This design comes from an exercise in tuning for small area, a short achievable clock period and few clock cycles on the open sky130 flow, not from production work. The RTL was checked by simulation tests, not by an equivalence proof against the original design. Not every run is shown, and edits may drop behaviour that the tests do not exercise.

===== flow/design.v =====
module rbot_solver (
    input clk,
    input reset,
    input start,
    input [161:0] cube_in,
    output moves_valid,
    output [199:0] moves,
    output done
);
    localparam IDLE = 2'd0;
    localparam FIND_SOLUTION = 2'd1;
    localparam CALCULATE_NEW_STATE = 2'd2;
    localparam DONE_PLANNING_SOLUTION = 2'd3;
    reg [1:0] state;
    reg [161:0] cubestate_for_solving_algorithm;
    wire [161:0] cubestate_updated;
    wire state_updated;
    wire cube_solution_finished;
    wire new_moves_ready;
    wire [199:0] next_moves;
    wire load = start && (state == IDLE || state == DONE_PLANNING_SOLUTION);
    always @(posedge clk) begin
        if (reset) begin
            state <= IDLE;
        end else begin
            case (state)
                IDLE, DONE_PLANNING_SOLUTION: begin
                    if (start) begin
                        cubestate_for_solving_algorithm <= cube_in;
                        state <= FIND_SOLUTION;
                    end
                end
                FIND_SOLUTION: begin
                    if (cube_solution_finished) state <= DONE_PLANNING_SOLUTION;
                    else if (new_moves_ready) state <= CALCULATE_NEW_STATE;
                end
                CALCULATE_NEW_STATE: begin
                    cubestate_for_solving_algorithm <= cubestate_updated;
                    if (state_updated) state <= FIND_SOLUTION;
                end
            endcase
        end
    end
    solving_algorithm sa (
        .start(state == FIND_SOLUTION),
        .clock(clk),
        .reset(reset | load),
        .cubestate(cubestate_for_solving_algorithm),
        .state_updated(state_updated),
        .next_moves(next_moves),
        .cube_solved(cube_solution_finished),
        .new_moves_ready(new_moves_ready),
        .step_stuff(),
        .state_stuff(),
        .fucked(),
        .piece_counter_stuff()
    );
    update_state us (
        .clock(clk),
        .reset(reset),
        .moves_input(next_moves),
        .new_moves_ready(new_moves_ready),
        .cubestate_input(cubestate_for_solving_algorithm),
        .cubestate_updated(cubestate_updated),
        .state_updated(state_updated),
        .state_stuff()
    );
    assign moves_valid = new_moves_ready;
    assign moves = next_moves;
    assign done = (state == DONE_PLANNING_SOLUTION);
endmodule
module solving_algorithm(input start, input clock, input reset, input [161:0] cubestate, input state_updated,
                        output reg [199:0] next_moves, output reg cube_solved, output reg new_moves_ready, output [2:0] step_stuff, output [1:0] state_stuff, output reg fucked, output [1:0] piece_counter_stuff);
    parameter W = 3'd0;
    parameter O = 3'd1;
    parameter G = 3'd2;
    parameter Red = 3'd3;
    parameter Blue = 3'd4;
    parameter Y = 3'd5;
    parameter R = 4'd2;
    parameter Ri = 4'd3;
    parameter U = 4'd4;
    parameter Ui = 4'd5;
    parameter F = 4'd6;
    parameter Fi = 4'd7;
    parameter L = 4'd8;
    parameter Li = 4'd9;
    parameter B = 4'd10;
    parameter Bi = 4'd11;
    parameter D = 4'd12;
    parameter Di = 4'd13;
    parameter CROSS = 0;
    parameter BOTTOM_CORNERS = 1;
    parameter MIDDLE_LAYER = 2;
    parameter OLL_EDGES = 3;
    parameter OLL_CORNERS = 4;
    parameter PLL_EDGES = 5;
    parameter PLL_CORNERS = 6;
    parameter SOLVED = 7;
    parameter MOVE = 0;  
    parameter UPDATE_STATE = 1;  
    parameter WAIT = 2;
    parameter SETUP = 3;
    reg[2:0] step;
    assign step_stuff = step;
    reg [1:0] state;
    assign state_stuff = state;
    reg [5:0] counter;
    reg[1:0] piece_counter;
    assign piece_counter_stuff = piece_counter;
    always @(posedge clock) begin
        if(reset)begin
            state <= SETUP;
            step <= CROSS;  
            piece_counter <= 0;
            cube_solved <= 0;
            next_moves <= 0;
            new_moves_ready <= 0;
            fucked <= 0;
        end else begin
            case (state)
                SETUP:begin
                    if(start)begin
                        state <= MOVE;
                    end
                end
                MOVE:begin
                    case (step)
                        CROSS: begin
                            case (piece_counter)
                                0: begin
                                    if (cubestate[101:99] == G && cubestate[140:138] == Y) piece_counter <= 1;
                                    else if (cubestate[101:99] == Y && cubestate[140:138] == G) begin
                                        next_moves <= next_moves | {Fi,Ri,Di};
                                        new_moves_ready <= 1;
                                        state <= UPDATE_STATE;
                                        piece_counter <= 0;
                                    end
                                    else if (cubestate[137:135] == Y && cubestate[86:84] == G) begin
                                        next_moves <= next_moves | {D};
                                        new_moves_ready <= 1;
                                        state <= UPDATE_STATE;
                                        piece_counter <= 0;
                                    end
                                    else if (cubestate[137:135] == G && cubestate[86:84] == Y) begin
                                        next_moves <= next_moves | {Li,Fi};
                                        new_moves_ready <= 1;
                                        state <= UPDATE_STATE;
                                        piece_counter <= 0;
                                    end
                                    else if (cubestate[134:132] == Y && cubestate[125:123] == G) begin
                                        next_moves <= next_moves | {D,D};
                                        new_moves_ready <= 1;
                                        state <= UPDATE_STATE;
                                        piece_counter <= 0;
                                    end
                                    else if (cubestate[134:132] == G && cubestate[125:123] == Y) begin
                                        next_moves <= next_moves | {B,R,Di};
                                        new_moves_ready <= 1;
                                        state <= UPDATE_STATE;
                                        piece_counter <= 0;
                                    end
                                    else if (cubestate[143:141] == Y && cubestate[116:114] == G) begin
                                        next_moves <= next_moves | {Di};
                                        new_moves_ready <= 1;
                                        state <= UPDATE_STATE;
                                        piece_counter <= 0;
                                    end
                                    else if (cubestate[143:141] == G && cubestate[116:114] == Y) begin
                                        next_moves <= next_moves | {R,F};
                                        new_moves_ready <= 1;
                                        state <= UPDATE_STATE;
                                        piece_counter <= 0;
                                    end
                                    else if (cubestate[98:96] == Y && cubestate[113:111] == G) begin
                                        next_moves <= next_moves | {Ri,Di};
                                        new_moves_ready <= 1;
                                        state <= UPDATE_STATE;
                                        piece_counter <= 0;
                                    end
                                    else if (cubestate[98:96] == G && cubestate[113:111] == Y) begin
                                        next_moves <= next_moves | {F};
                                        new_moves_ready <= 1;
                                        state <= UPDATE_STATE;
                                        piece_counter <= 0;
                                    end
                                    else if (cubestate[104:102] == Y && cubestate[89:87] == G) begin
                                        next_moves <= next_moves | {L,D};
                                        new_moves_ready <= 1;
                                        state <= UPDATE_STATE;
                                        piece_counter <= 0;
                                    end
                                    else if (cubestate[104:102] == G && cubestate[89:87] == Y) begin
                                        next_moves <= next_moves | {Fi};
                                        new_moves_ready <= 1;
                                        state <= UPDATE_STATE;
                                        piece_counter <= 0;
                                    end
                                    else if (cubestate[128:126] == Y && cubestate[119:117] == G) begin
                                        next_moves <= next_moves | {R,Di};
                                        new_moves_ready <= 1;
                                        state <= UPDATE_STATE;
                                        piece_counter <= 0;
                                    end
                                    else if (cubestate[128:126] == G && cubestate[119:117] == Y) begin
                                        next_moves <= next_moves | {Bi,D,D};
                                        new_moves_ready <= 1;
                                        state <= UPDATE_STATE;
                                        piece_counter <= 0;
                                    end
                                    else if (cubestate[122:120] == Y && cubestate[95:93] == G) begin
                                        next_moves <= next_moves | {Li,D};
                                        new_moves_ready <= 1;
                                        state <= UPDATE_STATE;
                                        piece_counter <= 0;
                                    end
                                    else if (cubestate[122:120] == G && cubestate[95:93] == Y) begin
                                        next_moves <= next_moves | {B,D,D};
                                        new_moves_ready <= 1;
                                        state <= UPDATE_STATE;
                                        piece_counter <= 0;
                                    end
                                    else if (cubestate[80:78] == Y && cubestate[107:105] == G) begin
                                        next_moves <= next_moves | {F,F};
                                        new_moves_ready <= 1;
                                        state <= UPDATE_STATE;
                                        piece_counter <= 0;
                                    end
                                    else if (cubestate[80:78] == G && cubestate[107:105] == Y) begin
                                        next_moves <= next_moves | {U,L,Fi};
                                        new_moves_ready <= 1;
                                        state <= UPDATE_STATE;
                                        piece_counter <= 0;
                                    end
                                    else begin
                                        next_moves <= next_moves | {U};
                                        new_moves_ready <= 1;
                                        state <= UPDATE_STATE;
                                        piece_counter <= 0;
                                    end
                                end
                                1: begin
                                    if (cubestate[137:135] == Y && cubestate[86:84] == O) piece_counter <= 2;       
                                    else if (cubestate[137:135] == O && cubestate[86:84] == Y) begin
                                        next_moves <= next_moves | {Li,D,Fi,Di};
                                        new_moves_ready <= 1;
                                        state <= UPDATE_STATE;
                                        piece_counter <= 1;
                                    end
                                    else if (cubestate[134:132] == Y && cubestate[125:123] == O) begin
                                        next_moves <= next_moves | {F,D,Fi};
                                        new_moves_ready <= 1;
                                        state <= UPDATE_STATE;
                                        piece_counter <= 1;
                                    end
                                    else if (cubestate[134:132] == O && cubestate[125:123] == Y) begin
                                        next_moves <= next_moves | {Bi,Li};
                                        new_moves_ready <= 1;
                                        state <= UPDATE_STATE;
                                        piece_counter <= 1;
                                    end
                                    else if (cubestate[143:141] == Y && cubestate[116:114] == O) begin
                                        next_moves <= next_moves | {R,D,D,Ri,D,D};
                                        new_moves_ready <= 1;
                                        state <= UPDATE_STATE;
                                        piece_counter <= 1;
                                    end
                                    else if (cubestate[143:141] == O && cubestate[116:114] == Y) begin
                                        next_moves <= next_moves | {Ri,Di,Bi,D};
                                        new_moves_ready <= 1;
                                        state <= UPDATE_STATE;
                                        piece_counter <= 1;
                                    end
                                    else if (cubestate[98:96] == Y && cubestate[113:111] == O) begin
                                        next_moves <= next_moves | {D,D,Ri,D,D};
                                        new_moves_ready <= 1;
                                        state <= UPDATE_STATE;
                                        piece_counter <= 1;
                                    end
                                    else if (cubestate[98:96] == O && cubestate[113:111] == Y) begin
                                        next_moves <= next_moves | {D,F,Di};
                                        new_moves_ready <= 1;
                                        state <= UPDATE_STATE;
                                        piece_counter <= 1;
                                    end
                                    else if (cubestate[104:102] == Y && cubestate[89:87] == O) begin
                                        next_moves <= next_moves | {L};
                                        new_moves_ready <= 1;
                                        state <= UPDATE_STATE;
                                        piece_counter <= 1;
                                    end
                                    else if (cubestate[104:102] == O && cubestate[89:87] == Y) begin
                                        next_moves <= next_moves | {D,Fi,Di};
                                        new_moves_ready <= 1;
                                        state <= UPDATE_STATE;
                                        piece_counter <= 1;
                                    end
                                    else if (cubestate[128:126] == Y && cubestate[119:117] == O) begin
                                        next_moves <= next_moves | {D,D,R,D,D};
                                        new_moves_ready <= 1;
                                        state <= UPDATE_STATE;
                                        piece_counter <= 1;
                                    end
                                    else if (cubestate[128:126] == O && cubestate[119:117] == Y) begin
                                        next_moves <= next_moves | {Di,Bi,D};
                                        new_moves_ready <= 1;
                                        state <= UPDATE_STATE;
                                        piece_counter <= 1;
                                    end
                                    else if (cubestate[122:120] == Y && cubestate[95:93] == O) begin
                                        next_moves <= next_moves | {Li};
                                        new_moves_ready <= 1;
                                        state <= UPDATE_STATE;
                                        piece_counter <= 1;
                                    end
                                    else if (cubestate[122:120] == O && cubestate[95:93] == Y) begin
                                        next_moves <= next_moves | {Di,B,D};
                                        new_moves_ready <= 1;
                                        state <= UPDATE_STATE;
                                        piece_counter <= 1;
                                    end
                                    else if (cubestate[80:78] == Y && cubestate[107:105] == O) begin
                                        next_moves <= next_moves | {U,L,L};
                                        new_moves_ready <= 1;
                                        state <= UPDATE_STATE;
                                        piece_counter <= 1;
                                    end
                                    else if (cubestate[80:78] == O && cubestate[107:105] == Y) begin
                                        next_moves <= next_moves | {Fi,L,F};
                                        new_moves_ready <= 1;
                                        state <= UPDATE_STATE;
                                        piece_counter <= 1;
                                    end
                                    else begin
                                        next_moves <= next_moves | {U};
                                        new_moves_ready <= 1;
                                        state <= UPDATE_STATE;
                                        piece_counter <= 1;
                                    end              
                                end
                                2: begin
                                    if (cubestate[134:132] == Y && cubestate[125:123] == Blue) piece_counter <= 3;
                                    else if (cubestate[134:132] == Blue && cubestate[125:123] == Y) begin
                                        next_moves <= next_moves | {B,Di,R,D};
                                        new_moves_ready <= 1;
                                        state <= UPDATE_STATE;
                                        piece_counter <= 2;
                                    end
                                    else if (cubestate[143:141] == Y && cubestate[116:114] == Blue) begin
                                        next_moves <= next_moves | {R,Di,Ri,D};
                                        new_moves_ready <= 1;
                                        state <= UPDATE_STATE;
                                        piece_counter <= 2;
                                    end
                                    else if (cubestate[143:141] == Blue && cubestate[116:114] == Y) begin
                                        next_moves <= next_moves | {Ri,Bi};
                                        new_moves_ready <= 1;
                                        state <= UPDATE_STATE;
                                        piece_counter <= 2;
                                    end 
                                    else if (cubestate[98:96] == Y && cubestate[113:111] == Blue) begin
                                        next_moves <= next_moves | {Di,Ri,D};
                                        new_moves_ready <= 1;
                                        state <= UPDATE_STATE;
                                        piece_counter <= 2;
                                    end
                                    else if (cubestate[98:96] == Blue && cubestate[113:111] == Y) begin
                                        next_moves <= next_moves | {D,D,F,D,D};
                                        new_moves_ready <= 1;
                                        state <= UPDATE_STATE;
                                        piece_counter <= 2;
                                    end
                                    else if (cubestate[104:102] == Y && cubestate[89:87] == Blue) begin
                                        next_moves <= next_moves | {D,L,Di};
                                        new_moves_ready <= 1;
                                        state <= UPDATE_STATE;
                                        piece_counter <= 2;
                                    end
                                    else if (cubestate[104:102] == Blue && cubestate[89:87] == Y) begin
                                        next_moves <= next_moves | {D,D,Fi,D,D};
                                        new_moves_ready <= 1;
                                        state <= UPDATE_STATE;
                                        piece_counter <= 2;
                                    end
                                    else if (cubestate[128:126] == Y && cubestate[119:117] == Blue) begin
                                        next_moves <= next_moves | {Di,R,D};
                                        new_moves_ready <= 1;
                                        state <= UPDATE_STATE;
                                        piece_counter <= 2;
                                    end
                                    else if (cubestate[128:126] == Blue && cubestate[119:117] == Y) begin
                                        next_moves <= next_moves | {Bi};
                                        new_moves_ready <= 1;
                                        state <= UPDATE_STATE;
                                        piece_counter <= 2;
                                    end
                                    else if (cubestate[122:120] == Y && cubestate[95:93] == Blue) begin
                                        next_moves <= next_moves | {D,Li,Di};
                                        new_moves_ready <= 1;
                                        state <= UPDATE_STATE;
                                        piece_counter <= 2;
                                    end
                                    else if (cubestate[122:120] == Blue && cubestate[95:93] == Y) begin
                                        next_moves <= next_moves | {B};
                                        new_moves_ready <= 1;
                                        state <= UPDATE_STATE;
                                        piece_counter <= 2;
                                    end
                                    else if (cubestate[80:78] == Y && cubestate[107:105] == Blue) begin
                                        next_moves <= next_moves | {U,U,B,B};
                                        new_moves_ready <= 1;
                                        state <= UPDATE_STATE;
                                        piece_counter <= 2;
                                    end
                                    else if (cubestate[80:78] == Blue && cubestate[107:105] == Y) begin
                                        next_moves <= next_moves | {Ui,R,Bi};
                                        new_moves_ready <= 1;
                                        state <= UPDATE_STATE;
                                        piece_counter <= 2;
                                    end
                                    else begin
                                        next_moves <= next_moves | {U};
                                        new_moves_ready <= 1;
                                        state <= UPDATE_STATE;
                                        piece_counter <= 2;
                                    end             
                                end
                                3: begin
                                    if (cubestate[116:114] == Red && cubestate[143:141] == Y) begin
                                        piece_counter <= 0;
                                        step <= BOTTOM_CORNERS;
                                    end
                                    else if (cubestate[116:114] == Y && cubestate[143:141] == Red) begin
                                        next_moves <= next_moves | {R,Di,F,D};
                                        new_moves_ready <= 1;
                                        state <= UPDATE_STATE;
                                        piece_counter <= 3;
                                    end
                                    else if (cubestate[98:96] == Y && cubestate[113:111] == Red) begin
                                        next_moves <= next_moves | {Ri};
                                        new_moves_ready <= 1;
                                        state <= UPDATE_STATE;
                                        piece_counter <= 3;
                                    end
                                    else if (cubestate[98:96] == Red && cubestate[113:111] == Y) begin
                                        next_moves <= next_moves | {Di,F,D};
                                        new_moves_ready <= 1;
                                        state <= UPDATE_STATE;
                                        piece_counter <= 3;
                                    end
                                    else if (cubestate[104:102] == Y && cubestate[89:87] == Red) begin
                                        next_moves <= next_moves | {D,D,L,D,D};
                                        new_moves_ready <= 1;
                                        state <= UPDATE_STATE;
                                        piece_counter <= 3;
                                    end
                                    else if (cubestate[104:102] == Red && cubestate[89:87] == Y) begin
                                        next_moves <= next_moves | {Di,Fi,D};
                                        new_moves_ready <= 1;
                                        state <= UPDATE_STATE;
                                        piece_counter <= 3;
                                    end
                                    else if (cubestate[128:126] == Y && cubestate[119:117] == Red) begin
                                        next_moves <= next_moves | {R};
                                        new_moves_ready <= 1;
                                        state <= UPDATE_STATE;
                                        piece_counter <= 3;
                                    end
                                    else if (cubestate[128:126] == Red && cubestate[119:117] == Y) begin
                                        next_moves <= next_moves | {D,Bi,Di};
                                        new_moves_ready <= 1;
                                        state <= UPDATE_STATE;
                                        piece_counter <= 3;
                                    end
                                    else if (cubestate[122:120] == Y && cubestate[95:93] == Red) begin
                                        next_moves <= next_moves | {D,D,Li,D,D};
                                        new_moves_ready <= 1;
                                        state <= UPDATE_STATE;
                                        piece_counter <= 3;
                                    end
                                    else if (cubestate[122:120] == Red && cubestate[95:93] == Y) begin
                                        next_moves <= next_moves | {D,B,Di};
                                        new_moves_ready <= 1;
                                        state <= UPDATE_STATE;
                                        piece_counter <= 3;
                                    end
                                    else if (cubestate[80:78] == Y && cubestate[107:105] == Red) begin
                                        next_moves <= next_moves | {Ui,R,R};
                                        new_moves_ready <= 1;
                                        state <= UPDATE_STATE;
                                        piece_counter <= 3;
                                    end
                                    else if (cubestate[80:78] == Red && cubestate[107:105] == Y) begin
                                        next_moves <= next_moves | {F,Ri,Fi};
                                        new_moves_ready <= 1;
                                        state <= UPDATE_STATE;
                                        piece_counter <= 3;
                                    end
                                    else begin
                                        next_moves <= next_moves | {U};
                                        new_moves_ready <= 1;
                                        state <= UPDATE_STATE;
                                        piece_counter <= 3;
                                    end
                                end
                                default : piece_counter <= 0;
                            endcase
                        end
                        BOTTOM_CORNERS: begin
                            case (piece_counter)
                                0: begin
                                    if (cubestate[17:15] == O && cubestate[29:27] == G && cubestate[62:60] == Y) piece_counter <= 1;
                                    else if (cubestate[17:15] == Y && cubestate[29:27] == O && cubestate[62:60] == G) begin
                                        next_moves <= next_moves | {Li,Ui,L,U,Li,Ui,L};
                                        new_moves_ready <= 1;
                                        state <= UPDATE_STATE;
                                        piece_counter <= 0;
                                    end
                                    else if (cubestate[17:15] == G && cubestate[29:27] == Y && cubestate[62:60] == O) begin
                                        next_moves <= next_moves | {Li,U,L,Ui,Li,U,L};
                                        new_moves_ready <= 1;
                                        state <= UPDATE_STATE;
                                        piece_counter <= 0;
                                    end
                                    else if (cubestate[32:30] == G && cubestate[44:42] == Y && cubestate[71:69] == O) begin
                                        next_moves <= next_moves | {R,Li,U,L,Ri};
                                        new_moves_ready <= 1;
                                        state <= UPDATE_STATE;
                                        piece_counter <= 0;
                                    end
                                    else if (cubestate[32:30] == O && cubestate[44:42] == G && cubestate[71:69] == Y) begin
                                        next_moves <= next_moves | {R,U,Ri,Li,Ui,L};
                                        new_moves_ready <= 1;
                                        state <= UPDATE_STATE;
                                        piece_counter <= 0;
                                    end
                                    else if (cubestate[32:30] == Y && cubestate[44:42] == O && cubestate[71:69] == G) begin
                                        next_moves <= next_moves | {Fi,Ui,F,F,U,U,Fi};
                                        new_moves_ready <= 1;
                                        state <= UPDATE_STATE;
                                        piece_counter <= 0;
                                    end
                                    else if (cubestate[14:12] == G && cubestate[50:48] == O && cubestate[65:63] == Y) begin
                                        next_moves <= next_moves | {L,U,U,Li,U,Li,Ui,L};
                                        new_moves_ready <= 1;
                                        state <= UPDATE_STATE;
                                        piece_counter <= 0;
                                    end
                                    else if (cubestate[14:12] == Y && cubestate[50:48] == G && cubestate[65:63] == O) begin
                                        next_moves <= next_moves | {L,U,U,Li,Li,U,L};
                                        new_moves_ready <= 1;
                                        state <= UPDATE_STATE;
                                        piece_counter <= 0;
                                    end
                                    else if (cubestate[14:12] == O && cubestate[50:48] == Y && cubestate[65:63] == G) begin
                                        next_moves <= next_moves | {F,Bi,Ui,Fi,B};
                                        new_moves_ready <= 1;
                                        state <= UPDATE_STATE;
                                        piece_counter <= 0;
                                    end
                                    else if (cubestate[47:45] == G && cubestate[59:57] == Y && cubestate[68:66] == O) begin
                                        next_moves <= next_moves | {B,Li,U,U,L,Bi};
                                        new_moves_ready <= 1;
                                        state <= UPDATE_STATE;
                                        piece_counter <= 0;
                                    end
                                    else if (cubestate[47:45] == O && cubestate[59:57] == G && cubestate[68:66] == Y) begin
                                        next_moves <= next_moves | {Ri,Li,U,U,L,R};
                                        new_moves_ready <= 1;
                                        state <= UPDATE_STATE;
                                        piece_counter <= 0;
                                    end
                                    else if (cubestate[47:45] == Y && cubestate[59:57] == O && cubestate[68:66] == G) begin
                                        next_moves <= next_moves | {Ri,F,U,U,Fi,R};
                                        new_moves_ready <= 1;
                                        state <= UPDATE_STATE;
                                        piece_counter <= 0;
                                    end
                                    else if (cubestate[5:3] == G && cubestate[26:24] == Y && cubestate[20:18] == O) begin
                                        next_moves <= next_moves | {Ui,Li,U,L};
                                        new_moves_ready <= 1;
                                        state <= UPDATE_STATE;
                                        piece_counter <= 0;
                                    end
                                    else if (cubestate[5:3] == O && cubestate[26:24] == G && cubestate[20:18] == Y) begin
                                        next_moves <= next_moves | {Li,Ui,L};
                                        new_moves_ready <= 1;
                                        state <= UPDATE_STATE;
                                        piece_counter <= 0;
                                    end
                                    else if (cubestate[5:3] == Y && cubestate[26:24] == O && cubestate[20:18] == G) begin
                                        next_moves <= next_moves | {Li,U,U,L,U,Li,Ui,L};
                                        new_moves_ready <= 1;
                                        state <= UPDATE_STATE;
                                        piece_counter <= 0;
                                    end
                                    else begin
                                        next_moves <= next_moves | {U};
                                        new_moves_ready <= 1;
                                        state <= UPDATE_STATE;
                                        piece_counter <= 0;
                                    end
                                end
                                1: begin
                                    if (cubestate[32:30] == G && cubestate[44:42] == Red && cubestate[71:69] == Y) piece_counter <= 2;
                                    else if (cubestate[32:30] == Y && cubestate[44:42] == G && cubestate[71:69] == Red) begin
                                        next_moves <= next_moves | {R,Ui,Ri,U,R,Ui,Ri};
                                        new_moves_ready <= 1;
                                        state <= UPDATE_STATE;
                                        piece_counter <= 1;
                                    end
                                    else if (cubestate[32:30] == Red && cubestate[44:42] == Y && cubestate[71:69] == G) begin
                                        next_moves <= next_moves | {R,U,Ri,Ui,R,U,Ri};
                                        new_moves_ready <= 1;
                                        state <= UPDATE_STATE;
                                        piece_counter <= 1;
                                    end
                                    else if (cubestate[14:12] == G && cubestate[50:48] == Y && cubestate[65:63] == Red) begin
                                        next_moves <= next_moves | {Bi,R,U,U,Ri,B};
                                        new_moves_ready <= 1;
                                        state <= UPDATE_STATE;
                                        piece_counter <= 1;
                                    end
                                    else if (cubestate[14:12] == Red && cubestate[50:48] == G && cubestate[65:63] == Y) begin
                                        next_moves <= next_moves | {L,U,U,Li,U,R,Ui,Ri};
                                        new_moves_ready <= 1;
                                        state <= UPDATE_STATE;
                                        piece_counter <= 1;
                                    end
                                    else if (cubestate[14:12] == Y && cubestate[50:48] == Red && cubestate[65:63] == G) begin
                                        next_moves <= next_moves | {L,U,U,R,U,Ri,Li};
                                        new_moves_ready <= 1;
                                        state <= UPDATE_STATE;
                                        piece_counter <= 1;
                                    end
                                    else if (cubestate[47:45] == G && cubestate[59:57] == Red && cubestate[68:66] == Y) begin
                                        next_moves <= next_moves | {Ri,U,U,R,Ui,R,U,Ri};
                                        new_moves_ready <= 1;
                                        state <= UPDATE_STATE;
                                        piece_counter <= 1;
                                    end
                                    else if (cubestate[47:45] == Y && cubestate[59:57] == G && cubestate[68:66] == Red) begin
                                        next_moves <= next_moves | {Ri,U,U,R,R,Ui,Ri};
                                        new_moves_ready <= 1;
                                        state <= UPDATE_STATE;
                                        piece_counter <= 1;
                                    end
                                    else if (cubestate[47:45] == Red && cubestate[59:57] == Y && cubestate[68:66] == G) begin
                                        next_moves <= next_moves | {Fi,B,U,Bi,F};
                                        new_moves_ready <= 1;
                                        state <= UPDATE_STATE;
                                        piece_counter <= 1;
                                    end
                                    else if (cubestate[5:3] == G && cubestate[26:24] == Red && cubestate[20:18] == Y) begin
                                        next_moves <= next_moves | {R,Ui,Ri};
                                        new_moves_ready <= 1;
                                        state <= UPDATE_STATE;
                                        piece_counter <= 1;
                                    end
                                    else if (cubestate[5:3] == Y && cubestate[26:24] == G && cubestate[20:18] == Red) begin
                                        next_moves <= next_moves | {R,U,U,Ri,U,R,Ui,Ri};
                                        new_moves_ready <= 1;
                                        state <= UPDATE_STATE;
                                        piece_counter <= 1;
                                    end
                                    else if (cubestate[5:3] == Red && cubestate[26:24] == Y && cubestate[20:18] == G) begin
                                        next_moves <= next_moves | {Ui,R,U,Ri};
                                        new_moves_ready <= 1;
                                        state <= UPDATE_STATE;
                                        piece_counter <= 1;
                                    end
                                    else begin
                                        next_moves <= next_moves | {U};
                                        new_moves_ready <= 1;
                                        state <= UPDATE_STATE;
                                        piece_counter <= 1;
                                    end
                                end
                                2: begin
                                    if (cubestate[14:12] == O && cubestate[50:48] == Blue && cubestate[65:63] == Y) piece_counter <= 3;
                                    else if (cubestate[14:12] == Y && cubestate[50:48] == O && cubestate[65:63] == Blue) begin
                                        next_moves <= next_moves | {L,U,Li,Ui,L,U,Li};
                                        new_moves_ready <= 1;
                                        state <= UPDATE_STATE;
                                        piece_counter <= 2;
                                    end
                                    else if (cubestate[14:12] == Blue && cubestate[50:48] == Y && cubestate[65:63] == O) begin
                                        next_moves <= next_moves | {Bi,Ui,B,U,Bi,Ui,B};
                                        new_moves_ready <= 1;
                                        state <= UPDATE_STATE;
                                        piece_counter <= 2;
                                    end
                                    else if (cubestate[47:45] == Blue && cubestate[59:57] == O && cubestate[68:66] == Y) begin
                                        next_moves <= next_moves | {Ri,U,U,R,Bi,U,B};
                                        new_moves_ready <= 1;
                                        state <= UPDATE_STATE;
                                        piece_counter <= 2;
                                    end
                                    else if (cubestate[47:45] == Y && cubestate[59:57] == Blue && cubestate[68:66] == O) begin
                                        next_moves <= next_moves | {Ri,L,Ui,R,Li};
                                        new_moves_ready <= 1;
                                        state <= UPDATE_STATE;
                                        piece_counter <= 2;
                                    end
                                    else if (cubestate[47:45] == O && cubestate[59:57] == Y && cubestate[68:66] == Blue) begin
                                        next_moves <= next_moves | {B, U, Bi, U, Bi, U, B};
                                        new_moves_ready <= 1;
                                        state <= UPDATE_STATE;
                                        piece_counter <= 2;
                                    end
                                    else if (cubestate[5:3] == Blue && cubestate[26:24] == O && cubestate[20:18] == Y) begin
                                        next_moves <= next_moves | {U,U,L,Ui,Li};
                                        new_moves_ready <= 1;
                                        state <= UPDATE_STATE;
                                        piece_counter <= 2;
                                    end
                                    else if (cubestate[5:3] == Y && cubestate[26:24] == Blue && cubestate[20:18] == O) begin
                                        next_moves <= next_moves | {U,L,U,U,Li,Ui,Li,U,L};
                                        new_moves_ready <= 1;
                                        state <= UPDATE_STATE;
                                        piece_counter <= 2;
                                    end
                                    else if (cubestate[5:3] == O && cubestate[26:24] == Y && cubestate[20:18] == Blue) begin
                                        next_moves <= next_moves | {Bi,U,B};
                                        new_moves_ready <= 1;
                                        state <= UPDATE_STATE;
                                        piece_counter <= 2;
                                    end
                                    else begin
                                        next_moves <= next_moves | {U};
                                        new_moves_ready <= 1;
                                        state <= UPDATE_STATE;
                                        piece_counter <= 2;
                                    end
                                end
                                3: begin
                                    if (cubestate[47:45] == Red && cubestate[59:57] == Blue && cubestate[68:66] == Y) begin
                                        piece_counter <= 0;
                                        step <= MIDDLE_LAYER;
                                    end
                                    else if (cubestate[47:45] == Blue && cubestate[59:57] == Y && cubestate[68:66] == Red) begin
                                        next_moves <= next_moves | {Ri,U,R,Ui,Ri,U,R};
                                        new_moves_ready <= 1;
                                        state <= UPDATE_STATE;
                                        piece_counter <= 3;
                                    end
                                    else if (cubestate[47:45] == Y && cubestate[59:57] == Red && cubestate[68:66] == Blue) begin
                                        next_moves <= next_moves | {Ri,Ui,R,U,Ri,Ui,R};
                                        new_moves_ready <= 1;
                                        state <= UPDATE_STATE;
                                        piece_counter <= 3;
                                    end
                                    else if (cubestate[5:3] == Blue && cubestate[26:24] == Y && cubestate[20:18] == Red) begin
                                        next_moves <= next_moves | {Ri,U,U,R};
                                        new_moves_ready <= 1;
                                        state <= UPDATE_STATE;
                                        piece_counter <= 3;
                                    end
                                    else if (cubestate[5:3] == Red && cubestate[26:24] == Blue && cubestate[20:18] == Y) begin
                                        next_moves <= next_moves | {B,U,U,Bi};
                                        new_moves_ready <= 1;
                                        state <= UPDATE_STATE;
                                        piece_counter <= 3;
                                    end
                                    else if (cubestate[5:3] == Y && cubestate[26:24] == Red && cubestate[20:18] == Blue) begin
                                        next_moves <= next_moves | {Ri,Ui,R,Ui,Ri,U,R};
                                        new_moves_ready <= 1;
                                        state <= UPDATE_STATE;
                                        piece_counter <= 3;
                                    end
                                    else begin
                                        next_moves <= next_moves | {U};
                                        new_moves_ready <= 1;
                                        state <= UPDATE_STATE;
                                        piece_counter <= 3;
                                    end
                                end
                                default : piece_counter <= 0;
                            endcase
                        end
                        MIDDLE_LAYER: begin
                            case (piece_counter)
                                0: begin
                                    if (cubestate[89:87] == O && cubestate[104:102] == G) piece_counter <= 1;
                                    else if (cubestate[89:87] == G && cubestate[104:102] == O) begin
                                        next_moves <= next_moves | {Li,U,L,Ui,F,U,U,Fi,U,U,F,Ui,Fi};
                                        new_moves_ready <= 1;
                                        state <= UPDATE_STATE;
                                        piece_counter <= 0;
                                    end
                                    else if (cubestate[98:96] == G && cubestate[113:111] == O) begin
                                        next_moves <= next_moves | {B,B,D,D,F,F,D,D,B,B};
                                        new_moves_ready <= 1;
                                        state <= UPDATE_STATE;
                                        piece_counter <= 0;
                                    end
                                    else if( cubestate[98:96] == O && cubestate[113:111] == G) begin
                                        next_moves <= next_moves | {D,R,U,Ri,Di,U,F,Ui,Fi};
                                        new_moves_ready <= 1;
                                        state <= UPDATE_STATE;
                                        piece_counter <= 0;
                                    end
                                    else if (cubestate[128:126] == G && cubestate[119:117] == O) begin
                                        next_moves <= next_moves | {D,D,Ri,U,R,D,D,U,U,Li,Ui,L};
                                        new_moves_ready <= 1;
                                        state <= UPDATE_STATE;
                                        piece_counter <= 0;
                                    end
                                    else if( cubestate[128:126] == O && cubestate[119:117] == G) begin
                                        next_moves <= next_moves | {Ri,U,R,Ui,Li,U,L,U,F,Ui,Fi,U,Ri,Ui,R};
                                        new_moves_ready <= 1;
                                        state <= UPDATE_STATE;
                                        piece_counter <= 0;
                                    end
                                    else if (cubestate[95:93] == G && cubestate[122:120] == O) begin
                                        next_moves <= next_moves | {Di,L,U,Li,D,Ui,F,Ui,Fi};
                                        new_moves_ready <= 1;
                                        state <= UPDATE_STATE;
                                        piece_counter <= 0;
                                    end
                                    else if( cubestate[95:93] == O && cubestate[122:120] == G) begin
                                        next_moves <= next_moves | {R,R,D,D,L,L,D,D,R,R};
                                        new_moves_ready <= 1;
                                        state <= UPDATE_STATE;
                                        piece_counter <= 0;
                                    end
                                    else if (cubestate[80:78] == G && cubestate[107:105] == O) begin
                                        next_moves <= next_moves | {U,U,F,Ui,Fi,Ui,Li,U,L};
                                        new_moves_ready <= 1;
                                        state <= UPDATE_STATE;
                                        piece_counter <= 0;
                                    end
                                    else if(cubestate[80:78] == O && cubestate[107:105] == G) begin
                                        next_moves <= next_moves | {Ui,Li,U,L,U,F,Ui,Fi};
                                        new_moves_ready <= 1;
                                        state <= UPDATE_STATE;
                                        piece_counter <= 0;
                                    end
                                    else begin
                                        next_moves <= next_moves | {U};
                                        new_moves_ready <= 1;
                                        state <= UPDATE_STATE;
                                        piece_counter <= 0;
                                    end
                                end
                                1: begin
                                    if (cubestate[98:96] == G && cubestate[113:111] == Red) piece_counter <= 2;
                                    else if (cubestate[98:96] == Red && cubestate[113:111] == G) begin
                                        next_moves <= next_moves | {R,Ui,Ri,U,Fi,U,U,F,U,U,Fi,U,F};
                                        new_moves_ready <= 1;
                                        state <= UPDATE_STATE;
                                        piece_counter <= 1;
                                    end
                                    else if (cubestate[128:126] == G && cubestate[119:117] == Red) begin
                                        next_moves <= next_moves | {L,L,D,D,R,R,D,D,L,L};
                                        new_moves_ready <= 1;
                                        state <= UPDATE_STATE;
                                        piece_counter <= 1;
                                    end
                                    else if (cubestate[128:126] == Red && cubestate[119:117] == G) begin
                                        next_moves <= next_moves | {D,Ri,Ui,R,Di,Fi,U,U,F};
                                        new_moves_ready <= 1;
                                        state <= UPDATE_STATE;
                                        piece_counter <= 1;
                                    end
                                    else if (cubestate[122:120] == G && cubestate[95:93] == Red) begin
                                        next_moves <= next_moves | {D,D,L,U,Li,D,D,U,U,R,Ui,Ri};
                                        new_moves_ready <= 1;
                                        state <= UPDATE_STATE;
                                        piece_counter <= 1;
                                    end
                                    else if (cubestate[122:120] == Red && cubestate[95:93] == G) begin
                                        next_moves <= next_moves | {L,U,Li,Ui,Bi,Ui,B,U,R,Ui,Ri,Ui,Fi,U,F};
                                        new_moves_ready <= 1;
                                        state <= UPDATE_STATE;
                                        piece_counter <= 1;
                                    end
                                    else if (cubestate[80:78] == G && cubestate[107:105] == Red) begin
                                        next_moves <= next_moves | {U,U,Fi,U,F,U,R,Ui,Ri};
                                        new_moves_ready <= 1;
                                        state <= UPDATE_STATE;
                                        piece_counter <= 1;
                                    end
                                    else if (cubestate[80:78] == Red && cubestate[107:105] == G) begin
                                        next_moves <= next_moves | {U,R,Ui,Ri,Ui,Fi,U,F};
                                        new_moves_ready <= 1;
                                        state <= UPDATE_STATE;
                                        piece_counter <= 1;
                                    end
                                    else begin
                                        next_moves <= next_moves | {U};
                                        new_moves_ready <= 1;
                                        state <= UPDATE_STATE;
                                        piece_counter <= 1;
                                    end
                                end
                                2: begin
                                    if (cubestate[119:117] == Red && cubestate[128:126] == Blue) piece_counter <= 3;
                                    else if (cubestate[119:117] == Blue && cubestate[128:126] == Red) begin
                                        next_moves <= next_moves | {Ri,U,R,Ui,B,U,U,Bi,U,U,B,Ui,Bi};
                                        new_moves_ready <= 1;
                                        state <= UPDATE_STATE;
                                        piece_counter <= 2;
                                    end
                                    else if (cubestate[95:93] == Blue && cubestate[122:120] == Red) begin
                                        next_moves <= next_moves | {D,L,U,Li,Di,U,B,Ui,Bi};
                                        new_moves_ready <= 1;
                                        state <= UPDATE_STATE;
                                        piece_counter <= 2;
                                    end
                                    else if (cubestate[95:93] == Red && cubestate[122:120] == Blue) begin
                                        next_moves <= next_moves | {F,F,D,D,B,B,D,D,F,F};
                                        new_moves_ready <= 1;
                                        state <= UPDATE_STATE;
                                        piece_counter <= 2;
                                    end
                                    else if (cubestate[80:78] == Blue && cubestate[107:105] == Red) begin
                                        next_moves <= next_moves | {B,Ui,Bi,Ui,Ri,U,R};
                                        new_moves_ready <= 1;
                                        state <= UPDATE_STATE;
                                        piece_counter <= 2;
                                    end
                                    else if (cubestate[80:78] == Red && cubestate[107:105] == Blue) begin
                                        next_moves <= next_moves | {U,Ri,U,R,U,B,Ui,Bi};
                                        new_moves_ready <= 1;
                                        state <= UPDATE_STATE;
                                        piece_counter <= 2;
                                    end
                                    else begin
                                        next_moves <= next_moves | {U};
                                        new_moves_ready <= 1;
                                        state <= UPDATE_STATE;
                                        piece_counter <= 2;
                                    end
                                end
                                3: begin
                                    if (cubestate[95:93] == O && cubestate[122:120] == Blue) begin
                                        piece_counter <= 0;
                                        step <= OLL_EDGES;
                                    end
                                    else if (cubestate[95:93] == Blue && cubestate[122:120] == O) begin
                                        next_moves <= next_moves | {L,Ui,Li,U,Bi,U,U,B,U,U,Bi,U,B};
                                        new_moves_ready <= 1;
                                        state <= UPDATE_STATE;
                                        piece_counter <= 3;
                                    end
                                    else if (cubestate[80:78] == Blue && cubestate[107:105] == O) begin
                                        next_moves <= next_moves | {Bi,U,B,U,L,Ui,Li};
                                        new_moves_ready <= 1;
                                        state <= UPDATE_STATE;
                                        piece_counter <= 3;
                                    end
                                    else if (cubestate[80:78] == O && cubestate[107:105] == Blue) begin
                                        next_moves <= next_moves | {Ui,L,Ui,Li,Ui,Bi,U,B};
                                        new_moves_ready <= 1;
                                        state <= UPDATE_STATE;
                                        piece_counter <= 3;
                                    end
                                    else begin
                                        next_moves <= next_moves | {U};
                                        new_moves_ready <= 1;
                                        state <= UPDATE_STATE;
                                        piece_counter <= 3;
                                    end
                                end
                                default: piece_counter <= 0;
                            endcase
                        end
                        OLL_EDGES: begin
                            if(cubestate[83:81] == W && cubestate[80:78] == W && cubestate[77:75] == W && cubestate[74:72] == W) step <= OLL_CORNERS;
                            else if(cubestate[92:90] == W && cubestate[107:105] == W && cubestate[110:108] == W && cubestate[131:129] == W) begin
                                next_moves <= next_moves | {F,U,R,Ui,Ri,Fi,U,F,R,U,Ri,Ui,Fi};
                                new_moves_ready <= 1;
                                state <= UPDATE_STATE;
                            end
                            else if(cubestate[77:75] == W && cubestate[74:72] == W) begin
                                next_moves <= next_moves | {F,U,R,Ui,Ri,Fi};
                                new_moves_ready <= 1;
                                state <= UPDATE_STATE;
                            end
                            else if(cubestate[77:75] == W && cubestate[83:81] == W) begin
                                next_moves <= next_moves | {F,R,U,Ri,Ui,Fi};
                                new_moves_ready <= 1;
                                state <= UPDATE_STATE;
                            end
                            else begin
                                next_moves <= next_moves | {U};
                                new_moves_ready <= 1;
                                state <= UPDATE_STATE;
                            end
                        end
                        OLL_CORNERS: begin
                            if (cubestate[11:9] == W && cubestate[8:6] == W && cubestate[5:3] == W && cubestate[2:0] == W) step <= PLL_EDGES;
                            else if (cubestate[41:39] == W && cubestate[38:36] == W && cubestate[20:18] == W && cubestate[23:21] == W) begin
                                next_moves <= next_moves | {R,U,Ri,U,R,Ui,Ri,U,R,U,U,Ri};
                                new_moves_ready <= 1;
                                step <= OLL_CORNERS;
                                state <= UPDATE_STATE;
                            end
                            else if (cubestate[26:24] == W && cubestate[35:33] == W && cubestate[11:9] == W && cubestate[2:0] == W) begin
                                next_moves <= next_moves | {R,R,D,Ri,U,U,R,Di,Ri,U,U,Ri};
                                new_moves_ready <= 1;
                                step <= OLL_CORNERS;
                                state <= UPDATE_STATE;
                            end
                            else if (cubestate[26:24] == W && cubestate[53:51] == W && cubestate[11:9] == W && cubestate[8:6] == W) begin
                                next_moves <= next_moves | {L,F,Ri,Fi,Li,F,R,Fi};
                                new_moves_ready <= 1;
                                step <= OLL_CORNERS;
                                state <= UPDATE_STATE;
                            end
                            else if (cubestate[41:39] == W && cubestate[53:51] == W && cubestate[11:9] == W && cubestate[5:3] == W) begin
                                next_moves <= next_moves | {R,U,Ri,Ui,Ri,F,R,U,R,Ui,Ri,Fi};
                                new_moves_ready <= 1;
                                step <= OLL_CORNERS;
                                state <= UPDATE_STATE;
                            end
                            else if (cubestate[35:33] == W && cubestate[57:54] == W && cubestate[20:18] == W && cubestate[23:21] == W) begin
                                next_moves <= next_moves | {R,U,U,R,R,Ui,R,R,Ui,R,R,U,U,R};
                                new_moves_ready <= 1;
                                step <= OLL_CORNERS;
                                state <= UPDATE_STATE;
                            end
                            else if (cubestate[35:33] == W && cubestate[38:36] == W && cubestate[53:51] == W && cubestate[5:3] == W) begin
                                next_moves <= next_moves | {R,U,Ri,U,R,U,U,Ri};
                                new_moves_ready <= 1;
                                step <= OLL_CORNERS;
                                state <= UPDATE_STATE;
                            end
                            else if (cubestate[41:39] == W && cubestate[26:24] == W && cubestate[23:21] == W && cubestate[11:9] == W) begin
                                next_moves <= next_moves | {R,U,U,Ri,Ui,R,Ui,Ri};
                                new_moves_ready <= 1;
                                step <= OLL_CORNERS;
                                state <= UPDATE_STATE;
                            end
                            else begin
                                next_moves <= next_moves | {U};
                                new_moves_ready <= 1;
                                state <= UPDATE_STATE;
                            end
                        end
                        PLL_EDGES: begin
                            if (cubestate[92:90] == O && cubestate[107:105] == G && cubestate[110:108] == Red && cubestate[131:129] == Blue) step <= PLL_CORNERS;
                            else if (cubestate[92:90] == Red && cubestate[107:105] == O && cubestate[110:108] == G) begin
                                next_moves <= next_moves | {R,R,U,R,U,Ri,Ui,Ri,Ui,Ri,U,Ri};
                                new_moves_ready <= 1;
                                step <= PLL_CORNERS;
                                state <= UPDATE_STATE;
                            end
                            else if (cubestate[92:90] == G && cubestate[107:105] == Red && cubestate[110:108] == O) begin
                                next_moves <= next_moves | {R,Ui,R,U,R,U,R,Ui,Ri,Ui,R,R};
                                new_moves_ready <= 1;
                                step <= PLL_CORNERS;
                                state <= UPDATE_STATE;
                            end
                            else if (cubestate[131:129] == G && cubestate[107:105] == Red && cubestate[110:108] == Blue) begin
                                next_moves <= next_moves | {U,R,Ui,R,U,R,U,R,Ui,Ri,Ui,R,R,Ui};
                                new_moves_ready <= 1;
                                step <= PLL_CORNERS;
                                state <= UPDATE_STATE;
                            end
                            else if (cubestate[131:129] == Red && cubestate[107:105] == Blue && cubestate[110:108] == G) begin
                                next_moves <= next_moves | {U,R,R,U,R,U,Ri,Ui,Ri,Ui,Ri,U,Ri,Ui};
                                new_moves_ready <= 1;
                                step <= PLL_CORNERS;
                                state <= UPDATE_STATE;
                            end
                            else if (cubestate[131:129] == Red && cubestate[92:90] == Blue && cubestate[110:108] == O) begin
                                next_moves <= next_moves | {U,U,R,R,U,R,U,Ri,Ui,Ri,Ui,Ri,U,Ri,U,U};
                                new_moves_ready <= 1;
                                step <= PLL_CORNERS;
                                state <= UPDATE_STATE;
                            end
                            else if (cubestate[131:129] == O && cubestate[92:90] == Red && cubestate[110:108] == Blue) begin
                                next_moves <= next_moves | {U,U,R,Ui,R,U,R,U,R,Ui,Ri,Ui,R,R,U,U};
                                new_moves_ready <= 1;
                                step <= PLL_CORNERS;
                                state <= UPDATE_STATE;
                            end
                            else if (cubestate[131:129] == G && cubestate[107:105] == O && cubestate[92:90] == Blue) begin
                                next_moves <= next_moves | {Ui,R,R,U,R,U,Ri,Ui,Ri,Ui,Ri,U,Ri,U};
                                new_moves_ready <= 1;
                                step <= PLL_CORNERS;
                                state <= UPDATE_STATE;
                            end
                            else if (cubestate[131:129] == O && cubestate[107:105] == Blue && cubestate[92:90] == G) begin
                                next_moves <= next_moves | {Ui,R,Ui,R,U,R,U,R,Ui,Ri,Ui,R,R,U};
                                new_moves_ready <= 1;
                                step <= PLL_CORNERS;
                                state <= UPDATE_STATE;
                            end
                            else if (cubestate[107:105] == Red && cubestate[110:108] == G && cubestate[92:90] == Blue && cubestate[131:129] == O) begin
                                next_moves <= next_moves | {R,R,U,R,U,Ri,Ui,Ri,Ui,Ri,U,Ri};
                                new_moves_ready <= 1;
                                state <= UPDATE_STATE;
                            end
                            else if (cubestate[107:105] == O && cubestate[110:108] == Blue && cubestate[92:90] == G && cubestate[131:129] == Red) begin
                                next_moves <= next_moves | {R,R,U,R,U,Ri,Ui,Ri,Ui,Ri,U,Ri};
                                new_moves_ready <= 1;
                                state <= UPDATE_STATE;
                            end
                            else if (cubestate[92:90] == O && cubestate[110:108] == Red && cubestate[107:105] == Blue && cubestate[131:129] == G) begin
                                next_moves <= next_moves | {Ui,R,U,Ri,Ui,Ri,F,R,R,Ui,Ri,Ui,R,U,Ri,Fi,U};
                                new_moves_ready <= 1;
                                state <= UPDATE_STATE;
                            end
                            else if (cubestate[92:90] == Red && cubestate[110:108] == O && cubestate[107:105] == G && cubestate[131:129] == Blue) begin
                                next_moves <= next_moves | {Ui,R,U,Ri,Ui,Ri,F,R,R,Ui,Ri,Ui,R,U,Ri,Fi,U};
                                new_moves_ready <= 1;
                                state <= UPDATE_STATE;
                            end
                            else begin
                                next_moves <= next_moves | {U};
                                new_moves_ready <= 1;
                                state <= UPDATE_STATE;
                            end
                        end
                        PLL_CORNERS: begin
                            if (cubestate[26:24] == G && cubestate[35:33] == G && cubestate[56:54] == Blue && cubestate[53:51] == Blue) step <= SOLVED;
                            else if (cubestate[35:33] == Blue && cubestate[38:36] == G && cubestate[53:51] == Red) begin
                                next_moves <= next_moves | {Ri,F,Ri,B,B,R,Fi,Ri,B,B,R,R};
                                new_moves_ready <= 1;
                                state <= UPDATE_STATE;
                                step <= SOLVED;
                            end
                            else if (cubestate[35:33] == Red && cubestate[38:36] == Blue && cubestate[53:51] == G) begin
                                next_moves <= next_moves | {R,R,B,B,R,F,Ri,B,B,R,Fi,R};
                                new_moves_ready <= 1;
                                state <= UPDATE_STATE;
                                step <= SOLVED;
                            end
                            else if (cubestate[38:36] == O && cubestate[53:51] == Red && cubestate[20:18] == Blue) begin
                                next_moves <= next_moves | {U,Ri,F,Ri,B,B,R,Fi,Ri,B,B,R,R,Ui};
                                new_moves_ready <= 1;
                                state <= UPDATE_STATE;
                                step <= SOLVED;
                            end
                            else if (cubestate[38:36] == Blue && cubestate[53:51] == O && cubestate[20:18] == Red) begin
                                next_moves <= next_moves | {U,R,R,B,B,R,F,Ri,B,B,R,Fi,R,Ui};
                                new_moves_ready <= 1;
                                state <= UPDATE_STATE;
                                step <= SOLVED;
                            end
                            else if (cubestate[35:33] == Blue && cubestate[53:51] == O && cubestate[20:18] == G) begin
                                next_moves <= next_moves | {U,U,R,R,B,B,R,F,Ri,B,B,R,Fi,R,Ui,Ui};
                                new_moves_ready <= 1;
                                state <= UPDATE_STATE;
                                step <= SOLVED;
                            end
                            else if (cubestate[35:33] == O && cubestate[53:51] == G && cubestate[20:18] == Blue) begin
                                next_moves <= next_moves | {U,U,Ri,F,Ri,B,B,R,Fi,Ri,B,B,R,R,Ui,Ui};
                                new_moves_ready <= 1;
                                state <= UPDATE_STATE;
                                step <= SOLVED;
                            end
                            else if (cubestate[35:33] == Red && cubestate[38:36] == O && cubestate[20:18] == G) begin
                                next_moves <= next_moves | {Ui,R,R,B,B,R,F,Ri,B,B,R,Fi,R,U};
                                new_moves_ready <= 1;
                                state <= UPDATE_STATE;
                                step <= SOLVED;
                            end
                            else if (cubestate[35:33] == O && cubestate[38:36] == G && cubestate[20:18] == Red) begin
                                next_moves <= next_moves | {Ui,Ri,F,Ri,B,B,R,Fi,Ri,B,B,R,R,U};
                                new_moves_ready <= 1;
                                state <= UPDATE_STATE;
                                step <= SOLVED;
                            end
                            else if (cubestate[26:24] == O && cubestate[35:33] == Red && cubestate[23:21] == G && cubestate[38:36] == G) begin
                                next_moves <= next_moves | {R,Bi,Ri,F,R,B,Ri,Fi,R,B,Ri,F,R,Bi,Ri,Fi};
                                new_moves_ready <= 1;
                                state <= UPDATE_STATE;
                                step <= SOLVED;
                            end
                            else if (cubestate[26:24] == Red && cubestate[35:33] == O && cubestate[23:21] == Blue && cubestate[38:36] == Blue) begin
                                next_moves <= next_moves | {U,R,Bi,Ri,F,R,B,Ri,Fi,R,B,Ri,F,R,Bi,Ri,Fi,Ui};
                                new_moves_ready <= 1;
                                state <= UPDATE_STATE;
                                step <= SOLVED;
                            end
                            else if (cubestate[26:24] == Blue && cubestate[35:33] == Blue && cubestate[56:54] == G && cubestate[53:51] == G) begin
                                next_moves <= next_moves | {R,R,U,U,R,R,U,U,R,R,U,R,R,U,U,R,R,U,U,R,R,U};
                                new_moves_ready <= 1;
                                state <= UPDATE_STATE;
                                step <= SOLVED;
                            end
                            else begin
                                next_moves <= next_moves | U;
                                new_moves_ready <= 1;
                                state <= UPDATE_STATE;
                                fucked <= 1;
                            end
                        end
                        SOLVED: cube_solved <= 1;
                        default : step <= CROSS;
                    endcase
                end
                WAIT: begin
                    counter <= counter + 1;
                    state <= (counter == 60) ? MOVE : WAIT;
                end
                UPDATE_STATE:begin
                    next_moves <= 0;
                    new_moves_ready <= 0;
                    counter <= 0;
                    if (state_updated) begin
                        state <= WAIT;
                    end
                end
                default : state <= UPDATE_STATE;  
            endcase
        end
    end
endmodule
module update_state (
    input clock, input reset, input [199:0] moves_input, input new_moves_ready, input [161:0] cubestate_input,
    output reg [161:0] cubestate_updated, output reg state_updated, output [1:0] state_stuff
);
    parameter R = 4'd2;
    parameter Ri = 4'd3;
    parameter U = 4'd4;
    parameter Ui = 4'd5;
    parameter F = 4'd6;
    parameter Fi = 4'd7;
    parameter L = 4'd8;
    parameter Li = 4'd9;
    parameter B = 4'd10;
    parameter Bi = 4'd11;
    parameter D = 4'd12;
    parameter Di = 4'd13;
    parameter IDLE = 0;
    parameter MOVING = 1;
    parameter DONE = 2;
    reg [1:0] state;
    assign state_stuff = state;
    reg [5:0] counter;
    reg [161:0] cubestate;
    reg [199:0] moves;
    reg [3:0] next_move;
    always @(posedge clock) begin
        if (reset) begin
            state <= IDLE;
            state_updated <= 0;
        end else
        case (state)
            MOVING: begin
                case (next_move)
                    R: begin  
                        cubestate[8:6] <= cubestate[32:30];
                        cubestate[11:9] <= cubestate[35:33];
                        cubestate[56:54] <= cubestate[8:6];
                        cubestate[59:57] <= cubestate[11:9];
                        cubestate[68:66] <= cubestate[56:54];
                        cubestate[71:69] <= cubestate[59:57];
                        cubestate[32:30] <= cubestate[68:66];
                        cubestate[35:33] <= cubestate[71:69];
                        cubestate[83:81] <= cubestate[98:96];
                        cubestate[128:126] <= cubestate[83:81];
                        cubestate[143:141] <= cubestate[128:126];
                        cubestate[98:96] <= cubestate[143:141];
                        cubestate[38:36] <= cubestate[41:39];
                        cubestate[47:45] <= cubestate[38:36];
                        cubestate[44:42] <= cubestate[47:45]; 
                        cubestate[41:39] <= cubestate[44:42]; 
                        cubestate[110:108] <= cubestate[113:111];
                        cubestate[119:117] <= cubestate[110:108];
                        cubestate[116:114] <= cubestate[119:117];
                        cubestate[113:111] <= cubestate[116:114];
                    end
                    Ri: begin  
                        cubestate[32:30] <= cubestate[8:6];
                        cubestate[35:33] <= cubestate[11:9];
                        cubestate[8:6] <= cubestate[56:54];
                        cubestate[11:9] <= cubestate[59:57];
                        cubestate[56:54] <= cubestate[68:66];
                        cubestate[59:57] <= cubestate[71:69];
                        cubestate[68:66] <= cubestate[32:30];
                        cubestate[71:69] <= cubestate[35:33];
                        cubestate[98:96] <= cubestate[83:81];
                        cubestate[83:81] <= cubestate[128:126];
                        cubestate[128:126] <= cubestate[143:141];
                        cubestate[143:141] <= cubestate[98:96];
                        cubestate[41:39] <= cubestate[38:36];
                        cubestate[38:36] <= cubestate[47:45];
                        cubestate[47:45] <= cubestate[44:42];
                        cubestate[44:42] <= cubestate[41:39];
                        cubestate[113:111] <= cubestate[110:108];
                        cubestate[110:108] <= cubestate[119:117];
                        cubestate[119:117] <= cubestate[116:114];
                        cubestate[116:114] <= cubestate[113:111];
                    end
                    U: begin  
                        cubestate[26:24] <= cubestate[41:39];
                        cubestate[41:39] <= cubestate[56:54];
                        cubestate[56:54] <= cubestate[23:21];
                        cubestate[23:21] <= cubestate[26:24];
                        cubestate[35:33] <= cubestate[38:36];
                        cubestate[38:36] <= cubestate[53:51];
                        cubestate[53:51] <= cubestate[20:18];
                        cubestate[20:18] <= cubestate[35:33];
                        cubestate[107:105] <= cubestate[110:108];
                        cubestate[110:108] <= cubestate[131:129];
                        cubestate[131:129] <= cubestate[92:90];
                        cubestate[92:90] <= cubestate[107:105];
                        cubestate[2:0] <= cubestate[5:3];
                        cubestate[5:3] <= cubestate[8:6];
                        cubestate[8:6] <= cubestate[11:9];
                        cubestate[11:9] <= cubestate[2:0];
                        cubestate[77:75] <= cubestate[80:78];
                        cubestate[80:78] <= cubestate[83:81];
                        cubestate[83:81] <= cubestate[74:72];
                        cubestate[74:72] <= cubestate[77:75];
                    end
                    Ui: begin  
                        cubestate[41:39] <= cubestate[26:24];
                        cubestate[56:54] <= cubestate[41:39];
                        cubestate[23:21] <= cubestate[56:54];
                        cubestate[26:24] <= cubestate[23:21];
                        cubestate[38:36] <= cubestate[35:33];
                        cubestate[53:51] <= cubestate[38:36];
                        cubestate[20:18] <= cubestate[53:51];
                        cubestate[35:33] <= cubestate[20:18];
                        cubestate[110:108] <= cubestate[107:105];
                        cubestate[131:129] <= cubestate[110:108];
                        cubestate[92:90] <= cubestate[131:129];
                        cubestate[107:105] <= cubestate[92:90];
                        cubestate[5:3] <= cubestate[2:0];
                        cubestate[8:6] <= cubestate[5:3];
                        cubestate[11:9] <= cubestate[8:6];
                        cubestate[2:0] <= cubestate[11:9];
                        cubestate[80:78] <= cubestate[77:75];
                        cubestate[83:81] <= cubestate[80:78];
                        cubestate[74:72] <= cubestate[83:81];
                        cubestate[77:75] <= cubestate[74:72];
                    end
                    F: begin  
                        cubestate[41:39] <= cubestate[5:3];
                        cubestate[71:69] <= cubestate[41:39];
                        cubestate[17:15] <= cubestate[71:69];
                        cubestate[5:3] <= cubestate[17:15]; 
                        cubestate[44:42] <= cubestate[8:6];
                        cubestate[62:60] <= cubestate[44:42];
                        cubestate[20:18] <= cubestate[62:60];
                        cubestate[8:6] <= cubestate[20:18];
                        cubestate[80:78] <= cubestate[89:87];
                        cubestate[113:111] <= cubestate[80:78];
                        cubestate[140:138] <= cubestate[113:111];
                        cubestate[89:87] <= cubestate[140:138];
                        cubestate[35:33] <= cubestate[26:24];
                        cubestate[32:30] <= cubestate[35:33];
                        cubestate[29:27] <= cubestate[32:30];
                        cubestate[26:24] <= cubestate[29:27];
                        cubestate[107:105] <= cubestate[104:102];
                        cubestate[98:96] <= cubestate[107:105];
                        cubestate[101:99] <= cubestate[98:96];
                        cubestate[104:102] <= cubestate[101:99];
                    end
                    Fi: begin  
                        cubestate[5:3] <= cubestate[41:39];
                        cubestate[41:39] <= cubestate[71:69];
                        cubestate[71:69] <= cubestate[17:15];
                        cubestate[17:15] <= cubestate[5:3];
                        cubestate[8:6] <= cubestate[44:42];
                        cubestate[44:42] <= cubestate[62:60];
                        cubestate[62:60] <= cubestate[20:18];
                        cubestate[20:18] <= cubestate[8:6];
                        cubestate[89:87] <= cubestate[80:78];
                        cubestate[80:78] <= cubestate[113:111];
                        cubestate[113:111] <= cubestate[140:138];
                        cubestate[140:138] <= cubestate[89:87];
                        cubestate[26:24] <= cubestate[35:33];
                        cubestate[35:33] <= cubestate[32:30];
                        cubestate[32:30] <= cubestate[29:27];
                        cubestate[29:27] <= cubestate[26:24];
                        cubestate[104:102] <= cubestate[107:105];
                        cubestate[107:105] <= cubestate[98:96];
                        cubestate[98:96] <= cubestate[101:99];
                        cubestate[101:99] <= cubestate[104:102];
                    end
                    L: begin  
                        cubestate[2:0] <= cubestate[50:48];
                        cubestate[50:48] <= cubestate[62:60];
                        cubestate[62:60] <= cubestate[26:24];
                        cubestate[26:24] <= cubestate[2:0];
                        cubestate[5:3] <= cubestate[53:51];
                        cubestate[53:51] <= cubestate[65:63];
                        cubestate[65:63] <= cubestate[29:27];
                        cubestate[29:27] <= cubestate[5:3];
                        cubestate[104:102] <= cubestate[77:75];
                        cubestate[77:75] <= cubestate[122:120];
                        cubestate[122:120] <= cubestate[137:135];
                        cubestate[137:135] <= cubestate[104:102];
                        cubestate[23:21] <= cubestate[14:12];
                        cubestate[14:12] <= cubestate[17:15];
                        cubestate[17:15] <= cubestate[20:18];
                        cubestate[20:18] <= cubestate[23:21];
                        cubestate[95:93] <= cubestate[86:84];
                        cubestate[86:84] <= cubestate[89:87];
                        cubestate[89:87] <= cubestate[92:90];
                        cubestate[92:90] <= cubestate[95:93];
                    end
                    Li: begin  
                        cubestate[50:48] <= cubestate[2:0];
                        cubestate[62:60] <= cubestate[50:48];
                        cubestate[26:24] <= cubestate[62:60];
                        cubestate[2:0] <= cubestate[26:24];
                        cubestate[53:51] <= cubestate[5:3];
                        cubestate[65:63] <= cubestate[53:51];
                        cubestate[29:27] <= cubestate[65:63];
                        cubestate[5:3] <= cubestate[29:27];
                        cubestate[77:75] <= cubestate[104:102];
                        cubestate[122:120] <= cubestate[77:75];
                        cubestate[137:135] <= cubestate[122:120];
                        cubestate[104:102] <= cubestate[137:135];
                        cubestate[14:12] <= cubestate[23:21];
                        cubestate[17:15] <= cubestate[14:12];
                        cubestate[20:18] <= cubestate[17:15];
                        cubestate[23:21] <= cubestate[20:18];
                        cubestate[86:84] <= cubestate[95:93];
                        cubestate[89:87] <= cubestate[86:84];
                        cubestate[92:90] <= cubestate[89:87];
                        cubestate[95:93] <= cubestate[92:90];
                    end
                    B: begin  
                        cubestate[2:0] <= cubestate[38:36];
                        cubestate[38:36] <= cubestate[68:66];
                        cubestate[68:66] <= cubestate[14:12];
                        cubestate[14:12] <= cubestate[2:0];
                        cubestate[11:9] <= cubestate[47:45];
                        cubestate[47:45] <= cubestate[65:63];
                        cubestate[65:63] <= cubestate[23:21];
                        cubestate[23:21] <= cubestate[11:9];
                        cubestate[74:72] <= cubestate[119:117];
                        cubestate[119:117] <= cubestate[134:132];
                        cubestate[134:132] <= cubestate[95:93];
                        cubestate[95:93] <= cubestate[74:72];
                        cubestate[56:54] <= cubestate[59:57];
                        cubestate[59:57] <= cubestate[50:48];
                        cubestate[50:48] <= cubestate[53:51];
                        cubestate[53:51] <= cubestate[56:54];
                        cubestate[128:126] <= cubestate[125:123];
                        cubestate[125:123] <= cubestate[122:120];
                        cubestate[122:120] <= cubestate[131:129];
                        cubestate[131:129] <= cubestate[128:126];
                    end
                    Bi: begin  
                        cubestate[38:36] <= cubestate[2:0];
                        cubestate[68:66] <= cubestate[38:36];
                        cubestate[14:12] <= cubestate[68:66];
                        cubestate[2:0] <= cubestate[14:12];
                        cubestate[47:45] <= cubestate[11:9];
                        cubestate[65:63] <= cubestate[47:45];
                        cubestate[23:21] <= cubestate[65:63];
                        cubestate[11:9] <= cubestate[23:21];
                        cubestate[119:117] <= cubestate[74:72];
                        cubestate[134:132] <= cubestate[119:117];
                        cubestate[95:93] <= cubestate[134:132];
                        cubestate[74:72] <= cubestate[95:93];
                        cubestate[59:57] <= cubestate[56:54];
                        cubestate[50:48] <= cubestate[59:57];
                        cubestate[53:51] <= cubestate[50:48];
                        cubestate[56:54] <= cubestate[53:51];
                        cubestate[125:123] <= cubestate[128:126];
                        cubestate[122:120] <= cubestate[125:123];
                        cubestate[131:129] <= cubestate[122:120];
                        cubestate[128:126] <= cubestate[131:129];
                    end
                    D: begin  
                        cubestate[29:27] <= cubestate[14:12];
                        cubestate[14:12] <= cubestate[59:57];
                        cubestate[59:57] <= cubestate[44:42];
                        cubestate[44:42] <= cubestate[29:27];
                        cubestate[32:30] <= cubestate[17:15];
                        cubestate[17:15] <= cubestate[50:48];
                        cubestate[50:48] <= cubestate[47:45];
                        cubestate[47:45] <= cubestate[32:30];
                        cubestate[101:99] <= cubestate[86:84];
                        cubestate[86:84] <= cubestate[125:123];
                        cubestate[125:123] <= cubestate[116:114];
                        cubestate[116:114] <= cubestate[101:99];
                        cubestate[62:60] <= cubestate[65:63];
                        cubestate[65:63] <= cubestate[68:66];
                        cubestate[68:66] <= cubestate[71:69];
                        cubestate[71:69] <= cubestate[62:60];
                        cubestate[140:138] <= cubestate[137:135];
                        cubestate[137:135] <= cubestate[134:132];
                        cubestate[134:132] <= cubestate[143:141];
                        cubestate[143:141] <= cubestate[140:138];
                    end
                    Di: begin  
                        cubestate[14:12] <= cubestate[29:27];
                        cubestate[59:57] <= cubestate[14:12];
                        cubestate[44:42] <= cubestate[59:57];
                        cubestate[29:27] <= cubestate[44:42];
                        cubestate[17:15] <= cubestate[32:30];
                        cubestate[50:48] <= cubestate[17:15];
                        cubestate[47:45] <= cubestate[50:48];
                        cubestate[32:30] <= cubestate[47:45];
                        cubestate[101:99] <= cubestate[116:114];
                        cubestate[116:114] <= cubestate[125:123];
                        cubestate[125:123] <= cubestate[86:84];
                        cubestate[86:84] <= cubestate[101:99];
                        cubestate[65:63] <= cubestate[62:60];
                        cubestate[68:66] <= cubestate[65:63];
                        cubestate[71:69] <= cubestate[68:66];
                        cubestate[62:60] <= cubestate[71:69];
                        cubestate[137:135] <= cubestate[140:138];
                        cubestate[134:132] <= cubestate[137:135];
                        cubestate[143:141] <= cubestate[134:132];
                        cubestate[140:138] <= cubestate[143:141];
                    end
                endcase
                counter <= counter + 1;
                moves <= moves << 4;
                next_move <= moves[195:192];
                state <= (counter < 49) ? MOVING : DONE;
            end
            DONE: begin
                state_updated <= 1;
                cubestate_updated <= cubestate;
                state <= IDLE;
            end
            IDLE: begin
                counter <= 0;  
                state_updated <= 0;
                if (new_moves_ready) begin
                    cubestate <= cubestate_input;
                    moves <= moves_input;
                    next_move <= moves_input[199:196];
                    state <= MOVING;
                end
            end
            default : state <= IDLE;
        endcase
    end
endmodule

===== flow/config.mk =====
export PLATFORM = sky130hd
export DESIGN_NAME = rbot_solver
export DESIGN_NICKNAME = rbot_solver
export VERILOG_FILES = /design/flow/design.v
export SDC_FILE = /design/flow/constraint.sdc
export NUM_CORES = 4
export LEC_CHECK = 0
export CAP_MARGIN = 20
export CORE_MARGIN = 2
export CORE_UTILIZATION = 30
export PLACE_DENSITY = 0.5
export SLEW_MARGIN = 20

===== flow/run.sh =====
#!/bin/bash
# synth_recipe.tcl (not shown) runs the flow's synth.tcl, then flattens the netlist and writes it again
# the make line also repeats each setting of config.mk as NAME=value (left out here)
make -C /OpenROAD-flow-scripts/flow DESIGN_CONFIG=/design/flow/config.mk WORK_HOME=/design/flow/orfs CLKGATE_MAP_FILE= SYNTH_SCRIPT=/design/flow/synth_recipe.tcl finish

===== flow/constraint.sdc =====
create_clock -name core_clock -period 7.0 [get_ports {clk}]
set_input_delay 1.4000 -clock core_clock [delete_from_list [all_inputs] [get_ports {clk}]]
set_output_delay 1.4000 -clock core_clock [all_outputs]
set_load 0.01 [all_outputs]

Figure 1. Sequential cells grouped by signal name (run 1).
Other sequential cells in the stronger gray, the rest of the logic in the fainter gray.
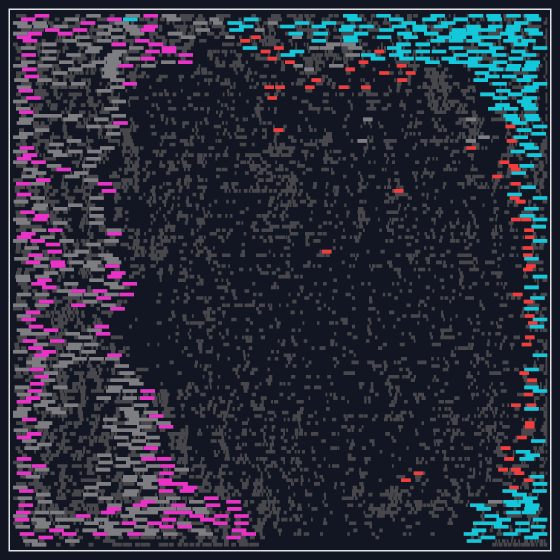
`sa.next_moves`: marked red, flops 64. `us.moves`: marked cyan, flops 196. `cubestate_for_solving_algorithm`: marked magenta, flops 144.
fraction of area in registers: 35.6%
Core Util, Final: 35.7%
Reg area: 0.0209 mm^2

Figure 2. Routing view (run 1).
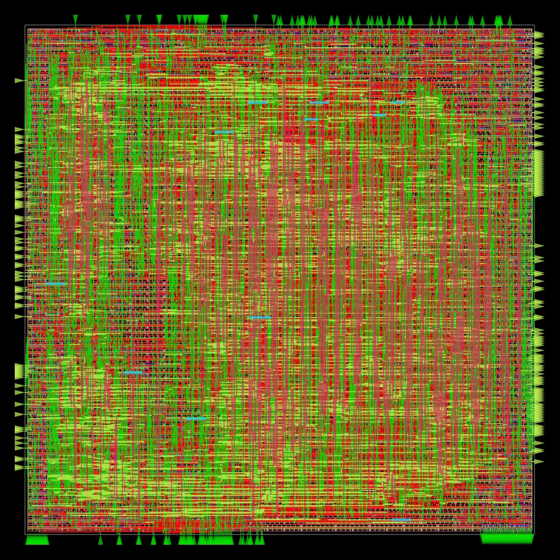
met3 wire len: 42100 um
Overall Global Routing Usage: 46.4%

==> impl_metrics.yaml, run 1 <==
cts:
  cts_tree: "done"
  cts_setup_buffers: 0
  htreeDepth: 3
  cts_buffers: 82
  cts.clk_slew.worst_paths_ns: 0.06
synth:
  yosysWarnings: 3
  ys_seq_area_share_pct: 42.0
  synth_cell_types: 110
  synthCells: 5488
  synth.most_common_cell: "edfxtp_1"
  ys_ff_latch: 722
  ys.flop_type: "edfxtp_1"
  synth-async-reset-ratio_pct: 0
floorplanning:
  die_y_um: 411
  io_pins: 367
  rows: 149
  initial_core_util_pct: 30.2
setup_path:
  critical_path.most_common_cell: "buf_4"
  ff2ff_path_depth: 11
  crit_type: "reg2reg"
  critPathSlowestCell: "nor4b_1"
  arrival_ns: 6.66
detailed_routing:
  vias_per_cell: 6.92
  dr.pass1.iters: 10
  via_count: 55619
  wl_per_cell_um: 50.1
sta:
  slew_headroom_pct: 2.56
  fmaxAchievable_ghz: 0.164
  rsz0062_at_grt: "false"
  finalClockSkew_ns: 0.0511
  final.min_clock_period_ns: 6.10
  setup_slack_ns: 0.896
  slew_viol_final: 0
grt:
  met2_usage_pct: 66.3
  grt_pass1_wl_um: 519000
  grt_pass1_vias: 50486
placement:
  placed_cells: 7852
  gp_congestion: 1.14
  dp_slack_ns: 1.62
final_layout:
  nets: 5937
job:
  max_cap_viol_count: 0
status:
  status: "timing/DRC/antenna clean"
Testbench counts for the RTL of run 1, summed over its fixed seeds: cycles 404,394.
Figure 3. The metal 2 layer (run 1).
Bar = 100 um.
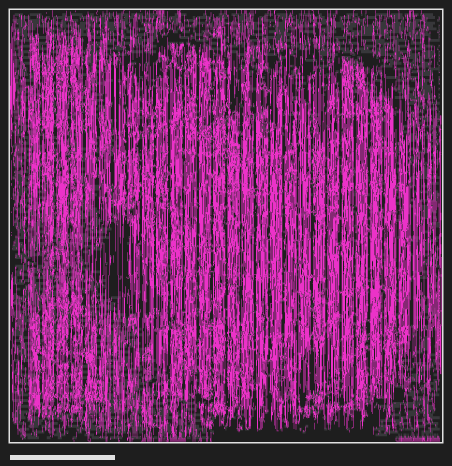
The layer carries 164 mm of wire. The longest straight run is 227 um. The wires run mostly vertical. 5037 nets have wire on it. The layer holds 41% of the routed length.

## run 1: metrics by stage
stage                     hold WS (ns)
after CTS                        0.472
after global placement           0.450
after global routing             0.509
after floorplan                  0.436
after detailed placement         0.463
final                            0.468
## run 1: final timing paths
check	start	to
hold / removal	us.state_updated	us.state_updated
setup reg to reg	cubestate_for_solving_algorithm[129]	sa.next_moves[17]
hold reg to reg	us.state_updated	us.state_updated
setup / recovery	cubestate_for_solving_algorithm[129]	sa.next_moves[17]
## run 1: registers in the layout (all words and copies together), names as in the netlist, 2 cells and up
signal / cells
us.state: 2
sa.state: 2
us.moves: 196
sa.piece_counter: 2
state: 2
cubestate_for_solving_algorithm: 144
sa.step: 3
us.cubestate: 144
us.cubestate_updated: 144
sa.counter: 6
us.next_move: 4
sa.next_moves: 64
us.counter: 6
## run 1: final cells by class
class / instances / area (um^2)
fillers: 16990 / 106000
multi-input cells: 4330 / 27200
flip-flops and latches: 722 / 20900
repair buffers: 589 / 5080
well taps: 2189 / 2740
clock buffers: 97 / 2130
clock inverters: 46 / 554
inverters: 32 / 124
diodes: 31 / 77.6
## run 1: layer usage
| metal | up-vias | wire, um |
|---|---|---|
| met5 | - | 133 |
| met4 | 22 | 45300 |
| met3 | 1451 | 42100 |
| met2 | 4719 | 164000 |
| met1 | 27726 | 151000 |
| li1 | 21701 | - |
## run 1: kinds of logic after synthesis
group | Yosys count | share of synthesized area, %
fa+ha+maj | 15 | 0.378
buf+inv | 563 | 5.50
simple gates | 2457 | 26.4
mux | 227 | 4.96
flops | 722 | 42.0
compound gates | 1486 | 20.5
other cells | 1 | 0.00754
xor+xnor | 17 | 0.300
## run 1: critical path: cells and delay by family (launching register included)
family	cells	cell delay (ns)
simple gates	4	3.10
compound gates	3	1.26
buf+inv	3	0.98
flops	1	0.36
mux	1	0.22
## run 1: cells in the final DEF, fill, tap and decap left out, drive strengths merged, types with 59 or more instances in the layout
| master | count |
|---|---|
| edfxtp | 644 |
| nand2 | 621 |
| nor2 | 514 |
| buf | 366 |
| a21oi | 325 |
| o21ai | 270 |
| clkdlybuf4s50 | 220 |
| nand3 | 209 |
| and2 | 171 |
| mux2 | 155 |
| nor3 | 155 |
| nand4 | 147 |
| conb | 128 |
| a31oi | 115 |
| nor4 | 110 |
| clkbuf | 100 |
| a22oi | 99 |
| dfxtp | 78 |
| a221oi | 77 |
| mux2i | 72 |
| nand2b | 62 |
| a211oi | 60 |
| o211ai | 59 |
## Run 2: large edit since run 1, in outline
flow/design.v: 1535 -> 828 lines; modules unchanged: 0
  rbot_solver: edited, 71 -> 828 lines
  removed: solving_algorithm, update_state
--- a/flow/config.mk
+++ b/flow/config.mk
@@ -11,2 +11,3 @@
 export PLACE_DENSITY = 0.5
 export SLEW_MARGIN = 20
+export SYNTH_MEMORY_MAX_BITS = 65536
Figure 4. Routing view (run 2).
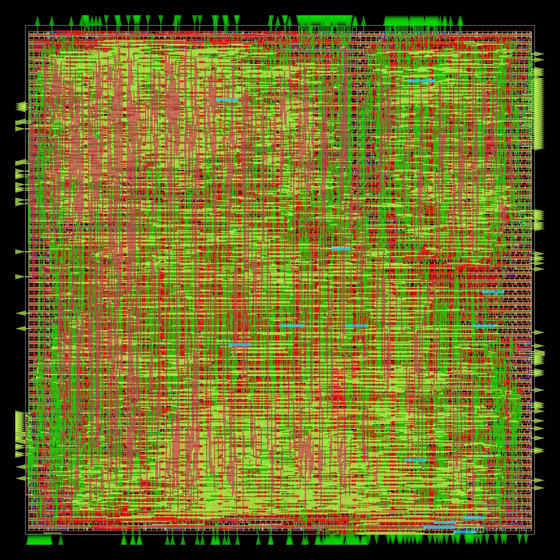
Overall Global Routing Usage: 51.4%
metal2 WL: 137000 um

Figure 5. I/O nets highlighted (run 2).
Bar = 100 um.
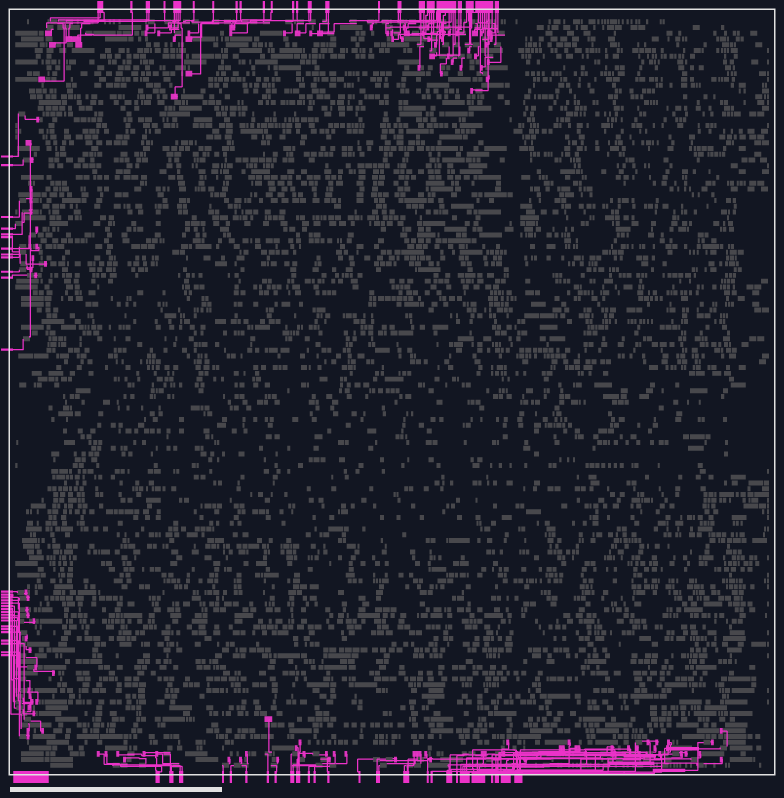
`cube_in`: marked magenta, bits 162, direction input, edge 72 bottom, 60 top, 30 left, end cells 144, buffers 144, wire 5220 um.

==> run 2 against run 1 <==
Sequential share of layout area is 25 points lower. Clock-buffer cell count fell by 80. First-iteration DRC count up 55%. Clock skew decreased by 0.020 ns. Worst setup slack got worse by 0.029 ns. Register-to-register slack improved by 0.02 ns. Synthesized area shrank 23%. Critical path depth fell by 2. Final cell count fell by 7.6%. Design area is 24% lower. Critical path type is now reg2out. Largest cell class unchanged.
==> impl_metrics.yaml, run 2 <==
sta:
  fin_setup_tns_ns: 0
  finalClockSkew_ns: 0.0309
  whs_ns: 0.498
  fmaxAchievable_ghz: 0.163
  hold_viol: 0
  slew_viol_final: 0
  setup_violations: 0
  rsz0062_at_grt: "false"
  slew_headroom_pct: 9.12
  final.min_clock_period_ns: 6.13
floorplanning:
  die_y_um: 361
  rows: 130
  die_x_um: 361
  dieArea_mm2: 0.130
  io_pins: 367
  initial_core_util_pct: 30.3
synth:
  ys_ff_latch: 172
  synth-edff-count: 144
  ys_seq_area_share_pct: 12.8
  synth_cell_types: 116
  netlist.area_leader.share_pct: 11.3
  post_synth.cell_area_avg_um2: 6.80
  synth-async-reset-ratio_pct: 0
  yosys-top-cells-area: "edfxtp_1, a22oi_1, nand2_1"
  yosysWarnings: 1
  synth.cell_area_mm2: 0.0381
  synthCells: 5611
  ys.flop_type: "edfxtp_1"
  synth.most_common_cell: "nand2_1"
setup_path:
  crit_type: "reg2out"
  critPathLaunchType: "register"
  arrival_ns: 4.73
  rrSetupSlack_ns: 0.92
  cp_max_fo: 11
  crit_start: "seq[1]"
  crit_chain: "inv_1 -> ha_1 -> inv_1 -> nand2_1 -> a21oi_1 -> a21oi_1 -> mux4_2 -> a211oi_1 -> clkdlybuf4s50_1"
  critPathRequiredTime_ns: 5.60
  critPathMaxStageDelay_ns: 0.72
  critPathSlowestCell: "dfxtp_1"
  rr_startpoint: "s[42]"
placement:
  dp_hpwl_um: 266000
  port_buffers: 220
  place_area_mm2: 0.0439
  gp_congestion: 1.09
final_layout:
  top_register: "s"
  area_delta_synth_final_pct: 16.9
  final_common_cell: "nand2_1"
  largest_reg_flops: 144
  finalInstanceArea_mm2: 0.0446
  layout-drive-gt1-share_pct: 13.6
  nets: 5931
  top_regs: "s: 144 flops, key: 17 flops, seq: 8 flops"
  final_cell_mix: "nand2_1, buf_4, nor2_1"
  final_core_util_pct: 35.4
cts:
  htreeDepth: 4
  clockRootBuffer: "clkbuf_16"
  clock_sinks: 172
  cts.clk_slew.worst_paths_ns: 0.09
  clockBufferDepth: 2
  cts_setup_buffers: 0
  clock_latency_ns: 0.57
  cts_buffers: 17
  cts_tree: "done"
status:
  status: "timing/DRC/antenna clean"
grt:
  grt_pass1_wl_um: 470000
  antenna_found_initial: 38
  grt_pass1_vias: 52914
  overflow: 0
  grt_max_degree: 76
detailed_routing:
  via_count: 58963
  dr.pass1.iters: 16
  wl_per_cell_um: 47.4
  wl_um: 352000
  vias_per_cell: 7.94
  ant_nets: 0
min_path:
  hold_path.class: "reg2reg"
  worstHoldStart: "done"
job:
  max_cap_viol_count: 0
Testbench counts for the RTL of run 2, summed over its fixed seeds: cycles 3,635.
Figure 6. The metal 2 layer (run 2).
Bar = 100 um.
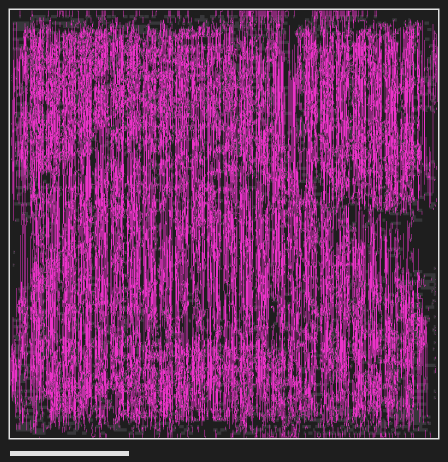
The longest straight run is 136 um. The wires run mostly vertical. 4834 nets have wire on it. The layer holds 39% of the routed length. The layer carries 137 mm of wire.

Figure 7. Sequential cells grouped by signal name (run 2).
Other sequential cells in the stronger gray, the rest of the logic in the fainter gray.
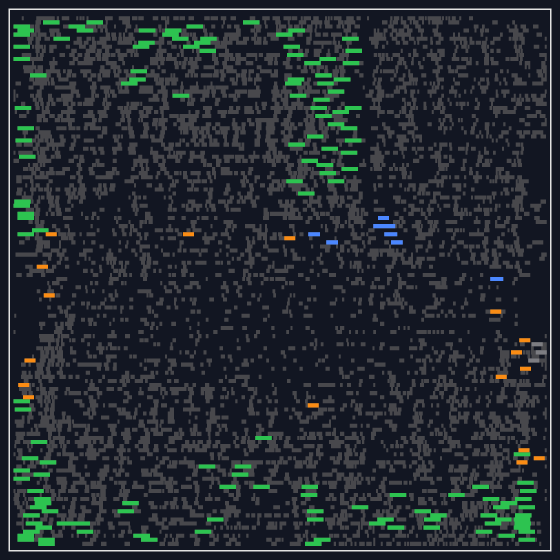
`key`: marked orange, flops 17. `seq`: marked blue, flops 8. `s`: marked green, flops 144, where spread over the die.
fraction of area in registers: 11.0%

[run 2: cell type report]
| cell class | instances | area [um^2] |
|---|---|---|
| Sequential cell | 172 | 4900 |
| Inverter | 45 | 174 |
| Fill cell | 13682 | 81300 |
| Multi-Input combinational cell | 4741 | 30400 |
| Clock buffer | 17 | 425 |
| Timing Repair Buffer | 766 | 6420 |
| Clock inverter | 15 | 150 |
| Tap cell | 1650 | 2060 |
| Antenna cell | 16 | 40.0 |
[run 2: path summary, 6_finish.rpt]
path	endpoint	cells past startpoint
setup / recovery	moves[199]	9
hold / removal	done	2
setup reg to reg	s[73]	14
hold reg to reg	done	2
[run 2: per-stage QoR]
stage / cells / setup WS [ns]
after floorplan: 5738 / 2.07
after global placement: 7370 / 1.15
after detailed placement: 7370 / 1.07
after CTS: 7402 / 0.989
after global routing: 7414 / 0.842
final: 7422 / 0.867
[run 2: metal layers]
layer / vias up / global-route usage [%] / part of all wire, %
li1: 22595 / - / -
met4: 26 / 31.5 / 8.5
met2: 6280 / 71.8 / 39
met3: 1653 / 21.0 / 15
met1: 28409 / 65.1 / 37
met5: - / 0.0740 / 0.053
[run 2: cells by family (layout without fill, tap and decap cells)]
kind of cell / after synthesis / in the layout / synth area share [%]
compound gates: 2038 / 2038 / 40.8
xor+xnor: 13 / 13 / 0.299
fa+ha+maj: 24 / 24 / 0.820
buf+inv: 825 / 843 / 9.71
flops: 172 / 172 / 12.8
mux: 5 / 5 / 0.164
other cells: 1 / 144 / 0.00984
simple gates: 2533 / 2533 / 35.4
[run 2: worst max-delay path: cells and delay by family (launching register included)]
family | cells | cell delay [ns]
mux | 1 | 0.51
flops | 1 | 0.72
buf+inv | 3 | 1.09
compound gates | 3 | 1.02
fa+ha+maj | 1 | 0.54
simple gates | 1 | 0.32

==> separate check: timing with driven ports <==
No port has a modelled driver above. Below, the same layouts with a new extraction and two added sets of constraints. Step 1: set_driving_cell puts a clkbuf_16 on clk and a buf_2 on each other input, an assumption about the parent block. Step 2 also shifts input and output timing later by t, the mid clock arrival at the registers, as if the neighbouring blocks saw the same clock. Slacks: no drivers / after step 1 / after step 2; pairs: no drivers / after step 1.
run	shift t [ns]	slack for setup (ns)	clock arrival spread, ns
run 1	0.816	0.896 / 0.896 / 0.896	0.051 / 0.051
run 2	0.645	0.867 / 0.776 / 0.925	0.031 / 0.031
After both steps setup and hold are still met in every run listed.
